Source: an optimization exercise on an open RTL-to-GDS flow (aim: small area). Production flows keep margins and buffers that such runs may drop.
Where RTL was checked, it was by simulation tests only, not by an equivalence proof against the original.
The series may have gaps, and a smaller design here may also do less where the tests do not look.
Function not checked in runs 4 to 7: the RTL went through the layout flow alone.
Power figures rest on the tool's default switching activity, not on a simulated workload.

<file path="flow/run.sh">
#!/bin/bash
# synth_recipe.tcl (not shown) runs the flow's synth.tcl, then flattens the netlist and writes it again
# the make line also repeats each setting of config.mk as NAME=value (left out here)
make -C /OpenROAD-flow-scripts/flow DESIGN_CONFIG=/design/flow/config.mk WORK_HOME=/design/flow/orfs CLKGATE_MAP_FILE= SYNTH_SCRIPT=/design/flow/synth_recipe.tcl finish
</file>
<file path="flow/config.mk">
export PLATFORM = sky130hd
export DESIGN_NAME = AVS
export DESIGN_NICKNAME = AVS
export VERILOG_FILES = /design/flow/design.v
export SDC_FILE = /design/flow/constraint.sdc
export NUM_CORES = 4
export LEC_CHECK = 0
export CAP_MARGIN = 20
export CORE_MARGIN = 2
export CORE_UTILIZATION = 40
export PLACE_DENSITY = 0.6
export SLEW_MARGIN = 20
</file>
<file path="flow/constraint.sdc">
create_clock -name core_clock -period 20.0 [get_ports {clk}]
set_input_delay 4.0000 -clock core_clock [delete_from_list [all_inputs] [get_ports {clk}]]
set_output_delay 4.0000 -clock core_clock [all_outputs]
set_load 0.01 [all_outputs]
</file>
<file path="flow/design.v">
module AVS(
	clk,
	rst,
	rx,
	led_data,
	servo_out,
	hexout0,
	hexout1,
	hexout2,
	hexout3,
	knight
	);
	input clk;
	input rst;
	input rx;
	output reg 	[7:0] led_data;
	output 		[5:0] servo_out;
	output  	[6:0] hexout0;
	output		[6:0] hexout1;
	output		[6:0] hexout2;
	output		[6:0] hexout3;
	output		[9:0] knight;
	wire [5:0] 	servo_out_reg;
	reg	 [7:0]	sv1_pos, sv2_pos, sv3_pos, sv4_pos, sv5_pos, sv6_pos;
	reg  [3:0]	sv_no, sv_pos;
	localparam TOW1 = 8'h40 , TOW2 = 8'hC0;
	localparam RECYC1 = 8'h00, DISP1 = 8'hFF, HOME = 8'h88;
	localparam RECYC2 = 8'hFF, DISP2 = 8'h00;
	wire [7:0]	rx_data;
	wire		rx_new_data;
	reg [7:0]	fsm_mode;
	reg 	[3:0] state_c;
	wire 	[3:0] state_q;
	parameter IDLE = 4'b0000, SORT = 4'b0001, RUN = 4'b0010, SVRD = 4'b0011;
	reg [7:0] rx_data_sort;
	reg [7:0] rx_data_run;
	wire [6:0] hexdisp;
	reg en;
	serial_rx 	rx1(.clk(clk), .rst(rst), .rx(rx), .data(rx_data), .new_data(rx_new_data));
	Servo		sv1(.clk(clk), .rst(rst), .svr_pos(sv1_pos), .svr_out(servo_out_reg[0]));
	Servo		sv2(.clk(clk), .rst(rst), .svr_pos(sv2_pos), .svr_out(servo_out_reg[1]));
	Servo		sv3(.clk(clk), .rst(rst), .svr_pos(sv3_pos), .svr_out(servo_out_reg[2]));
	Servo		sv4(.clk(clk), .rst(rst), .svr_pos(sv4_pos), .svr_out(servo_out_reg[3]));
	Servo		sv5(.clk(clk), .rst(rst), .svr_pos(sv5_pos), .svr_out(servo_out_reg[4]));
	Servo		sv6(.clk(clk), .rst(rst), .svr_pos(sv6_pos), .svr_out(servo_out_reg[5]));
	sev_seg		ss1(.data_in(state_q), .sevenseg_out(hexdisp));
	kitt		kr1(.clk(clk), .rst(rst), .en(en), .led_out(knight));
	assign servo_out  = servo_out_reg;
	assign state_q = state_c;
	assign hexout0 = hexdisp;
	assign hexout1 = hexdisp;
	assign hexout2 = hexdisp;
	assign hexout3 = hexdisp;
	always @(posedge clk)
	begin
		if(rst)
		begin
			state_c <= IDLE;
			led_data <= 8'h00;
			en <= 0;
			sv1_pos <= HOME;
			sv2_pos <= HOME;
			sv3_pos <= HOME;
			sv4_pos <= HOME;
			sv5_pos <= HOME;
			sv6_pos <= HOME;
		end
		else
		case(state_c)
			IDLE:	 
			begin
				en <= 0;
				if(rx_new_data)
				begin
					led_data <= rx_data;
					fsm_mode = rx_data;
					case(fsm_mode)
					8'hAA:
						begin
							sv2_pos <= HOME;
							sv3_pos <= HOME;
							state_c <= SORT;
						end
					8'hBB:
						begin
							sv1_pos <= HOME;
							state_c <= RUN;
						end
					default: 
						begin
							state_c <= SVRD;
						end
					endcase
				end
			end	
			SORT:  
			begin
				en <= 0;
				if(rx_new_data) 
				begin
					sv2_pos <= HOME;
					sv3_pos <= HOME;
					led_data <= rx_data;
					rx_data_sort = rx_data;
					case(rx_data_sort)
						8'hAA: 
						begin
							sv1_pos <= HOME;
							sv2_pos <= HOME;
							sv3_pos <= HOME;
						end
						8'h1F: 
						begin
							sv1_pos <= TOW1;
						end
						8'hF1: 
						begin
							sv1_pos <= TOW2;
						end
						8'hFF: 
						begin
							sv1_pos <= HOME;
							state_c <= IDLE;
						end
						8'hBB:
						begin
							state_c <= RUN;
						end
						default: 
						begin
							sv1_pos <= HOME;							
							state_c <= SORT;
						end
					endcase
				end
			end
			RUN:  
			begin
				en <= 1;
				if(rx_new_data)
				begin
					led_data <= rx_data;
					rx_data_run = rx_data;
					sv1_pos <= HOME;
					case(rx_data_run)
						8'hBB: 
						begin
							sv2_pos <= HOME; 
							sv3_pos <= HOME;
						end
						8'hFF: 
						begin
							sv2_pos <= DISP1; 
							sv3_pos <= DISP2;
						end
						8'hF0: 
						begin
							sv2_pos <= DISP1; 
							sv3_pos <= RECYC2;
						end
						8'h0F: 
						begin							
							sv2_pos <= RECYC1; 
							sv3_pos <= DISP2;
						end
						8'h00: 
						begin
							sv2_pos <= RECYC1; 
							sv3_pos <= RECYC2;
						end
						8'hF8:
						begin
							sv2_pos <= DISP1;
							sv3_pos <= HOME;
						end
						8'h08:
						begin
							sv2_pos <= RECYC1;
							sv3_pos <= HOME;
						end
						8'h8F:
						begin
							sv2_pos <= HOME;
							sv3_pos <= DISP2;
						end
						8'h80:
						begin
							sv2_pos <= HOME;
							sv3_pos <= RECYC2;
						end
						8'h99: 
						begin
							sv1_pos <= HOME;
							sv2_pos <= HOME;
							sv3_pos <= HOME;
							state_c <= IDLE;
						end
						default:
						begin
							sv2_pos <= HOME;
							sv3_pos <= HOME;
							state_c <= RUN;
						end
					endcase
				end
			end
		SVRD:
			begin
				en <= 0;
				sv_no  = rx_data[7:4];
				sv_pos = rx_data[3:0];
				case(sv_no)
					4'b0001: 
					begin
						sv1_pos <= {sv_pos, 4'b0000};  
						state_c <= IDLE;
					end
					4'b0010: 
					begin
						sv2_pos <= {sv_pos, 4'b0000};  
						state_c <= IDLE;
					end
					4'b0011: 
					begin
						sv3_pos <= {sv_pos, 4'b0000};  
						state_c <= IDLE;
					end
					4'b0100: 
					begin
						sv4_pos <= {sv_pos, 4'b0000};  
						state_c <= IDLE;
					end
					4'b0101: 
					begin
						sv5_pos <= {sv_pos, 4'b0000};  
						state_c <= IDLE;
					end
					4'b0110: 
					begin
						sv6_pos <= {sv_pos, 4'b0000};  
						state_c <= IDLE;
					end
					4'hE:  
					begin
						sv1_pos <= 8'd255;
						sv2_pos <= 8'd255;
						sv3_pos <= 8'd255;
						sv4_pos <= 8'd255;
						sv5_pos <= 8'd255;
						sv6_pos <= 8'd255;
						state_c <= IDLE;
					end
					4'b0000:  
					begin
						sv1_pos <= 8'd0;
						sv2_pos <= 8'd0;
						sv3_pos <= 8'd0;
						sv4_pos <= 8'd0;
						sv5_pos <= 8'd0;
						sv6_pos <= 8'd0;
						state_c <= IDLE;
					end
				endcase
			end
		default: 
			begin
				state_c <= IDLE;
			end
		endcase
	end
endmodule
module Servo
	(
		clk,
		rst,
		svr_pos,
		svr_out
	);
	input clk;
	input rst;
	input [7:0] svr_pos;
	output reg svr_out;
	parameter clkDiv = 390;
	reg [7:0] 	svr_pos_reg;
	reg [11:0]	pulseCount;
	reg [8:0]	clkCount;
	reg [7:0]	svr_out_reg;
	reg clkTick;
	always@(posedge clk)
	if(rst)
	begin
		clkTick <= 0;
		clkCount <= 0;
		pulseCount <= 0;
		svr_out_reg <= 0;
		svr_out <= 0;
	end
	else
	begin
		clkTick <= (clkCount == clkDiv -2);
		if(clkTick)
		begin
			clkCount <= 0;
		end
		else
		begin
			clkCount <= clkCount +1;
		end
		if(clkTick)
		begin
			if(pulseCount != 2564)
			begin
				pulseCount <= pulseCount + 1;
			end
			else 
			begin
				pulseCount <= 0;
			end
		end
		if(pulseCount == 0)
		begin
			svr_out_reg <= svr_pos;
		end
		svr_out <= (pulseCount < (50 + svr_out_reg));
	end
endmodule
module serial_rx #(
		parameter CLK_PER_BIT = 434
	)(
		input clk,
		input rst,
		input rx,
		output [7:0] data,
		output new_data
	);
	parameter CTR_SIZE = $clog2(CLK_PER_BIT);
	localparam STATE_SIZE = 2;
	localparam IDLE = 2'd0,
		WAIT_HALF = 2'd1,
		WAIT_FULL = 2'd2,
		WAIT_HIGH = 2'd3;
	reg [CTR_SIZE-1:0] ctr_d, ctr_q;
	reg [2:0] bit_ctr_d, bit_ctr_q;
	reg [7:0] data_d, data_q;
	reg new_data_d, new_data_q;
	reg [STATE_SIZE-1:0] state_d, state_q;
	reg rx_d, rx_q;
	assign new_data = new_data_q;
	assign data = data_q;
	always @(*) begin
		rx_d = rx;
		state_d = state_q;
		ctr_d = ctr_q;
		bit_ctr_d = bit_ctr_q;
		data_d = data_q;
		new_data_d = 1'b0;
		case (state_q)
		IDLE: begin
			bit_ctr_d = 3'b0;
			ctr_d = 1'b0;
			if (rx_q == 1'b0) begin
			state_d = WAIT_HALF;
			end
		end
		WAIT_HALF: begin
			ctr_d = ctr_q + 1'b1;
			if (ctr_q == (CLK_PER_BIT >> 1)) begin
			ctr_d = 1'b0;
			state_d = WAIT_FULL;
			end
		end
		WAIT_FULL: begin
			ctr_d = ctr_q + 1'b1;
			if (ctr_q == CLK_PER_BIT - 1) begin
			data_d = {rx_q, data_q[7:1]};
			bit_ctr_d = bit_ctr_q + 1'b1;
			ctr_d = 1'b0;
			if (bit_ctr_q == 3'd7) begin
				state_d = WAIT_HIGH;
				new_data_d = 1'b1;
			end
			end
		end
		WAIT_HIGH: begin
			if (rx_q == 1'b1) begin
			state_d = IDLE;
			end
		end
		default: begin
			state_d = IDLE;
		end
		endcase
	end
	always @(posedge clk) begin
		if (rst) begin
		ctr_q <= 1'b0;
		bit_ctr_q <= 3'b0;
		new_data_q <= 1'b0;
		state_q <= IDLE;
		end else begin
		ctr_q <= ctr_d;
		bit_ctr_q <= bit_ctr_d;
		new_data_q <= new_data_d;
		state_q <= state_d;
		end
		if (rst) begin
		rx_q <= 1'b1;
		data_q <= 8'h00;
		end else begin
		rx_q <= rx_d;
		data_q <= data_d;
		end
	end
endmodule
module sev_seg
(
	data_in,
	sevenseg_out
);
	input 		[3:0] data_in;
	output 	reg [6:0] sevenseg_out;
	parameter IDLE = 4'b0000, SORT = 4'b0001, RUN = 4'b0010, SVRD = 4'b0011;
	always @(*)
	begin
		case(data_in) 
			IDLE: sevenseg_out = 7'b1001111;
			RUN	: sevenseg_out = 7'b0010010;
			SORT: sevenseg_out = 7'b0000110;
			SVRD: sevenseg_out = 7'b1001100;
			default: sevenseg_out = 7'b1111111;
		endcase
	end
endmodule
module kitt
(
	clk,
	rst,
	en,
	led_out
);
	parameter clkcount = 5000000;
	input 	clk;
	input 	rst;
	input 	en;
	output	[9:0] led_out;
	reg [23:0] count;
	reg 	   direction;
	parameter LEDS_init = 10'b1100000000;
	parameter DIR_init = 1;
	reg [9:0] leds;
	reg [3:0] position;
	assign led_out = leds;
	always@(posedge clk)
	begin
		if(rst)
		begin
			leds <= LEDS_init;
			position <= DIR_init*8;
			count = 0;
		end
		else if(en == 1)
		begin
			if(count == clkcount)
			begin
				if(direction == 0)
				begin
					leds <= leds << 1;
				end
				else
				begin
					leds <= leds >> 1;
				end
				position <= position +1;
				count = 0;
			end
			else
			begin
				count = count + 1;
			end
		end
	end
	always@(*)
	begin
		if(position < 8)
		begin
			direction = 0;
		end
		else 
		begin
			direction = 1;
		end
	end
endmodule
</file>
Fig. 1: run 1, clock wires, drivers and flops
Bar = 50 um.
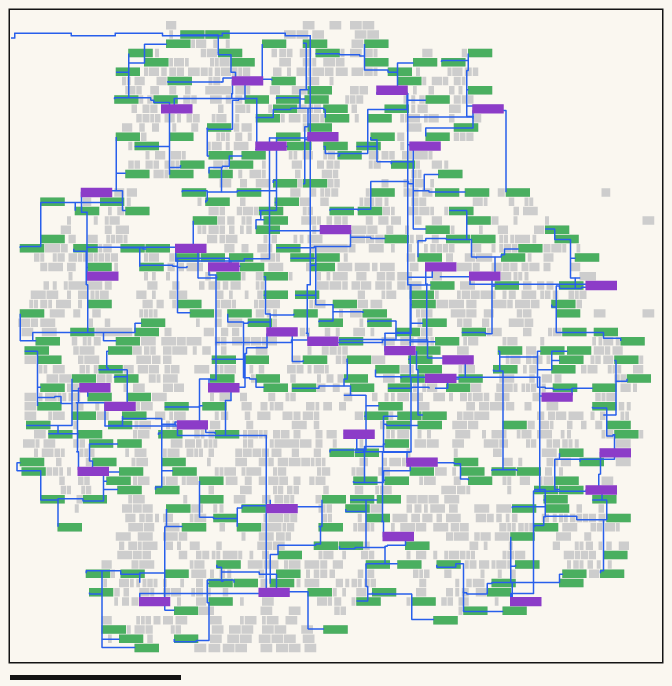
Key: blue = clock wires [length 3,740 um]; purple = clock drivers [count 35]; green = flip-flops [count 283]
There are 36 routed clock nets.
final setup skew: 0.0136 ns
source-to-sink clock delay at the later pin of the worst-skew pair: 0.50 ns
part of the power in the clock network: 45.5%
power drawn by the clock network: 0.000598 W

Fig. 2: run 1, logic cells by family
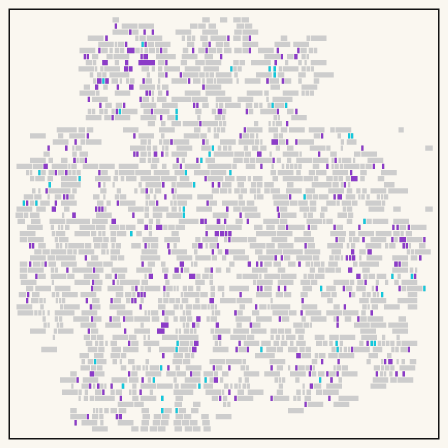
Key: cyan = inv cells [cells 51, where all over the die]; purple = nor cells [cells 301, where all over the die]

==> summary.txt, run 1 <==
- The flow ran to the end and the layout has no timing, DRC or antenna violations.
- Entering global routing, the biggest net connects 81 pins.
- The minimum clock period after layout is 6.73 ns.
- TritonCTS built the clock tree.
- The clock passes through at most 3 buffers.
- The maximum clock rate is 149 MHz.
- The global-route wire length before repair is 48,000 um.
- The total power consumption of the routed design is 0.00131 W.
- The die is 191 um tall.
- The violation count after the first detailed-routing iteration is 470.
- The cell with the most instances after synthesis is sky130_fd_sc_hd__dfxtp_1.
- The final layout contains 1,699 nets.
- The most common cell after layout, fill and taps aside is sky130_fd_sc_hd__dfxtp_1.
- In this run, CTS created clock tree buffers numbering 35.
- The number of clock sinks is 283.
- The required time of the critical path is 16.00 ns.
- The critical path startpoint category is a flip-flop.
- The endpoint identified for the worst register-to-register timing path is sv2_pos[4].
- The number of post-CTS setup repair buffers is 0.
- Setup repair after global routing left no endpoint under its margin.
- The path class of the tightest hold or removal check is flip-flop to flip-flop.
- In this run the clock root is driven by a sky130_fd_sc_hd__clkbuf_16.
- The ratio of cells with drive above 1 in the final layout is 4.80%.
- Along the worst path, the maximum fanout reaches 15.
- The cell count after synthesis is 1,589.
- The number of endpoints with negative hold slack in the final report is 0.
- The register with the most flip-flops in the layout has 24 of them.
- Of the available clock period, the critical path in the final layout requires 33.7%.
- In the routed layout, each cell is associated on average with a via count of 5.18.
- The register area share after synthesis is 40.6%.
- Global routing used 20.9% of the available met1 tracks.
- For this run, asynchronously set or reset flops after synthesis account for 0%.
- The critical path in this run is classified as flip-flop to output port.
- STA classifies the critical path endpoint as an output port.
- The critical path ends at hexout2[5].
- The die boundary width is 191 um.
- The reg2reg setup slack is 17.22 ns.
- The count of unresolved DRC violations after routing is 0.
- The mean instance size in the synthesized netlist is 8.78 sq um.
- The critical path startpoint is state_c[0].
Fig. 3: run 1, signal wires by layer
Bar = 50 um.
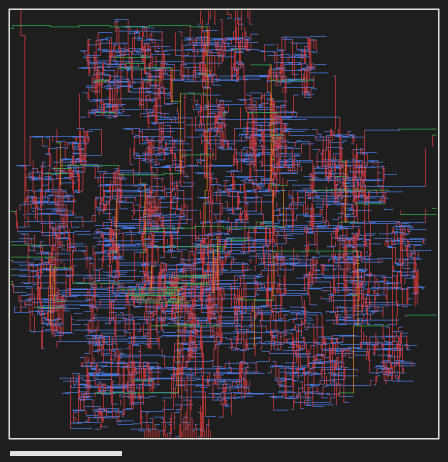
Key: blue = metal 1 [wire length 13,800 um]; red = metal 2 [wire length 12,600 um]; green = metal 3 [wire length 1,060 um]; orange = metal 4 [wire length 585 um]
via count: 10,800
Routed WL per cell: 13.5 um
total track usage: 15.5%
final routed wirelength across all metal layers: 28,000 um

## run 1: how the worst min path moves through the flow
stage | startpoint | end | slack, ns | cells after the start
final | rx1.bit_ctr_q[1] | rx1.bit_ctr_q[1] | 0.46 | 2
after global routing | sv4.clkCount[0] | sv4.clkCount[0] | 0.48 | 1
after CTS | rx1.bit_ctr_q[1] | rx1.bit_ctr_q[1] | 0.46 | 2
after detailed placement | sv3.clkCount[5] | sv3.clkTick | 0.45 | 1
after global placement | sv5.clkCount[0] | sv5.clkCount[0] | 0.44 | 1
after floorplan | sv3.clkCount[5] | sv3.clkTick | 0.42 | 1
## run 1: through the flow
stage / instance area, sq um / setup slack [ns] / instances / util [%] / hold WS [ns]
after CTS: 15700 / 13.21 / 2078 / 45.7 / 0.457
after global placement: 14700 / 13.77 / 2017 / 42.5 / 0.442
after global routing: 15800 / 13.05 / 2079 / 45.7 / 0.481
after detailed placement: 14700 / 13.73 / 2017 / 42.5 / 0.449
final: 15800 / 13.27 / 2079 / 45.7 / 0.455
after floorplan: 14000 / 14.14 / 1589 / - / 0.420
## run 1: layer usage
metal,part of all wire [%],wire length (um)
met1,49,13800
met2,45,12600
met3,3.8,1060
met4,2.1,585
met5,0,0
## run 1: cell type report
type | instances | area, sq um
Fill cell | 3352 | 18700
Tap cell | 455 | 569
Clock buffer | 46 | 947
Inverter | 51 | 191
Timing Repair Buffer | 57 | 564
Sequential cell | 283 | 5670
Clock inverter | 15 | 144
Multi-Input combinational cell | 1172 | 7670
## run 1: power by group
part	internal, W	total [W]	switching [W]
clock	0.000360	0.000598	0.000237
sequential	0.000575	0.000589	0.0000140
combinational	0.0000574	0.000127	0.0000696
## run 1: worst max-delay path, stage by stage (launching register included)
cell,delay [ns]
sky130_fd_sc_hd__dfxtp_1,0.38
sky130_fd_sc_hd__inv_1,0.11
sky130_fd_sc_hd__ha_1,0.39
sky130_fd_sc_hd__nor4_1,0.69
sky130_fd_sc_hd__clkdlybuf4s50_1,0.66
## run 1: cells by family (layout without fill, tap and decap cells)
logic type / count (synthesis) / after routing / share of synthesized area [%]
multiplexers: 67 / 67 / 4.81
AO/OA/AOI/OAI: 207 / 207 / 9.67
XOR/XNOR: 134 / 134 / 8.41
buffers and inverters: 134 / 169 / 4.39
flip-flops: 283 / 283 / 40.6
AND/OR/NAND/NOR: 668 / 668 / 23.5
adder cells (fa/ha/maj): 96 / 96 / 8.61
Fig. 4: run 1, routing congestion
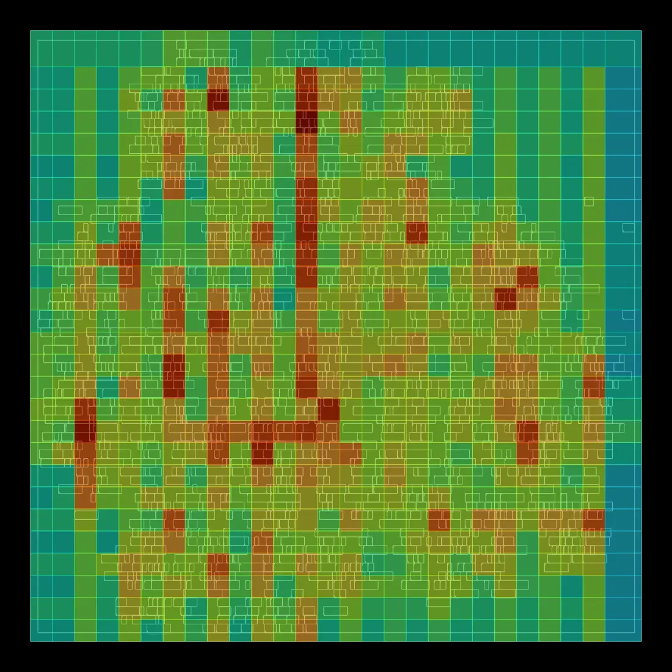

--- run 2 (changed files replaced; the others as in run 1) ---
==> flow/design.v <==
module AVS(
	clk,
	rst,
	rx,
	led_data,
	servo_out,
	hexout0,
	hexout1,
	hexout2,
	hexout3,
	knight
	);
	input clk;
	input rst;
	input rx;
	output reg	[7:0] led_data;
	output		[5:0] servo_out;
	output		[6:0] hexout0;
	output		[6:0] hexout1;
	output		[6:0] hexout2;
	output		[6:0] hexout3;
	output		[9:0] knight;
	localparam R_IDLE = 2'd0, R_HALF = 2'd1, R_FULL = 2'd2, R_HIGH = 2'd3;
	reg		rx_q;
	reg [1:0]	rs;
	reg [8:0]	ctr;
	reg [2:0]	bit_ctr;
	reg [7:0]	rx_data;
	wire ctr_end = ctr[8] & ctr[7] & ctr[5] & ctr[4] & ctr[0];
	wire new_data = (rs == R_HIGH) & ~ctr[0];
	always @(posedge clk) begin
		if (rst) begin
			rx_q <= 1'b1;
			rs <= R_IDLE;
		end else begin
			rx_q <= rx;
			case (rs)
			R_IDLE: if (!rx_q) rs <= R_HALF;
			R_HALF: if (ctr_end) rs <= R_FULL;
			R_FULL: if (ctr_end && bit_ctr == 3'd7) rs <= R_HIGH;
			R_HIGH: if (rx_q) rs <= R_IDLE;
			endcase
		end
		case (rs)
		R_IDLE: begin
			ctr <= 9'd216;
			bit_ctr <= 3'd0;
		end
		R_HIGH: ctr <= 9'd1;
		default: begin
			ctr <= ctr_end ? 9'd0 : ctr + 9'd1;
			if (rs == R_FULL && ctr_end) begin
				bit_ctr <= bit_ctr + 3'd1;
				rx_data <= {rx_q, rx_data[7:1]};
			end
		end
		endcase
	end
	localparam IDLE = 2'd0, SORT = 2'd1, RUN = 2'd2, SVRD = 2'd3;
	reg [1:0]	state;
	reg		en;
	reg [3:0]	ph [0:5];	 
	reg [5:0]	ps;		 
	wire [3:0] dh = rx_data[7:4];
	wire [3:0] dl = rx_data[3:0];
	wire hi_0 = dh == 4'h0, hi_8 = dh == 4'h8, hi_F = dh == 4'hF;
	wire lo_0 = dl == 4'h0, lo_8 = dl == 4'h8, lo_F = dl == 4'hF;
	wire is_AA = rx_data == 8'hAA;
	wire is_BB = rx_data == 8'hBB;
	wire is_99 = rx_data == 8'h99;
	wire is_FF = hi_F & lo_F;
	wire is_1F = dh == 4'h1 && lo_F;
	wire is_F1 = hi_F && dl == 4'h1;
	wire run_cmd = (hi_0 | hi_8 | hi_F) & (lo_0 | lo_8 | lo_F);
	wire sv_act = ~dh[3] & ~(dh[2] & dh[1] & dh[0]) | (dh == 4'hE);
	integer i;
	always @(posedge clk) begin
		if (rst) begin
			state <= IDLE;
			led_data <= 8'h00;
			en <= 1'b0;
			for (i = 0; i < 6; i = i + 1)
				ph[i] <= 4'h8;
			ps <= 6'b111111;
		end else begin
			en <= state == RUN;
			case (state)
			IDLE: if (new_data) begin
				led_data <= rx_data;
				if (is_AA) begin
					ph[1] <= 4'h8; ps[1] <= 1'b1;
					ph[2] <= 4'h8; ps[2] <= 1'b1;
					state <= SORT;
				end else if (is_BB) begin
					ph[0] <= 4'h8; ps[0] <= 1'b1;
					state <= RUN;
				end else
					state <= SVRD;
			end
			SORT: if (new_data) begin
				led_data <= rx_data;
				ph[1] <= 4'h8; ps[1] <= 1'b1;
				ph[2] <= 4'h8; ps[2] <= 1'b1;
				if (is_1F) begin
					ph[0] <= 4'h4; ps[0] <= 1'b0;
				end else if (is_F1) begin
					ph[0] <= 4'hC; ps[0] <= 1'b0;
				end else if (is_BB)
					state <= RUN;
				else begin
					ph[0] <= 4'h8; ps[0] <= 1'b1;
					if (is_FF)
						state <= IDLE;
				end
			end
			RUN: if (new_data) begin
				led_data <= rx_data;
				ph[0] <= 4'h8; ps[0] <= 1'b1;
				ps[1] <= 1'b1;
				ps[2] <= 1'b1;
				if (run_cmd) begin
					ph[1] <= dh;
					ph[2] <= lo_8 ? 4'h8 : ~dl;
				end else begin
					ph[1] <= 4'h8;
					ph[2] <= 4'h8;
				end
				if (is_99)
					state <= IDLE;
			end
			SVRD: if (sv_act) begin
				state <= IDLE;
				for (i = 0; i < 6; i = i + 1)
					if (dh == i + 1 || dh == 4'h0 || dh == 4'hE) begin
						ph[i] <= (dh == 4'h0) ? 4'h0 :
						         (dh == 4'hE) ? 4'hF : dl;
						ps[i] <= dh == 4'hE;
					end
			end
			endcase
		end
	end
	reg [8:0]	pre;
	reg [11:0]	fc;
	reg [3:0]	lh [0:5];	 
	reg [5:0]	ls;
	wire tick = pre[8] & pre[7] & pre[2] & pre[0];		 
	wire fc_end = fc[11] & fc[9] & fc[7] & fc[6] & fc[4] & fc[1];	 
	wire fc_start = fc == 12'd206;
	wire below = fc[11:8] == 4'd0;
	wire window = fc[11:8] == 4'd1;
	wire [3:0] qh = fc[7:4];
	wire [3:0] ql = fc[3:0];
	always @(posedge clk) begin
		if (rst) begin
			pre <= 9'd389;
			fc <= 12'd2770;
		end else begin
			pre <= tick ? 9'd0 : pre + 9'd1;
			if (tick)
				fc <= fc_end ? 12'd206 : fc + 12'd1;
		end
		if (fc_start && !tick)
			for (i = 0; i < 6; i = i + 1) begin
				lh[i] <= ph[i];
				ls[i] <= ps[i];
			end
	end
	genvar g;
	generate for (g = 0; g < 6; g = g + 1) begin : sv
		wire lo_lt = ls[g] & lh[g][3] & (~ql[3] | (lh[g][0] & ~(&ql[2:0])));
		assign servo_out[g] = below | window & ((qh < lh[g]) | (qh == lh[g]) & lo_lt);
	end endgenerate
	reg [6:0] hexdisp;
	always @(*)
		case (state)
		IDLE: hexdisp = 7'b1001111;
		SORT: hexdisp = 7'b0000110;
		RUN:  hexdisp = 7'b0010010;
		default: hexdisp = 7'b1001100;
		endcase
	assign hexout0 = hexdisp;
	assign hexout1 = hexdisp;
	assign hexout2 = hexdisp;
	assign hexout3 = hexdisp;
	reg [22:0]	kcount;
	reg [3:0]	pos;
	wire k_end = kcount[22] & kcount[19] & kcount[18] & kcount[14] &
	             kcount[11] & kcount[9] & kcount[8] & kcount[6];
	always @(posedge clk)
		if (rst) begin
			kcount <= 23'd0;
			pos <= 4'd8;
		end else if (en) begin
			if (k_end) begin
				kcount <= 23'd0;
				pos <= pos + 4'd1;
			end else
				kcount <= kcount + 23'd1;
		end
	wire [3:0] j = pos[3] ? (5'd16 - {1'b0, pos}) : pos;
	genvar b;
	generate for (b = 0; b < 10; b = b + 1) begin : kl
		assign knight[b] = (j == b) | (j == b - 1);
	end endgenerate
endmodule
==> flow/config.mk <==
export PLATFORM = sky130hd
export DESIGN_NAME = AVS
export DESIGN_NICKNAME = AVS
export VERILOG_FILES = /design/flow/design.v
export SDC_FILE = /design/flow/constraint.sdc
export NUM_CORES = 4
export LEC_CHECK = 0
export CAP_MARGIN = 20
export CORE_MARGIN = 2
export CORE_UTILIZATION = 40
export CTS_BUF_LIST = sky130_fd_sc_hd__clkbuf_4
export CTS_CLUSTER_DIAMETER = 100
export CTS_CLUSTER_SIZE = 40
export PLACE_DENSITY = 0.6
export SLEW_MARGIN = 20
Fig. 5: run 2, routing congestion
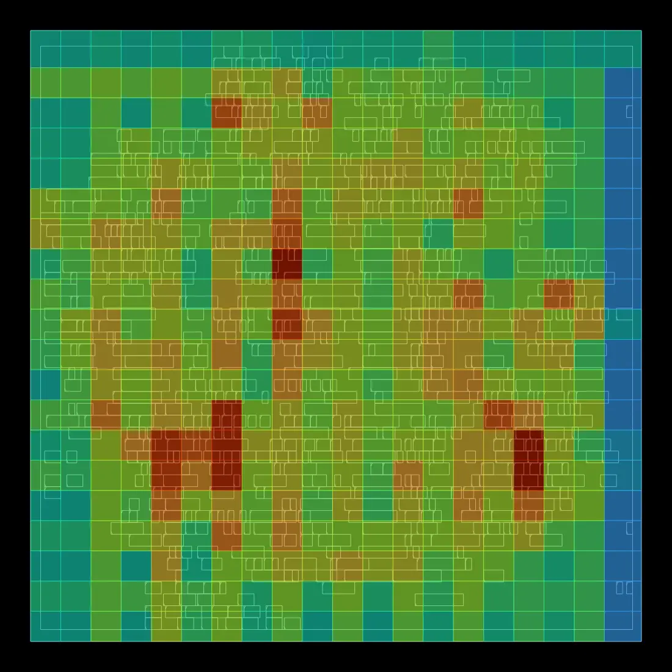
grt met2 use: 23.1%
met3 Track Usage GR: 3.92%

Fig. 6: run 2, clock wires, drivers and flops
Bar = 50 um.
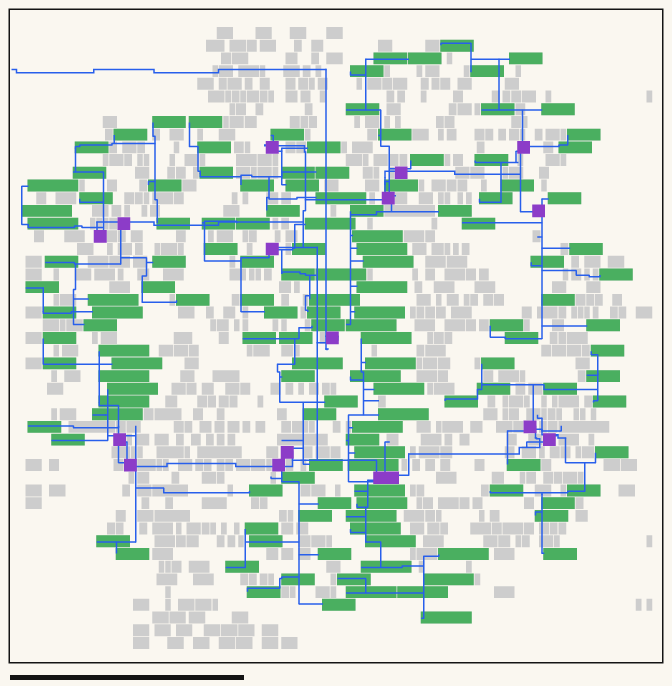
Key: purple = clock drivers [count 17]; blue = clock wires [length 1,770 um]; green = flip-flops [count 142]
There are 18 routed clock nets.
source-to-sink clock delay at the later pin of the worst-skew pair: 0.54 ns
final setup skew: 0.0159 ns
part of the power in the clock network: 28.1%
power drawn by the clock network: 0.000190 W

==> summary.txt, run 2 <==
- The delay of the slowest cell on the worst path is 0.58 ns.
- The maximum number of pins on one net before global-route repair is 46.
- Tracing the worst setup path back leads to its startpoint at pos[0].
- The post-synthesis xor/xnor area fraction is 4.89%.
- The number of endpoints with negative hold slack in the final report is 0.
- The mean instance size in the synthesized netlist is 9.45 sq um.
- The maximum clock rate is 139 MHz.
- The number of buffers and inverters on the critical path is 2.
- The largest driver fanout on the critical path is 13.
- The heaviest power group is registers.
- For this run, the register share of the synthesized area comes to 44.3%.
- The number of nets in the layout is 845.
- After clock tree synthesis, the setup repair step added 0 buffers.
- Summing the areas of all compound-gate instances in the mapped netlist gives 13.3% of the synthesized area.
- At the placement stage, the worst setup path has a slack of 13.40 ns.
- The cell-internal power is 0.000474 W.
- The global routing usage summed across all routing layers is 15.0%.
- The tightest min-delay check is of the flip-flop to flip-flop type.
- The part of the cycle the worst path needs is 35.8%.
- The start-to-end type of the worst setup path is flip-flop to output port.
- Global routing used 21.1% of the available met1 tracks.
- The cell count after synthesis is 778.
- The multi-input combinational cell area is 3620 sq um.
- In this run the horizontal extent of the chip is 140 um.
- The flow ran to the end and the layout has no timing, DRC or antenna violations.
- The critical path startpoint category is a flip-flop.
Fig. 7: run 2, register map, names as in the netlist
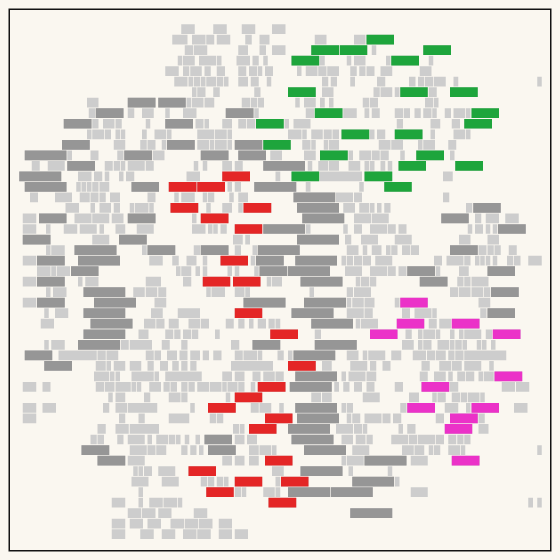
Key: red = `ph` [sequential cells 24]; green = `kcount` [sequential cells 23]; magenta = `fc` [sequential cells 12]
Another 83 sequential cells are not colored.

Fig. 8: run 2, logic cells by family
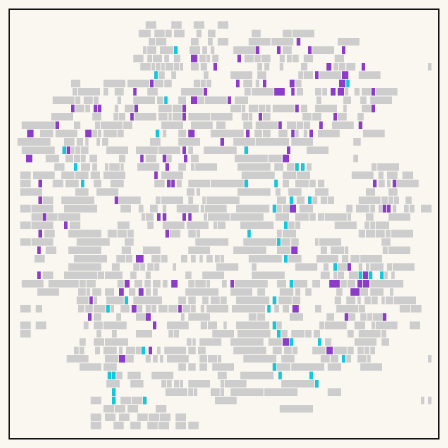
Key: purple = nor cells [cells 104]; cyan = inv cells [cells 44]
most common library cell in the layout ignoring fill and taps: sky130_fd_sc_hd__dfxtp_1
share of cell area taken by multi-input logic gates: 44.5%
Final Instance Count excl. Fillers: 1,040

==> run 2: cell types whose count changed after synthesis, moves of 49 or more <==
cell and delta:
sky130_fd_sc_hd__nand3_1 -51, sky130_fd_sc_hd__nand2_1 -58, sky130_fd_sc_hd__nor2_1 -170, sky130_fd_sc_hd__mux2i_1 -49
sky130_fd_sc_hd__xor2_1 -70, sky130_fd_sc_hd__dfxtp_1 -182, sky130_fd_sc_hd__ha_1 -51
==> run 2: metal layers <==
metal  up-vias  share of wire, %  wire [um]
li1       2759                 -          -
met1      2465                52       7210
met2        84                44       6170
met3         8               3.5        491
met4         0              0.90        126
met5         -                 0          0
==> run 2: layout make-up <==
class	instances	share of cell area [%]
sequential	142	40.0
antenna	1	0.0308
multi-input combinational	540	44.5
tap	229	3.53
clock buffer	19	1.75
inverter	44	2.03
timing repair buffer	52	6.28
clock inverter	13	1.82
==> run 2: worst reg2reg max path, delay by kind of cell, from the launching register on <==
kind | cells | cell delay, ns
AO/OA/AOI/OAI | 2 | 0.49
adder cells (fa/ha/maj) | 1 | 0.42
buffers and inverters | 1 | 0.11
flip-flops | 1 | 0.42
AND/OR/NAND/NOR | 2 | 0.63
==> run 2: kinds of logic (layout without fill, tap and decap cells) <==
family                     after synthesis  after routing
adders and majority gates               45             45
muxes                                   19             19
DFF                                    142            142
xor gates and xnor gates                41             41
other                                    1              5
AOI/OAI and AO/OA                      144            144
buffers and inverters                   99            128
and+or+nand+nor                        287            287
==> run 2: worst min path at each step <==
| stage | end | depth (start not counted) | from | slack (ns) |
|---|---|---|---|---|
| CTS | lh[0][1] | 0 | ph[0][1] | 0.44 |
| floorplan | ls[1] | 0 | ps[1] | 0.40 |
| global route | lh[0][1] | 0 | ph[0][1] | 0.46 |
| global placement | lh[4][0] | 0 | ph[4][0] | 0.42 |
| finish | lh[0][1] | 0 | ph[0][1] | 0.44 |
| detailed placement | lh[0][1] | 0 | ph[0][1] | 0.42 |
==> run 2: metrics by stage <==
| stage | total power (W) | std cells | hold WS, ns |
|---|---|---|---|
| after floorplan | 0.000454 | 781 | 0.402 |
| after global placement | 0.000492 | 1007 | 0.418 |
| after detailed placement | 0.000493 | 1007 | 0.419 |
| after CTS | 0.000685 | 1039 | 0.438 |
| after global routing | 0.000718 | 1040 | 0.458 |
| final | 0.000675 | 1040 | 0.436 |
Fig. 9: run 2, signal wires by layer
Bar = 50 um.
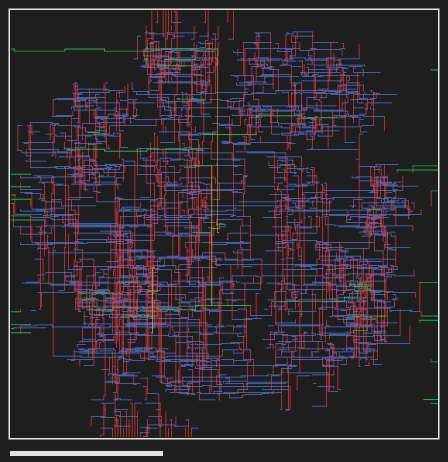

==> run 2 -> run 3 <==
--- a/flow/config.mk
+++ b/flow/config.mk
@@ -10,5 +10,2 @@
 export CORE_UTILIZATION = 40
-export CTS_BUF_LIST = sky130_fd_sc_hd__clkbuf_4
-export CTS_CLUSTER_DIAMETER = 100
-export CTS_CLUSTER_SIZE = 40
 export PLACE_DENSITY = 0.6
Fig. 10: run 3, signal wires by layer
Bar = 50 um.
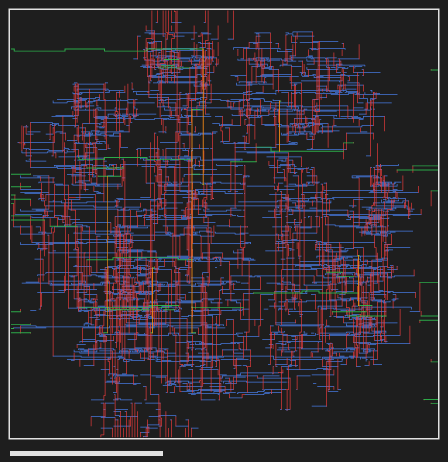
final routed wirelength across all metal layers: 14,100 um
total track usage: 15.2%
Routed WL per cell: 13.6 um

Fig. 11: run 3, register map, names as in the netlist
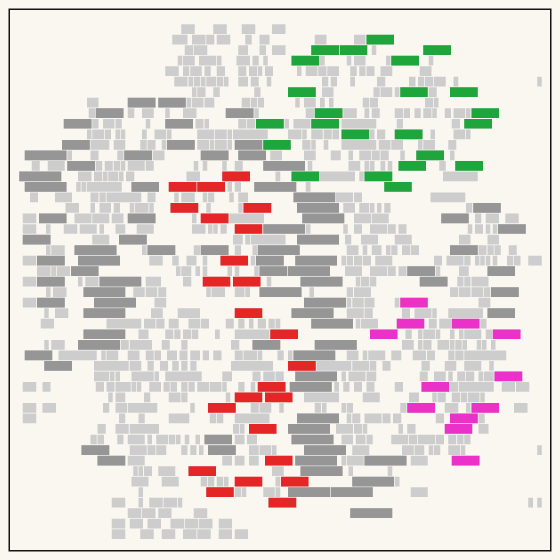
sequential cell power: 0.000344 W
area used by sequential logic in the layout: 3250 sq um
Seq/total area: 38.6%

Fig. 12: run 3, logic cells by family
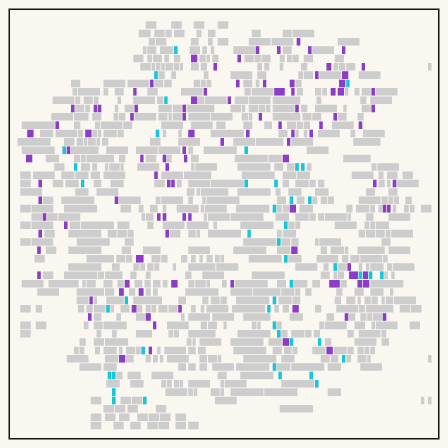
Key: purple = nor cells [cells 104]; cyan = inv cells [cells 44]
Final Instance Count excl. Fillers: 1,039
share of cell area taken by multi-input logic gates: 43.0%

Fig. 13: run 3, routing congestion
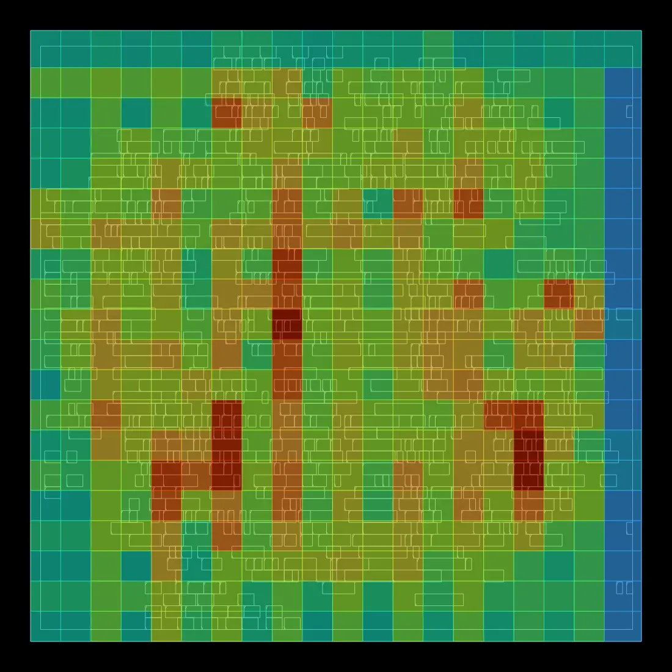
met1 global-route usage: 21.1%
met3 Track Usage GR: 3.96%
grt met2 use: 23.2%

==> summary.txt, run 3 <==
- The delay of the slowest cell on the worst path is 0.56 ns.
- The worst path uses 35.2% of the clock period.
- For this run, the register share of the synthesized area comes to 44.3%.
- The cell-internal power is 0.000579 W.
- The worst hold path class is flip-flop to flip-flop.
- After detailed routing, the number of vias per cell comes to 5.09.
- The total placed instance area is 7840 sq um.
- For this run, the share of the core covered by cells in the final layout is 46.7%.
- The clock network burns 39.1% of the power.
- In this run the critical register-to-register path is captured at ps[0].
- The start-to-end type of the worst setup path is flip-flop to output port.
- The detailed router finished its first iteration with 253 violations.
- The fraction of the mapped netlist area in simple logic gates is 20.5%.
- The number of endpoints with negative hold slack in the final report came to 0.
- The clock period could shrink to 7.04 ns.
- The first global-routing pass estimated 24,200 um of wire.
- The startpoint of the tightest hold check path is ph[3][0].
- The mean instance size in the synthesized netlist is 9.45 sq um.
- Buffers added to address setup during post-CTS repair amount to 0.
- The worst setup path is launched from a flip-flop.
- The post-synthesis xor/xnor area fraction is 4.89%.
- Setup repair after global routing left no endpoint under its margin.
- The die boundary width is 140 um.
- Entering global routing, the biggest net connects 46 pins.
- After detailed placement, the design holds a cell count of 1,007.
- The most common cell after layout, fill and taps aside is sky130_fd_sc_hd__dfxtp_1.
- CTS saw 142 sinks.
- After Yosys synthesis, full adders, half adders and majority gates account for 7.66% of the synthesized area.
- The critical-path cell with the highest stage delay is sky130_fd_sc_hd__dfxtp_1.
- The clock latency at the later pin of the worst-skew pair is 0.42 ns.
- In this run the worst path has a maximum fanout of 13.
- In this run the clock root is driven by a sky130_fd_sc_hd__clkbuf_16.
- The cell count after synthesis is 778.
- After routing the design area is 8420 sq um.
- In the final design database the tool counted 845 nets.
- STA classifies the critical path endpoint as an output port.
- The post-synthesis async set-or-reset flop share is 0%.
- The hold path endpoint is lh[3][0].
- Yosys instantiated no cell more often than sky130_fd_sc_hd__dfxtp_1.
- The main combinational cell family by area after synthesis is simple AND/OR/NAND/NOR gates.
- The switching power share of the total is 27.4%.
- The final worst hold slack is 0.431 ns.
- Counting the buffers created by CTS gives 17.
- The floorplan step set the die height to 140 um.
- The number of flops mapped to enable cells by yosys is 41.
- The number of cells traversed by the worst hold path is 0.
- In this run, flip-flops and latches consume 43.1% of the power.
- The multiplexer share of the synthesized area is 2.60%.
- The flow ran to the end and the layout has no timing, DRC or antenna violations.
[run 3: cell counts after synthesis]
Identical to the previous run, type by type.
[run 3: worst max-delay path, delay by kind of cell, from the launching register on]
family	cells	cell delay, ns
buffers and inverters	2	0.70
AND/OR/NAND/NOR	2	0.30
AO/OA/AOI/OAI	2	0.22
multiplexers	1	0.28
flip-flops	1	0.56
adder cells (fa/ha/maj)	1	0.56
[run 3: power by group through the flow]
stage / combinational (W) / clock [W] / sequential, W
after global placement: 0.000142 / 0 / 0.000350
final: 0.000142 / 0.000312 / 0.000344
after global routing: 0.000161 / 0.000331 / 0.000349
after detailed placement: 0.000143 / 0 / 0.000350
after CTS: 0.000145 / 0.000319 / 0.000344
after floorplan: 0.000113 / 0 / 0.000341
[run 3: cell families (layout without fill, tap and decap cells)]
kind of cell	Yosys count	count (layout)
other cells	1	4
fa+ha+maj	45	45
xor+xnor	41	41
compound gates	144	144
flops	142	142
mux	19	19
buf+inv	99	128
simple gates	287	287
[run 3: routing by layer]
metal	GRT usage (%)	wire (um)	share of wire (%)	vias up
li1	-	-	-	2758
met1	21.1	7130	51	2436
met2	23.2	6250	44	79
met3	3.96	486	3.4	17
met4	4.74	221	1.6	0
met5	0	0	0	-
[run 3: layout make-up]
type,count,area [sq um]
multi-input cells,540,3620
well taps,229,287
flip-flops and latches,142,3250
clock inverters,11,114
inverters,44,165
repair buffers,52,510
clock buffers,21,472
fillers,1735,9600
[run 3: per-stage QoR]
step / setup WS, ns / total power (W)
finish: 12.96 / 0.000798
global route: 12.72 / 0.000841
CTS: 12.95 / 0.000808
detailed placement: 13.40 / 0.000493
global placement: 13.45 / 0.000492
floorplan: 13.77 / 0.000454
[run 3: how the worst max path moves through the flow]
stage | cells past startpoint | start | slack [ns] | end
2_1_floorplan | 6 | pos[0] | 13.77 | knight[4]
3_3_place_gp | 8 | pos[0] | 13.45 | knight[4]
3_5_place_dp | 8 | pos[0] | 13.40 | knight[4]
4_1_cts | 8 | pos[0] | 12.95 | knight[4]
5_1_grt | 8 | pos[0] | 12.72 | knight[4]
6_report | 8 | pos[0] | 12.96 | knight[4]
Fig. 14: run 3, clock wires, drivers and flops
Bar = 50 um.
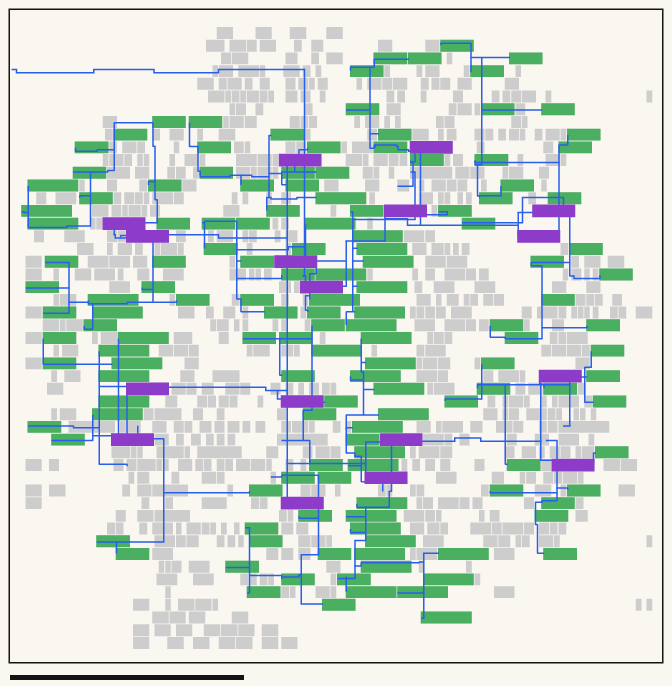

==> run 3 -> run 4 <==
--- a/flow/design.v
+++ b/flow/design.v
@@ -28,3 +28,5 @@
 	reg [7:0]	rx_data;
-	wire ctr_end = ctr[8] & ctr[7] & ctr[5] & ctr[4] & ctr[0];
+	localparam [8:0] C0 = 9'h00c, C216 = 9'h0d0, C433 = 9'h10f, CMASK = 9'h0f7;
+	wire ctr_end = (ctr & CMASK) == (C433 & CMASK);
+	wire [8:0] ctr_nx = {ctr[7:0], ~(ctr[8] ^ ctr[4])};
 	wire new_data = (rs == R_HIGH) & ~ctr[0];
@@ -45,3 +47,3 @@
 		R_IDLE: begin
-			ctr <= 9'd216;
+			ctr <= C216;
 			bit_ctr <= 3'd0;
@@ -50,3 +52,3 @@
 		default: begin
-			ctr <= ctr_end ? 9'd0 : ctr + 9'd1;
+			ctr <= ctr_end ? C0 : ctr_nx;
 			if (rs == R_FULL && ctr_end) begin
@@ -146,3 +148,5 @@
 	reg [5:0]	ls;
-	wire tick = pre[8] & pre[7] & pre[2] & pre[0];		 
+	localparam [8:0] P0 = 9'h004, P389 = 9'h0e3, PMASK = 9'h1bb;
+	wire tick = (pre & PMASK) == (P389 & PMASK);
+	wire [8:0] pre_nx = {pre[7:0], ~(pre[8] ^ pre[4])};
 	wire fc_end = fc[11] & fc[9] & fc[7] & fc[6] & fc[4] & fc[1];	 
@@ -155,8 +159,7 @@
 		if (rst) begin
-			pre <= 9'd389;
+			pre <= P389;
 			fc <= 12'd2770;
 		end else begin
-			pre <= tick ? 9'd0 : pre + 9'd1;
-			if (tick)
-				fc <= fc_end ? 12'd206 : fc + 12'd1;
+			pre <= tick ? P0 : pre_nx;
+			fc <= (tick & fc_end) ? 12'd206 : fc + {11'd0, tick};
 		end
@@ -171,3 +174,8 @@
 		wire lo_lt = ls[g] & lh[g][3] & (~ql[3] | (lh[g][0] & ~(&ql[2:0])));
-		assign servo_out[g] = below | window & ((qh < lh[g]) | (qh == lh[g]) & lo_lt);
+		wire [3:0] a = qh, b = lh[g];
+		wire lt = ~a[3] & b[3] | (~a[3] | b[3]) & (
+		          ~a[2] & b[2] | (~a[2] | b[2]) & (
+		          ~a[1] & b[1] | (~a[1] | b[1]) & (
+		          ~a[0] & b[0] | (~a[0] | b[0]) & lo_lt)));
+		assign servo_out[g] = below | window & lt;
 	end endgenerate
@@ -193,8 +201,5 @@
 			pos <= 4'd8;
-		end else if (en) begin
-			if (k_end) begin
-				kcount <= 23'd0;
-				pos <= pos + 4'd1;
-			end else
-				kcount <= kcount + 23'd1;
+		end else begin
+			kcount <= (en & k_end) ? 23'd0 : kcount + {22'd0, en};
+			pos <= pos + {3'd0, en & k_end};
 		end
--- a/flow/config.mk
+++ b/flow/config.mk
@@ -10,2 +10,4 @@
 export CORE_UTILIZATION = 40
+export CTS_BUF_LIST = sky130_fd_sc_hd__clkbuf_8
+export CTS_CLUSTER_SIZE = 30
 export PLACE_DENSITY = 0.6
Fig. 15: run 4, clock wires, drivers and flops
Bar = 50 um.
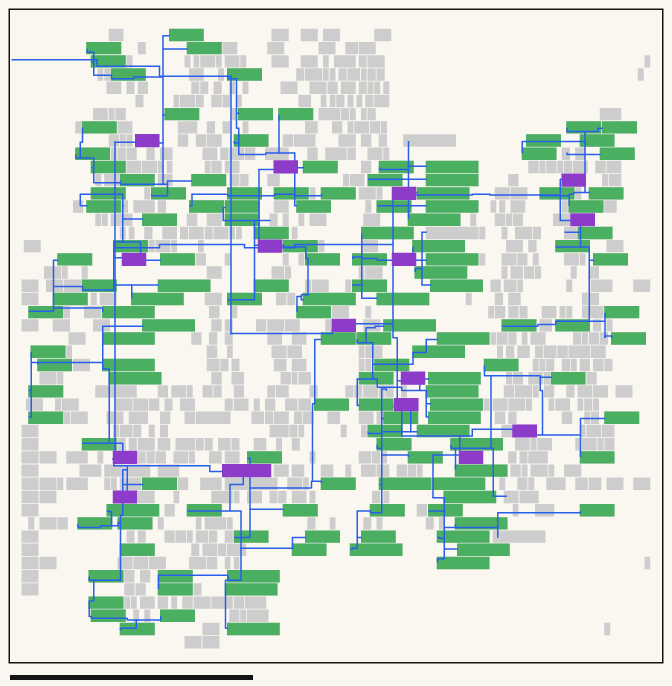
final setup skew: 0.0157 ns
part of the power in the clock network: 35.5%

Fig. 16: run 4, signal wires by layer
Bar = 50 um.
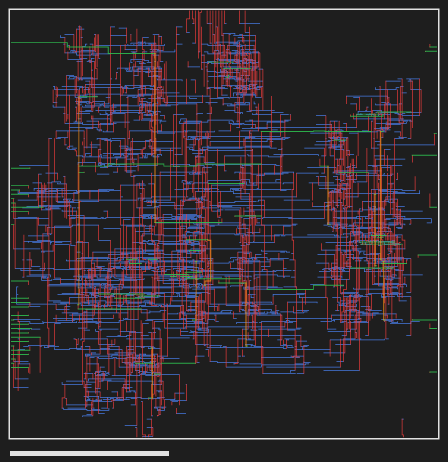
Key: blue = metal 1 [wire length 6,670 um]; orange = metal 4 [wire length 288 um]; red = metal 2 [wire length 6,550 um]; green = metal 3 [wire length 613 um]

Fig. 17: run 4, register map, names as in the netlist
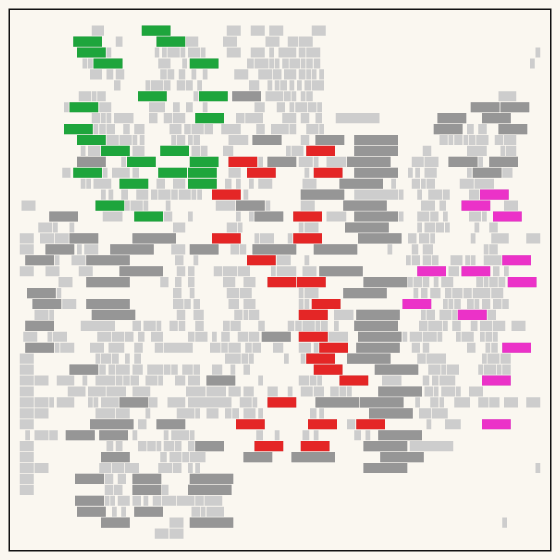
Key: red = `ph` [sequential cells 24]; green = `kcount` [sequential cells 23, where top left]; magenta = `fc` [sequential cells 12, where right middle]
Another 83 sequential cells are not colored.
Seq/total area: 42.2%
fin util: 46.5%

Fig. 18: run 4, routing congestion
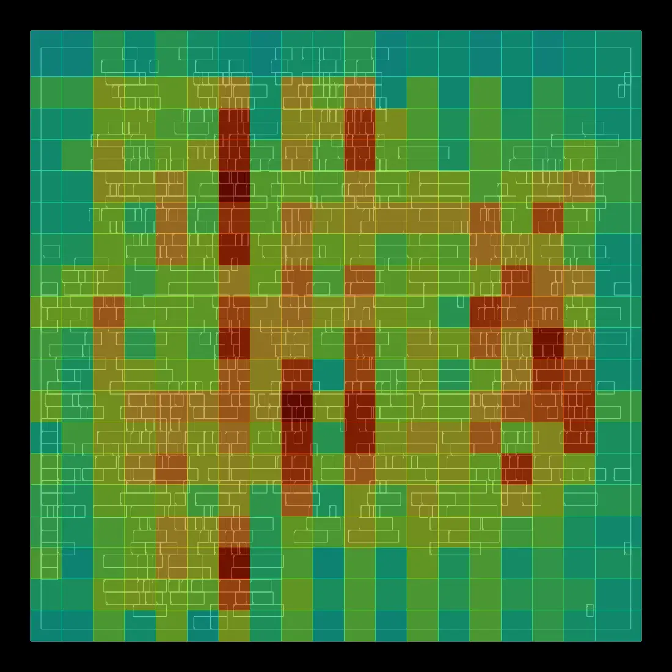
met3 Track Usage GR: 3.74%
total track usage: 16.2%
Routed WL per cell: 14.7 um
met1 global-route usage: 20.9%
grt met2 use: 26.1%

==> summary.txt, run 4 <==
- Summed over all layers, the routed wires come to 14,100 um.
- The multiplexer share of the synthesized area is 2.80%.
- The switching power share of the total is 26.1%.
- The maximum clock path buffer count is 2.
- The mean instance size in the synthesized netlist is 9.54 sq um.
- The critical path in this run is classified as flip-flop to output port.
- The power consumed by sequential cells is 0.000331 W.
- The die boundary width is 134 um.
- The cell sitting at the root of the clock tree is a sky130_fd_sc_hd__clkbuf_8.
- After Yosys synthesis, and, or, nand and nor cells account for 21.0% of the synthesized area.
- Of the total synthesized cell area, the portion taken by XOR and XNOR cells is 4.25%.
- The run finished with no timing, DRC or antenna violations.
- Internal power comes to 0.000512 W.
- The die is 134 um tall.
- The number of flops mapped to enable cells by yosys is 41.
- The number of placed instances, taps included, is 931.
- The synthesized-area fraction occupied by adder cells is 5.38%.
- Entering global routing, the biggest net connects 58 pins.
- The fraction of the mapped netlist area in compound gates is 12.2%.
- The share of total power dissipated in combinational logic is 16.8%.
- The total power consumption of the routed design is 0.000693 W.
- For this run, the top clock speed supported by timing is 149 MHz.
- The clock reaches the later pin of the worst-skew pair after 0.44 ns.
- Final hold analysis gives a worst-case slack of 0.428 ns.
- The main combinational cell family by area after synthesis is simple AND/OR/NAND/NOR gates.
- The endpoint identified for the worst register-to-register timing path is ph[0][3].
- Clock tree synthesis found a total of 142 sinks.
- The total placed instance area is 7280 sq um.
- The routed layout has 5,070 vias.
- Cells with a size suffix above 1 make up 7.81% of the layout.
- The layout has 1,588 filler cells.
- The required time of the critical path is 16.00 ns.
- The post-synthesis async set-or-reset flop share is 0%.
-- run 4: cell count changes in the layout (fill, tap and decap cells not counted), moves of 7 or more --
cell / previous run / this run
sky130_fd_sc_hd__clkbuf_16: 18 / 0
sky130_fd_sc_hd__clkbuf_8: 1 / 19
sky130_fd_sc_hd__ha_1: 45 / 20
sky130_fd_sc_hd__inv_1: 43 / 33
sky130_fd_sc_hd__maj3_1: 0 / 7
sky130_fd_sc_hd__nand4_1: 25 / 11
sky130_fd_sc_hd__nor2_1: 72 / 80
sky130_fd_sc_hd__nor3_1: 10 / 19
sky130_fd_sc_hd__o21ai_0: 42 / 19
sky130_fd_sc_hd__xor2_1: 24 / 13
-- run 4: how the worst max path moves through the flow --
stage	end	startpoint	depth (start not counted)
CTS	servo_out[2]	fc[4]	6
floorplan	servo_out[0]	fc[5]	5
global placement	servo_out[0]	fc[4]	6
detailed placement	servo_out[2]	fc[4]	6
global route	servo_out[2]	fc[4]	6
finish	servo_out[2]	fc[4]	6
-- run 4: layer usage --
| metal | part of all wire (%) | vias to the layer above | wire length, um | track usage, % |
|---|---|---|---|---|
| met5 | 0 | - | 0 | 0 |
| met3 | 4.3 | 22 | 613 | 3.74 |
| met1 | 47 | 2390 | 6670 | 20.9 |
| met2 | 46 | 135 | 6550 | 26.1 |
| li1 | - | 2523 | - | - |
| met4 | 2.0 | 0 | 288 | 6.96 |
-- run 4: final cells by class --
class | count | area (sq um) | area share (%)
Clock inverter | 13 | 173 | 2.24
Clock buffer | 19 | 262 | 3.39
Multi-Input combinational cell | 485 | 3120 | 40.4
Timing Repair Buffer | 52 | 510 | 6.62
Sequential cell | 142 | 3250 | 42.2
Tap cell | 220 | 275 | 3.57
Inverter | 32 | 120 | 1.56
-- run 4: critical path, cell delays in order, from the launching register on --
cell and delay, ns:
sky130_fd_sc_hd__dfxtp_1 0.56, sky130_fd_sc_hd__nor2b_1 0.10, sky130_fd_sc_hd__maj3_2 0.32, sky130_fd_sc_hd__maj3_2 0.31, sky130_fd_sc_hd__maj3_1 0.34, sky130_fd_sc_hd__o21a_1 0.18
sky130_fd_sc_hd__clkdlybuf4s50_1 0.47
-- run 4: cell families after synthesis --
logic type	count (synthesis)
muxes	19
AOI/OAI and AO/OA	121
other	1
xor gates and xnor gates	33
and+or+nand+nor	277
buffers and inverters	88
DFF	142
adders and majority gates	31
==> run 4 -> run 5 <==
--- a/flow/config.mk
+++ b/flow/config.mk
@@ -11,3 +11,4 @@
 export CTS_BUF_LIST = sky130_fd_sc_hd__clkbuf_8
-export CTS_CLUSTER_SIZE = 30
+export CTS_CLUSTER_DIAMETER = 200
+export CTS_CLUSTER_SIZE = 50
 export PLACE_DENSITY = 0.6
Fig. 19: run 5, logic cells by family
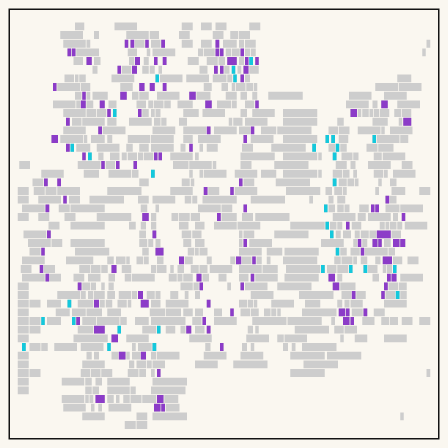
Final Instance Count excl. Fillers: 963
share of cell area taken by multi-input logic gates: 40.4%

==> summary.txt, run 5 <==
- The number of buffers and inverters on the critical path is 1.
- The flow ran to the end and the layout has no timing, DRC or antenna violations.
- Entering global routing, the biggest net connects 58 pins.
- Summing all flip-flop and latch instances after layout gives 3250 sq um.
- After synthesis, the largest family of logic cells by area is simple AND/OR/NAND/NOR gates.
- The number of post-CTS setup repair buffers is 0.
- For this block, the routed nets add up to 14,100 um of wire.
- The first global-routing pass estimated 23,600 um of wire.
- The cell that appears most often on the critical path is sky130_fd_sc_hd__maj3_2.
- The number of nets in the layout is 753.
- The clock passes through at most 2 buffers.
- Counting instances, the worst hold path has a depth of 1.
- The multi-input combinational cell area is 3120 sq um.
- The critical path goes through nor2b_1 -> maj3_2 -> maj3_2 -> maj3_1 -> o21a_1 -> clkdlybuf4s50_1.
- The endpoint type of the worst setup path is an output port.
- Across all layers, the routed design uses 5,070 vias.
- Setup slack on the worst reg-to-reg path comes out at 17.41 ns.
- The worst hold path class is flip-flop to flip-flop.
- The start-to-end type of the worst setup path is flip-flop to output port.
- The global routing usage summed across all routing layers is 16.2%.
- The violation count after the first detailed-routing iteration is 247.
- The clock net in this run drives a total of 142 sinks.
- The vias per cell is 5.26.
- Clock tree synthesis inserted a total of 17 buffers.
- The critical-path cell with the highest stage delay is sky130_fd_sc_hd__dfxtp_1.
- The required time of the critical path is 16.00 ns.
- Of the cells placed in the final design, the portion with a size suffix greater than 1 is 7.81%.
- The number of flops mapped to enable cells by yosys is 41.
- The synthesized-area fraction occupied by adder cells is 5.38%.
- The most common cell after layout, fill and taps aside is sky130_fd_sc_hd__dfxtp_1.
- The root buffer cell is sky130_fd_sc_hd__clkbuf_8.
- The clock period could shrink to 6.71 ns.
==> run 5: cell counts after synthesis <==
Identical to the previous run, type by type.
==> run 5: logic make-up (layout without fill, tap and decap cells) <==
logic type,Yosys count,in the layout
buffers and inverters,88,116
adders and majority gates,31,31
and+or+nand+nor,277,277
muxes,19,19
DFF,142,142
other,1,4
xor gates and xnor gates,33,33
AOI/OAI and AO/OA,121,121
==> run 5: area by class of cell <==
type / instances / area share (%)
clock inverters: 13 / 2.24
clock buffers: 19 / 3.39
repair buffers: 52 / 6.62
flip-flops and latches: 142 / 42.2
inverters: 32 / 1.56
multi-input cells: 485 / 40.4
well taps: 220 / 3.57
==> run 5: worst max path at each step <==
| stage | start | to | slack (ns) | cells after the start |
|---|---|---|---|---|
| 2_1_floorplan | fc[5] | servo_out[0] | 14.38 | 5 |
| 3_3_place_gp | fc[4] | servo_out[0] | 13.78 | 6 |
| 3_5_place_dp | fc[4] | servo_out[2] | 13.76 | 6 |
| 4_1_cts | fc[4] | servo_out[2] | 13.25 | 6 |
| 5_1_grt | fc[4] | servo_out[2] | 13.16 | 6 |
| 6_report | fc[4] | servo_out[2] | 13.29 | 6 |
==> run 5: report_power, final <==
group	switching, W	internal [W]
clock network	0.000105	0.000141
registers	0.0000144	0.000317
logic	0.0000619	0.0000543
total	0.000181	0.000512
==> run 5: metal layers <==
metal / up-vias / GRT usage, % / wire length (um)
met5: - / 0 / 0
met4: 0 / 6.96 / 288
met3: 22 / 3.74 / 613
met2: 135 / 26.1 / 6550
met1: 2390 / 20.9 / 6670
li1: 2523 / - / -
==> run 5: worst reg2reg max path, cell delays in order (launching register included) <==
cell and delay [ns]:
sky130_fd_sc_hd__dfxtp_1 0.42, sky130_fd_sc_hd__inv_1 0.11, sky130_fd_sc_hd__ha_1 0.42, sky130_fd_sc_hd__nor3_1 0.34
sky130_fd_sc_hd__o221a_2 0.28, sky130_fd_sc_hd__nand4b_1 0.31, sky130_fd_sc_hd__a2111oi_0 0.51, sky130_fd_sc_hd__a21oi_1 0.07
==> run 5: metrics by stage <==
stage	hold slack (ns)	instances	setup slack, ns	total power, W	area (sq um)
2_1_floorplan	0.403	715	14.38	0.000423	6810
5_1_grt	0.450	963	13.16	0.000725	7710
4_1_cts	0.430	963	13.25	0.000701	7710
6_report	0.428	963	13.29	0.000693	7710
3_5_place_dp	0.415	931	13.76	0.000453	7280
3_3_place_gp	0.411	931	13.78	0.000450	7280
==> run 5 -> run 6 <==
--- a/flow/config.mk
+++ b/flow/config.mk
@@ -10,5 +10,3 @@
 export CORE_UTILIZATION = 40
-export CTS_BUF_LIST = sky130_fd_sc_hd__clkbuf_8
-export CTS_CLUSTER_DIAMETER = 200
-export CTS_CLUSTER_SIZE = 50
+export CTS_BUF_LIST = sky130_fd_sc_hd__clkbuf_4 sky130_fd_sc_hd__clkbuf_8
 export PLACE_DENSITY = 0.6
Fig. 20: run 6, clock wires, drivers and flops
Bar = 50 um.
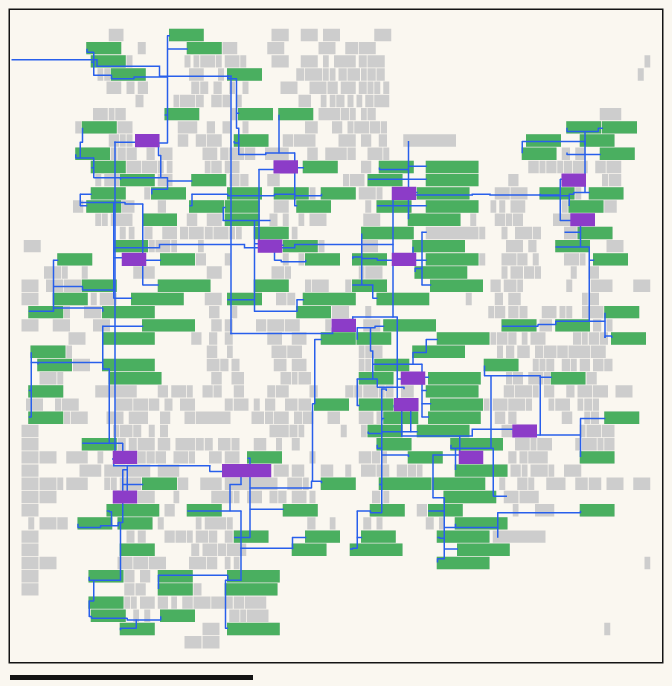
Key: green = flip-flops [count 142]; purple = clock drivers [count 17]; blue = clock wires [length 1,670 um]
There are 18 routed clock nets. Position of the flops: all over the die.
source-to-sink clock delay at the later pin of the worst-skew pair: 0.44 ns
power drawn by the clock network: 0.000250 W
part of the power in the clock network: 35.8%
final setup skew: 0.0170 ns

Fig. 21: run 6, register map, names as in the netlist
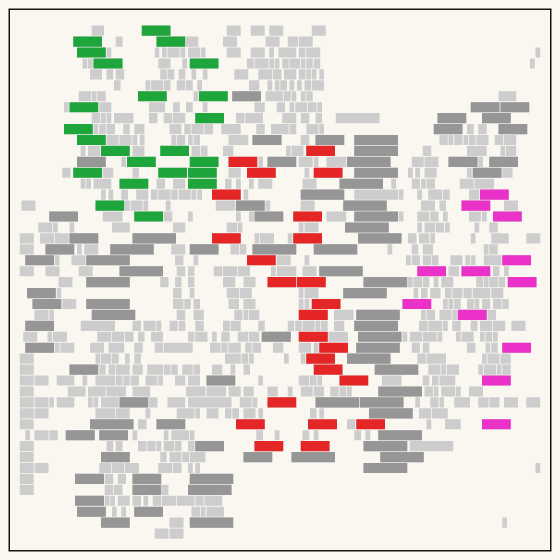
Seq/total area: 42.1%
fin util: 46.5%

==> summary.txt, run 6 <==
- Across the whole layout, storage elements account for 3250 sq um.
- The number of antenna diodes in the final layout is 0.
- CTS placed an instance of sky130_fd_sc_hd__clkbuf_8 at the clock tree root.
- The number of post-CTS setup repair buffers is 0.
- The multi-input combinational cell area is 3120 sq um.
- The final non-filler cell total is 963.
- In this run the worst hold path is classified as flip-flop to flip-flop.
- The number of flops mapped to enable cells by yosys is 41.
- TritonCTS built the clock tree.
- The cell with the most instances after synthesis is sky130_fd_sc_hd__dfxtp_1.
- The vias per cell is 5.26.
- The worst setup path is of the flip-flop to output port kind.
- The global-route wire length before repair is 23,600 um.
- The maximum number of pins on one net before global-route repair is 58.
- The most common cell after layout, fill and taps aside is sky130_fd_sc_hd__dfxtp_1.
- The minimum clock period after layout is 6.71 ns.
- Clock tree synthesis inserted a total of 17 buffers.
- The post-synthesis async set-or-reset flop share is 0%.
- The first routing iteration left 272 violations.
- The endpoint type of the worst setup path is an output port.
- The largest driver fanout on the critical path is 12.
- The maximum clock path buffer count is 2.
- Cells with a size suffix above 1 make up 8.08% of the layout.
- The cell count after synthesis is 712.
- The critical path startpoint category is a flip-flop.
- The run finished with no timing, DRC or antenna violations.
Fig. 22: run 6, logic cells by family
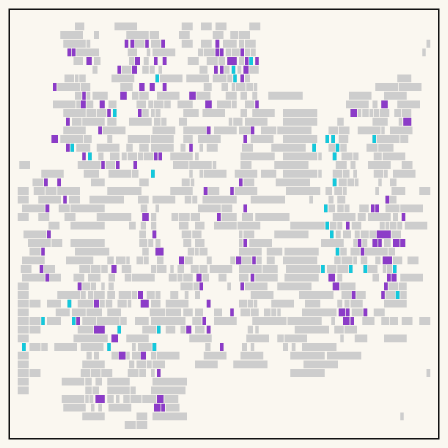
Key: cyan = inv cells [cells 32]; purple = nor cells [cells 123, where all over the die]
share of cell area taken by multi-input logic gates: 40.4%

Fig. 23: run 6, signal wires by layer
Bar = 50 um.
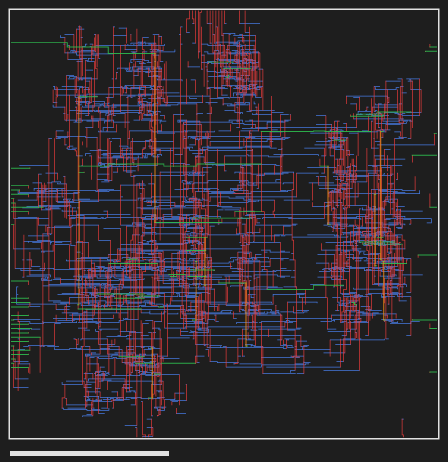
via count: 5,070
Routed WL per cell: 14.7 um
total track usage: 16.2%
final routed wirelength across all metal layers: 14,100 um

run 6: cell counts after synthesis:
No cell type changed its count.
run 6: final cells by class:
type                            count  area share (%)
Clock inverter                     11            2.14
Clock buffer                       21            3.58
Multi-Input combinational cell    485            40.4
Inverter                           32            1.56
Timing Repair Buffer               52            6.61
Tap cell                          220            3.57
Sequential cell                   142            42.1
run 6: cell families (layout without fill, tap and decap cells):
kind of cell,Yosys count,count (layout),share of synthesized area [%]
AND/OR/NAND/NOR,277,277,21.0
flip-flops,142,142,47.9
AO/OA/AOI/OAI,121,121,12.2
buffers and inverters,88,116,6.50
XOR/XNOR,33,33,4.25
adder cells (fa/ha/maj),31,31,5.38
multiplexers,19,19,2.80
other,1,4,0.0552
run 6: final timing paths:
path | startpoint | to | slack (ns)
worst max-delay path | fc[4] | servo_out[2] | 13.29
worst min-delay path | pre[6] | pre[7] | 0.43
worst max register to register | state[0] | ph[0][3] | 17.41
worst min register to register | pre[6] | pre[7] | 0.43
run 6: where the power goes:
group | total [W] | internal, W | leakage (nW) | switching (W)
Clock | 0.000250 | 0.000145 | 0.226 | 0.000105
Combinational | 0.000116 | 0.0000543 | 1.38 | 0.0000619
Sequential | 0.000331 | 0.000317 | 1.21 | 0.0000144
run 6: critical path: stages, from the launching register on:
cell                              delay (ns)
sky130_fd_sc_hd__dfxtp_1                0.56
sky130_fd_sc_hd__nor2b_1                0.10
sky130_fd_sc_hd__maj3_2                 0.32
sky130_fd_sc_hd__maj3_2                 0.31
sky130_fd_sc_hd__maj3_1                 0.34
sky130_fd_sc_hd__o21a_1                 0.18
sky130_fd_sc_hd__clkdlybuf4s50_1        0.47
run 6: routing by layer:
layer | up-vias | global-route usage [%] | share of wire [%]
li1 | 2524 | - | -
met1 | 2392 | 20.9 | 47
met2 | 132 | 26.2 | 47
met3 | 22 | 3.74 | 4.2
met4 | 0 | 6.96 | 2.0
met5 | - | 0 | 0
run 6: metrics by stage:
stage	worst slack (ns)	cell area (sq um)
5_1_grt	13.16	7720
3_5_place_dp	13.76	7280
6_report	13.29	7720
3_3_place_gp	13.78	7280
4_1_cts	13.25	7720
2_1_floorplan	14.38	6810
Fig. 24: run 6, routing congestion
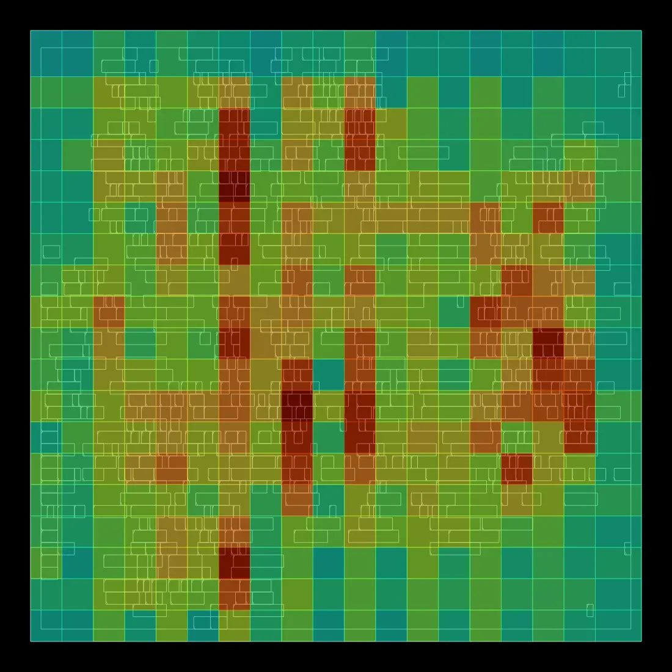

==> run 6 -> run 7 <==
--- a/flow/config.mk
+++ b/flow/config.mk
@@ -10,3 +10,5 @@
 export CORE_UTILIZATION = 40
-export CTS_BUF_LIST = sky130_fd_sc_hd__clkbuf_4 sky130_fd_sc_hd__clkbuf_8
+export CTS_BUF_LIST = sky130_fd_sc_hd__clkbuf_16
+export CTS_CLUSTER_DIAMETER = 300
+export CTS_CLUSTER_SIZE = 80
 export PLACE_DENSITY = 0.6
Fig. 25: run 7, routing congestion
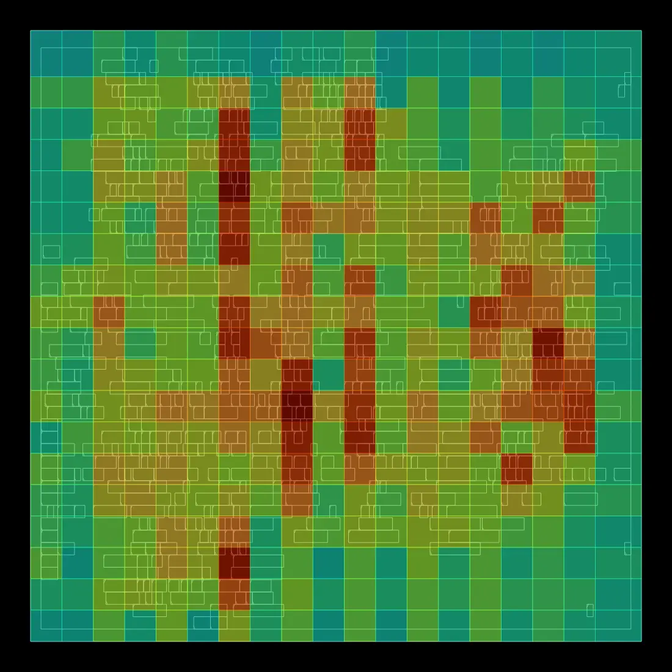
total track usage: 16.6%
met3 Track Usage GR: 4.65%
fin util: 47.4%
Most Crowded Layer GR: met2
grt met2 use: 26.7%

Fig. 26: run 7, register map, names as in the netlist
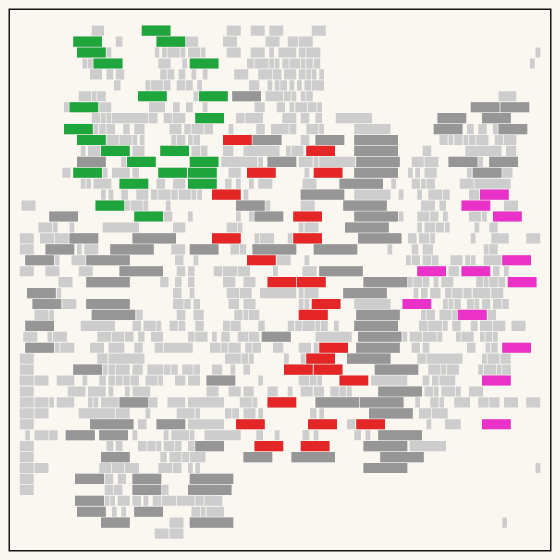
Seq/total area: 41.4%
sequential cell power: 0.000332 W

Fig. 27: run 7, clock wires, drivers and flops
Bar = 50 um.
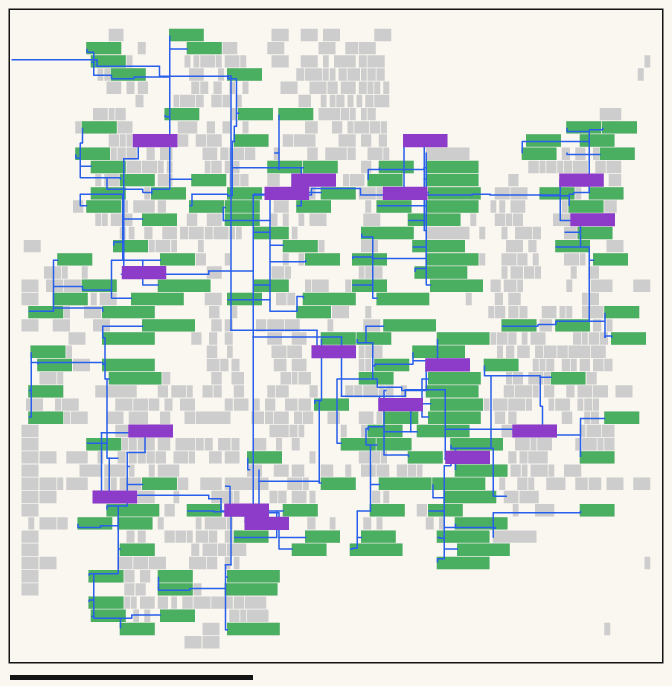
final setup skew: 0.00818 ns
part of the power in the clock network: 40.4%
source-to-sink clock delay at the later pin of the worst-skew pair: 0.42 ns

Fig. 28: run 7, logic cells by family
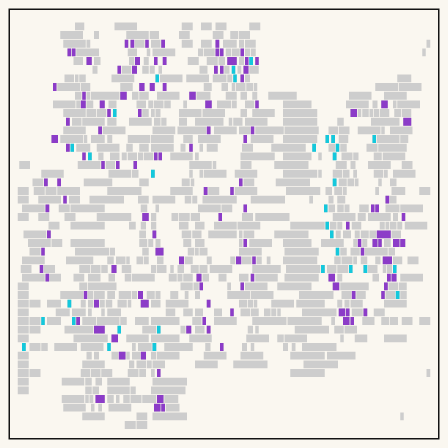
Key: cyan = inv cells [cells 32]; purple = nor cells [cells 123, where all over the die]
share of cell area taken by multi-input logic gates: 39.7%

==> summary.txt, run 7 <==
- The worst hold path class is flip-flop to flip-flop.
- The synthesized netlist devotes 21.0% of its cell area to simple gates.
- The synthesized netlist devotes 5.38% of its cell area to adder and majority cells.
- The post-synthesis async set-or-reset flop share is 0%.
- The number of post-CTS setup repair buffers is 0.
- The cell with the most instances after synthesis is sky130_fd_sc_hd__dfxtp_1.
- Yosys mapped a number of flops with a built-in enable equal to 41.
- The maximum clock rate is 149 MHz.
- Counting instances, the worst hold path has a depth of 1.
- Wires add up to 14,300 um.
- The portion of synthesized area spent on multiplexers is 2.80%.
- Once layout is complete, the cells apart from fillers number 963.
- The violation count after the first detailed-routing iteration is 281.
- The critical path startpoint category is a flip-flop.
- The number of endpoints with negative hold slack in the final report was 0.
- The main combinational cell family by area after synthesis is simple AND/OR/NAND/NOR gates.
- STA puts the critical path data required time at 16.00 ns.
- The largest driver fanout on the critical path is 12.
- The reg-to-reg startpoint is state[0].
- The first global-routing pass estimated 23,900 um of wire.
- STA classifies the critical path endpoint as an output port.
- The mean instance size in the synthesized netlist is 9.54 sq um.
- The die is 134 um wide.
- The library cell used most frequently in the layout, excluding fill and tap cells, is sky130_fd_sc_hd__dfxtp_1.
- In the final routed layout, each cell accounts on average for 14.8 um.
- The root buffer cell is sky130_fd_sc_hd__clkbuf_16.
- Setup repair after global routing left no endpoint under its margin.
- In this run the vertical extent of the chip is 134 um.
- The final critical path takes up 33.5% of the cycle.
- The register area share after synthesis is 47.9%.
- The run finished with no timing, DRC or antenna violations.
run 7: cell counts after synthesis:
No cell type changed its count.
run 7: critical path: stages (launching register included):
cell                              delay, ns
sky130_fd_sc_hd__dfxtp_1               0.56
sky130_fd_sc_hd__nor2b_1               0.10
sky130_fd_sc_hd__maj3_2                0.32
sky130_fd_sc_hd__maj3_2                0.31
sky130_fd_sc_hd__maj3_1                0.34
sky130_fd_sc_hd__o21a_1                0.18
sky130_fd_sc_hd__clkdlybuf4s50_1       0.47
run 7: per-stage QoR:
| step | util [%] | worst slack, ns | area, sq um | power (W) | hold WS, ns |
|---|---|---|---|---|---|
| finish | 47.4 | 13.30 | 7860 | 0.000752 | 0.424 |
| global placement | 43.9 | 13.78 | 7280 | 0.000450 | 0.411 |
| global route | 47.4 | 13.19 | 7860 | 0.000785 | 0.446 |
| CTS | 47.4 | 13.29 | 7860 | 0.000759 | 0.426 |
| detailed placement | 43.9 | 13.76 | 7280 | 0.000453 | 0.415 |
| floorplan | - | 14.38 | 6810 | 0.000423 | 0.403 |
run 7: worst max-delay path by stage:
stage / endpoint / slack, ns / from / cells past startpoint
6_report: servo_out[2] / 13.30 / fc[4] / 6
5_1_grt: servo_out[2] / 13.19 / fc[4] / 6
4_1_cts: servo_out[2] / 13.29 / fc[4] / 6
3_5_place_dp: servo_out[2] / 13.76 / fc[4] / 6
3_3_place_gp: servo_out[0] / 13.78 / fc[4] / 6
2_1_floorplan: servo_out[0] / 14.38 / fc[5] / 5
run 7: power groups by stage:
stage / clock network, W / registers, W / logic [W]
after floorplan: 0 / 0.000333 / 0.0000903
after global placement: 0 / 0.000337 / 0.000113
after detailed placement: 0 / 0.000337 / 0.000116
after CTS: 0.000311 / 0.000332 / 0.000117
after global routing: 0.000322 / 0.000334 / 0.000129
final: 0.000304 / 0.000332 / 0.000116
run 7: per-layer routing:
metal / routed length, um / vias up / track usage [%]
met4: 331 / 0 / 6.67
met5: 0 / - / 0
met1: 6640 / 2396 / 21.0
met3: 648 / 29 / 4.65
met2: 6630 / 141 / 26.7
li1: - / 2528 / -
run 7: layout make-up:
type / count / area, sq um
clock buffer: 21 / 526
clock inverter: 11 / 60.1
fill: 1559 / 8720
inverter: 32 / 120
multi-input combinational: 485 / 3120
sequential: 142 / 3250
tap: 220 / 275
timing repair buffer: 52 / 510
Fig. 29: run 7, signal wires by layer
Bar = 50 um.
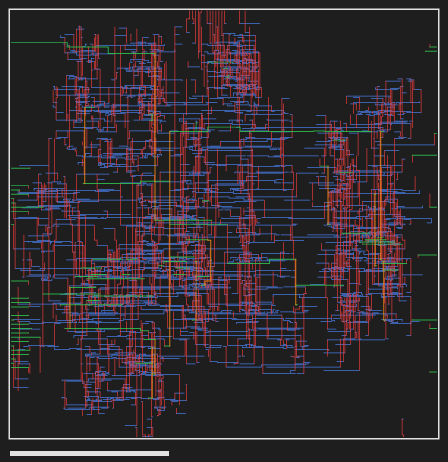

## Run 8: files that changed since run 7, shown whole
removed: flow/run.sh
==> flow/design.v <==
module AVS(
	clk,
	rst,
	rx,
	led_data,
	servo_out,
	hexout0,
	hexout1,
	hexout2,
	hexout3,
	knight
	);
	input clk;
	input rst;
	input rx;
	output reg	[7:0] led_data;
	output		[5:0] servo_out;
	output		[6:0] hexout0;
	output		[6:0] hexout1;
	output		[6:0] hexout2;
	output		[6:0] hexout3;
	output		[9:0] knight;
	localparam R_IDLE = 2'd0, R_HALF = 2'd1, R_FULL = 2'd2, R_HIGH = 2'd3;
	reg		rx_q;
	reg [1:0]	rs;
	reg [8:0]	ctr;
	reg [2:0]	bit_ctr;
	reg [7:0]	rx_data;
	localparam [8:0] C0 = 9'h00c, C216 = 9'h0d0, C433 = 9'h10f, CMASK = 9'h0f7;
	wire ctr_end = (ctr & CMASK) == (C433 & CMASK);
	wire [8:0] ctr_nx = {ctr[7:0], ~(ctr[8] ^ ctr[4])};
	wire new_data = (rs == R_HIGH) & ~ctr[0];
	always @(posedge clk) begin
		if (rst) begin
			rx_q <= 1'b1;
			rs <= R_IDLE;
		end else begin
			rx_q <= rx;
			case (rs)
			R_IDLE: if (!rx_q) rs <= R_HALF;
			R_HALF: if (ctr_end) rs <= R_FULL;
			R_FULL: if (ctr_end && bit_ctr == 3'd7) rs <= R_HIGH;
			R_HIGH: if (rx_q) rs <= R_IDLE;
			endcase
		end
		case (rs)
		R_IDLE: begin
			ctr <= C216;
			bit_ctr <= 3'd0;
		end
		R_HIGH: ctr <= 9'd1;
		default: begin
			ctr <= ctr_end ? C0 : ctr_nx;
			if (rs == R_FULL && ctr_end) begin
				bit_ctr <= bit_ctr + 3'd1;
				rx_data <= {rx_q, rx_data[7:1]};
			end
		end
		endcase
	end
	localparam IDLE = 2'd0, SORT = 2'd1, RUN = 2'd2, SVRD = 2'd3;
	reg [1:0]	state;
	reg		en;
	reg [3:0]	ph [0:5];	 
	reg [5:0]	ps;		 
	wire [3:0] dh = rx_data[7:4];
	wire [3:0] dl = rx_data[3:0];
	wire hi_0 = dh == 4'h0, hi_8 = dh == 4'h8, hi_F = dh == 4'hF;
	wire lo_0 = dl == 4'h0, lo_8 = dl == 4'h8, lo_F = dl == 4'hF;
	wire is_AA = rx_data == 8'hAA;
	wire is_BB = rx_data == 8'hBB;
	wire is_99 = rx_data == 8'h99;
	wire is_FF = hi_F & lo_F;
	wire is_1F = dh == 4'h1 && lo_F;
	wire is_F1 = hi_F && dl == 4'h1;
	wire run_cmd = (hi_0 | hi_8 | hi_F) & (lo_0 | lo_8 | lo_F);
	wire sv_act = ~dh[3] & ~(dh[2] & dh[1] & dh[0]) | (dh == 4'hE);
	wire nd = new_data;
	wire in_idle = state == IDLE, in_sort = state == SORT;
	wire in_run = state == RUN, in_svrd = state == SVRD;
	always @(posedge clk) begin
		if (rst) begin
			state <= IDLE;
			led_data <= 8'h00;
			en <= 1'b0;
		end else begin
			en <= in_run;
			if (nd && !in_svrd)
				led_data <= rx_data;
			case (state)
			IDLE: if (nd)
				state <= is_AA ? SORT : is_BB ? RUN : SVRD;
			SORT: if (nd) begin
				if (is_BB)
					state <= RUN;
				else if (is_FF)
					state <= IDLE;
			end
			RUN: if (nd && is_99)
				state <= IDLE;
			SVRD: if (sv_act)
				state <= IDLE;
			endcase
		end
	end
	wire sv_all = hi_0 | (dh == 4'hE);		 
	wire [3:0] sv_h = hi_0 ? 4'h0 : (dh == 4'hE) ? 4'hF : dl;
	wire sv_s = dh == 4'hE;
	wire sort_tow = in_sort & (is_1F | is_F1);
	wire run_set = in_run & run_cmd;
	wire [5:0] w;
	wire [3:0] dph [0:5];
	wire [5:0] dps;
	assign w[0] = in_svrd & ((dh == 4'h1) | sv_all) |
	              nd & (in_idle & is_BB | in_sort & ~is_BB | in_run);
	assign dph[0] = in_svrd ? sv_h : sort_tow ? {dh[0], 3'b100} : 4'h8;
	assign dps[0] = in_svrd ? sv_s : ~sort_tow;
	wire w_home = nd & (in_idle & is_AA | in_sort | in_run);
	assign w[1] = in_svrd & ((dh == 4'h2) | sv_all) | w_home;
	assign dph[1] = in_svrd ? sv_h : run_set ? dh : 4'h8;
	assign dps[1] = in_svrd ? sv_s : 1'b1;
	assign w[2] = in_svrd & ((dh == 4'h3) | sv_all) | w_home;
	assign dph[2] = in_svrd ? sv_h : run_set ? (lo_8 ? 4'h8 : ~dl) : 4'h8;
	assign dps[2] = in_svrd ? sv_s : 1'b1;
	genvar k;
	generate for (k = 3; k < 6; k = k + 1) begin : svw
		assign w[k] = in_svrd & ((dh == k + 1) | sv_all);
		assign dph[k] = sv_h;
		assign dps[k] = sv_s;
	end endgenerate
	integer i;
	always @(posedge clk)
		for (i = 0; i < 6; i = i + 1)
			if (rst | w[i]) begin
				ph[i] <= rst ? 4'h8 : dph[i];
				ps[i] <= rst | dps[i];
			end
	reg [8:0]	pre;
	reg [11:0]	fc;
	reg [3:0]	lh [0:5];	 
	reg [5:0]	ls;
	localparam [8:0] P0 = 9'h004, P389 = 9'h0e3, PMASK = 9'h1bb;
	wire tick = (pre & PMASK) == (P389 & PMASK);
	wire [8:0] pre_nx = {pre[7:0], ~(pre[8] ^ pre[4])};
	wire fc_end = fc[11] & fc[9] & fc[7] & fc[6] & fc[4] & fc[1];	 
	wire fc_start = fc == 12'd206;
	wire below = fc[11:8] == 4'd0;
	wire window = fc[11:8] == 4'd1;
	wire [3:0] qh = fc[7:4];
	wire [3:0] ql = fc[3:0];
	always @(posedge clk) begin
		if (rst) begin
			pre <= P389;
			fc <= 12'd2770;
		end else begin
			pre <= tick ? P0 : pre_nx;
			fc <= (tick & fc_end) ? 12'd206 : fc + {11'd0, tick};
		end
		if (fc_start && !tick)
			for (i = 0; i < 6; i = i + 1) begin
				lh[i] <= ph[i];
				ls[i] <= ps[i];
			end
	end
	genvar g;
	generate for (g = 0; g < 6; g = g + 1) begin : sv
		wire lo_lt = ls[g] & lh[g][3] & (~ql[3] | (lh[g][0] & ~(&ql[2:0])));
		wire [3:0] a = qh, b = lh[g];
		wire lt = ~a[3] & b[3] | (~a[3] | b[3]) & (
		          ~a[2] & b[2] | (~a[2] | b[2]) & (
		          ~a[1] & b[1] | (~a[1] | b[1]) & (
		          ~a[0] & b[0] | (~a[0] | b[0]) & lo_lt)));
		assign servo_out[g] = below | window & lt;
	end endgenerate
	reg [6:0] hexdisp;
	always @(*)
		case (state)
		IDLE: hexdisp = 7'b1001111;
		SORT: hexdisp = 7'b0000110;
		RUN:  hexdisp = 7'b0010010;
		default: hexdisp = 7'b1001100;
		endcase
	assign hexout0 = hexdisp;
	assign hexout1 = hexdisp;
	assign hexout2 = hexdisp;
	assign hexout3 = hexdisp;
	reg [22:0]	kcount;
	reg [3:0]	pos;
	wire k_end = kcount[22] & kcount[19] & kcount[18] & kcount[14] &
	             kcount[11] & kcount[9] & kcount[8] & kcount[6];
	always @(posedge clk)
		if (rst) begin
			kcount <= 23'd0;
			pos <= 4'd8;
		end else begin
			kcount <= (en & k_end) ? 23'd0 : kcount + {22'd0, en};
			pos <= pos + {3'd0, en & k_end};
		end
	assign knight[0] = (pos == 4'd0);
	assign knight[1] = (pos == 4'd0) | (pos == 4'd1) | (pos == 4'd15);
	assign knight[2] = (pos == 4'd1) | (pos == 4'd2) | (pos == 4'd14) | (pos == 4'd15);
	assign knight[3] = (pos == 4'd2) | (pos == 4'd3) | (pos == 4'd13) | (pos == 4'd14);
	assign knight[4] = (pos == 4'd3) | (pos == 4'd4) | (pos == 4'd12) | (pos == 4'd13);
	assign knight[5] = (pos == 4'd4) | (pos == 4'd5) | (pos == 4'd11) | (pos == 4'd12);
	assign knight[6] = (pos == 4'd5) | (pos == 4'd6) | (pos == 4'd10) | (pos == 4'd11);
	assign knight[7] = (pos == 4'd6) | (pos == 4'd7) | (pos == 4'd9) | (pos == 4'd10);
	assign knight[8] = (pos == 4'd7) | (pos == 4'd8) | (pos == 4'd9);
	assign knight[9] = (pos == 4'd8);
endmodule
==> flow/flow/run.sh <==
#!/bin/bash
# Standard ORFS layout with a leaner clock tree (no dummy loads, fewer and
# smaller clock buffers) and the smallest buffer on the ports.
set -euo pipefail
cd "$(dirname "$0")/.."
export CTS_ARGS="-sink_clustering_enable -repair_clock_nets -dont_use_dummy_load -buf_list sky130_fd_sc_hd__clkbuf_8 -sink_clustering_size 30 -sink_clustering_max_diameter 100"
export BUFFER_PORTS_ARGS="-buffer_cell sky130_fd_sc_hd__buf_1"
bash standard.sh > flow/../standard.log 2>&1
==> flow/standard.sh <==
#!/bin/bash
# synth_recipe.tcl (not shown) runs the flow's synth.tcl, then flattens the netlist and writes it again
# the make line also repeats each setting of config.mk as NAME=value (left out here)
make -C /OpenROAD-flow-scripts/flow DESIGN_CONFIG=/design/flow/config.mk WORK_HOME=/design/flow/orfs CLKGATE_MAP_FILE= SYNTH_SCRIPT=/design/flow/synth_recipe.tcl "${@:-finish}"
==> flow/config.mk <==
export PLATFORM = sky130hd
export DESIGN_NAME = AVS
export DESIGN_NICKNAME = AVS
export VERILOG_FILES = /design/flow/design.v
export SDC_FILE = /design/flow/constraint.sdc
export NUM_CORES = 4
export LEC_CHECK = 0
export CAP_MARGIN = 20
export CORE_MARGIN = 2
export CORE_UTILIZATION = 40
export PLACE_DENSITY = 0.6
export SLEW_MARGIN = 20
Fig. 30: run 8, signal wires by layer
Bar = 50 um.
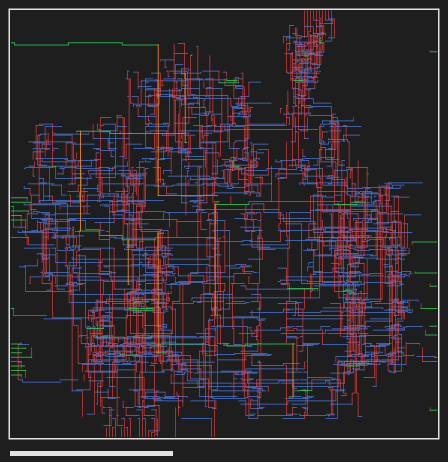
via count: 4,606
final routed wirelength across all metal layers: 12,700 um

Fig. 31: run 8, logic cells by family
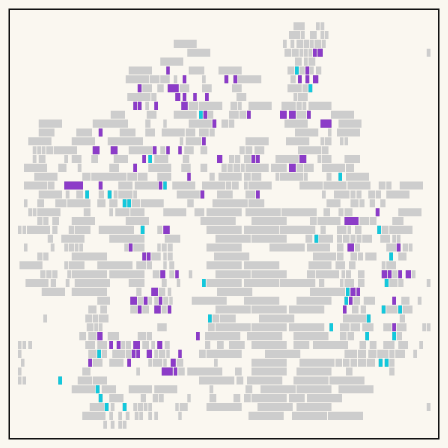
Key: cyan = inv cells [cells 33]; purple = nor cells [cells 89]
Final Instance Count excl. Fillers: 882
share of cell area taken by multi-input logic gates: 36.9%

==> summary.txt, run 8 <==
- The flow ran to the end and the layout has no timing, DRC or antenna violations.
- The placement-stage worst setup slack is 14.27 ns.
- The critical path's top delay family is compound AO/OA/AOI/OAI gates.
- The detailed-route wire length per cell is 14.4 um.
- Summing all placed instances gives a cell area of 6710 sq um.
- The part of the cycle the worst path needs is 30.9%.
- Buffers added to address setup during post-CTS repair amount to 0.
- The number of buffers and inverters on the critical path is 1.
- The reg-to-reg critical path endpoint is ph[0][0].
- Along the worst hold path, the cell count comes to 0.
- The clock period could shrink to 6.17 ns.
- Clock tree synthesis inserted a total of 17 buffers.
- The clock latency at the later pin of the worst-skew pair is 0.44 ns.
- The net switching power of the design is 0.000143 W.
- In this run the most used layer during global routing was met2.
- The hold path endpoint is lh[4][3].
- Between clock sinks in the finished design, the worst skew comes to 0.0342 ns.
- The switching power share of the total is 25.2%.
- The signal on the critical path passes through nor2_1 -> o2111a_1 -> a221oi_1 -> maj3_1 -> a221oi_1 -> buf_1.
- The post-synthesis async set-or-reset flop share is 0%.
- The clock passes through at most 2 buffers.
- The met3 layer usage reported by global route is 3.74%.
- The largest driver fanout on the critical path is 10.
- The slack of the critical path is 13.83 ns.
- The worst register-to-register path has a setup slack of 17.46 ns.
- The maximum number of pins on one net before global-route repair is 33.
- The number of clock sinks is 142.
- In the final design database the tool counted 689 nets.
- After technology mapping, the gate count stands at 644.
- The critical-path cell with the highest stage delay is sky130_fd_sc_hd__dfxtp_1.
- Setup repair after global routing left no endpoint under its margin.
- In the global route stage, met1 resource usage came out at 19.8%.
- The worst setup path is launched from a flip-flop.
- The TritonCTS clock tree is done.
- The worst hold path class is flip-flop to flip-flop.
Fig. 32: run 8, register map, names as in the netlist
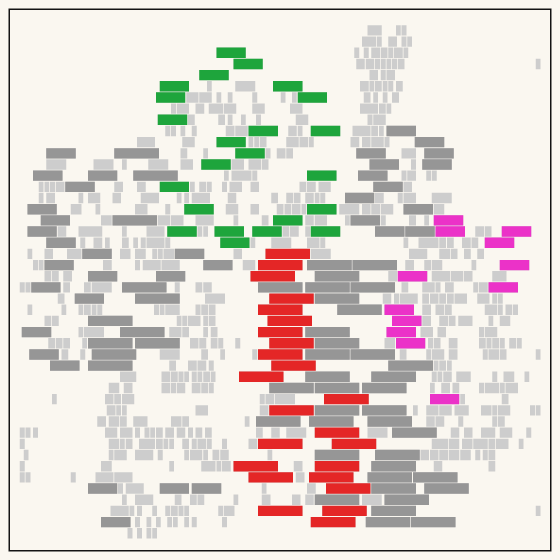
Key: magenta = `fc` [sequential cells 12, where right middle]; red = `ph` [sequential cells 24]; green = `kcount` [sequential cells 23]
Another 83 sequential cells are not colored.

Fig. 33: run 8, clock wires, drivers and flops
Bar = 50 um.
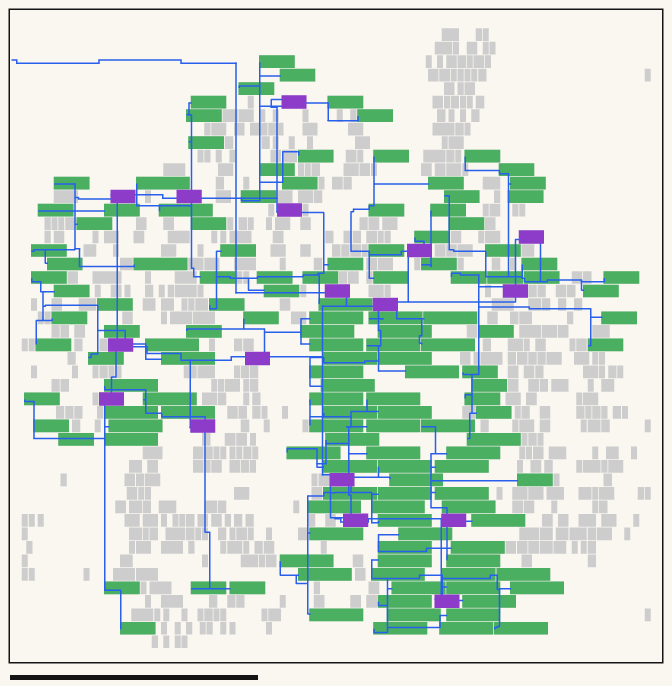
Key: blue = clock wires [length 1,610 um]; purple = clock drivers [count 17]; green = flip-flops [count 142]
There are 18 routed clock nets.

-- run 8: cell count changes after synthesis, sizes merged, moves of 9 or more --
cell,change
edfxtp,+30
buf,-14
mux2i,-15
a21o,-9
nor2,-21
dfxtp,-30
-- run 8: per-layer routing --
layer	wire length, um	part of all wire (%)
met5	0	0
met4	198	1.6
met3	456	3.6
met2	6160	48
met1	5900	46
-- run 8: metrics by stage --
| step | power (W) | utilization (%) | hold WS (ns) |
|---|---|---|---|
| 2_1_floorplan | 0.000396 | - | 0.400 |
| 3_3_place_gp | 0.000406 | 42.2 | 0.406 |
| 3_5_place_dp | 0.000410 | 42.2 | 0.406 |
| 4_1_cts | 0.000573 | 43.7 | 0.407 |
| 5_1_grt | 0.000596 | 43.7 | 0.410 |
| 6_report | 0.000567 | 43.7 | 0.401 |
-- run 8: cell type report --
type	instances	area [sq um]
clock buffer	17	234
fill	1552	8940
timing repair buffer	52	203
inverter	33	124
multi-input combinational	422	2560
tap	216	270
sequential	142	3550
-- run 8: how the worst max path moves through the flow --
stage	from	to	slack, ns	cells past startpoint
after global placement	fc[4]	servo_out[0]	14.33	6
after floorplan	fc[4]	servo_out[0]	14.38	6
final	fc[4]	servo_out[0]	13.83	6
after global routing	fc[3]	servo_out[3]	13.67	6
after CTS	fc[4]	servo_out[0]	13.79	6
after detailed placement	fc[4]	servo_out[0]	14.27	6
-- run 8: worst register-to-register path: stages (launching register included) --
cell and delay [ns]:
sky130_fd_sc_hd__edfxtp_1 0.60, sky130_fd_sc_hd__nand4bb_1 0.39, sky130_fd_sc_hd__nor3_1 0.43, sky130_fd_sc_hd__mux2_2 0.23, sky130_fd_sc_hd__nor2_1 0.04, sky130_fd_sc_hd__o211ai_1 0.49
-- run 8: kinds of logic after synthesis --
family | count (synthesis) | synth area share, %
and+or+nand+nor | 253 | 19.7
DFF | 142 | 54.7
AOI/OAI and AO/OA | 104 | 9.82
buffers and inverters | 83 | 6.18
xor gates and xnor gates | 31 | 4.18
adders and majority gates | 25 | 4.54
muxes | 5 | 0.790
other | 1 | 0.0577
-- run 8: power by group through the flow --
stage                     combinational (W)  clock (W)  sequential, W
after floorplan                   0.0000598          0       0.000337
after global placement            0.0000660          0       0.000340
after detailed placement          0.0000691          0       0.000341
after CTS                         0.0000696   0.000168       0.000335
after global routing              0.0000775   0.000181       0.000337
final                             0.0000685   0.000163       0.000335

-- what the ideal ports hide --
No port has a modelled driver above. Below, the same layouts with a new extraction and two added sets of constraints. Step 1: set_driving_cell puts a clkbuf_16 on clk and a buf_2 on each other input, an assumption about the parent block. Step 2 moves the port delays by t, midway between the first and last clock arrival at a register: inputs arrive t later, outputs are due t later. That takes back most of the time a late clock gives input paths. Three values: ideal ports, drivers, drivers and shift; two values: the first two.
run | shift t [ns] | slack for setup (ns) | hold slack, ns
run 1 | 0.544 | 13.269 / 13.217 / 13.761 | 0.455 / 0.455 / 0.455
run 2 | 0.567 | 12.830 / 12.792 / 13.359 | 0.436 / 0.436 / 0.436
run 3 | 0.460 | 12.959 / 12.918 / 13.378 | 0.431 / 0.431 / 0.431
run 4 | 0.476 | 13.294 / 13.253 / 13.729 | 0.428 / 0.428 / 0.428
run 5 | 0.476 | 13.294 / 13.253 / 13.729 | 0.428 / 0.428 / 0.428
run 6 | 0.477 | 13.291 / 13.250 / 13.726 | 0.427 / 0.427 / 0.427
run 7 | 0.465 | 13.303 / 13.257 / 13.722 | 0.424 / 0.424 / 0.424
run 8 | 0.456 | 13.825 / 13.791 / 14.246 | 0.401 / 0.401 / 0.401
After both steps every run listed still meets setup and hold.
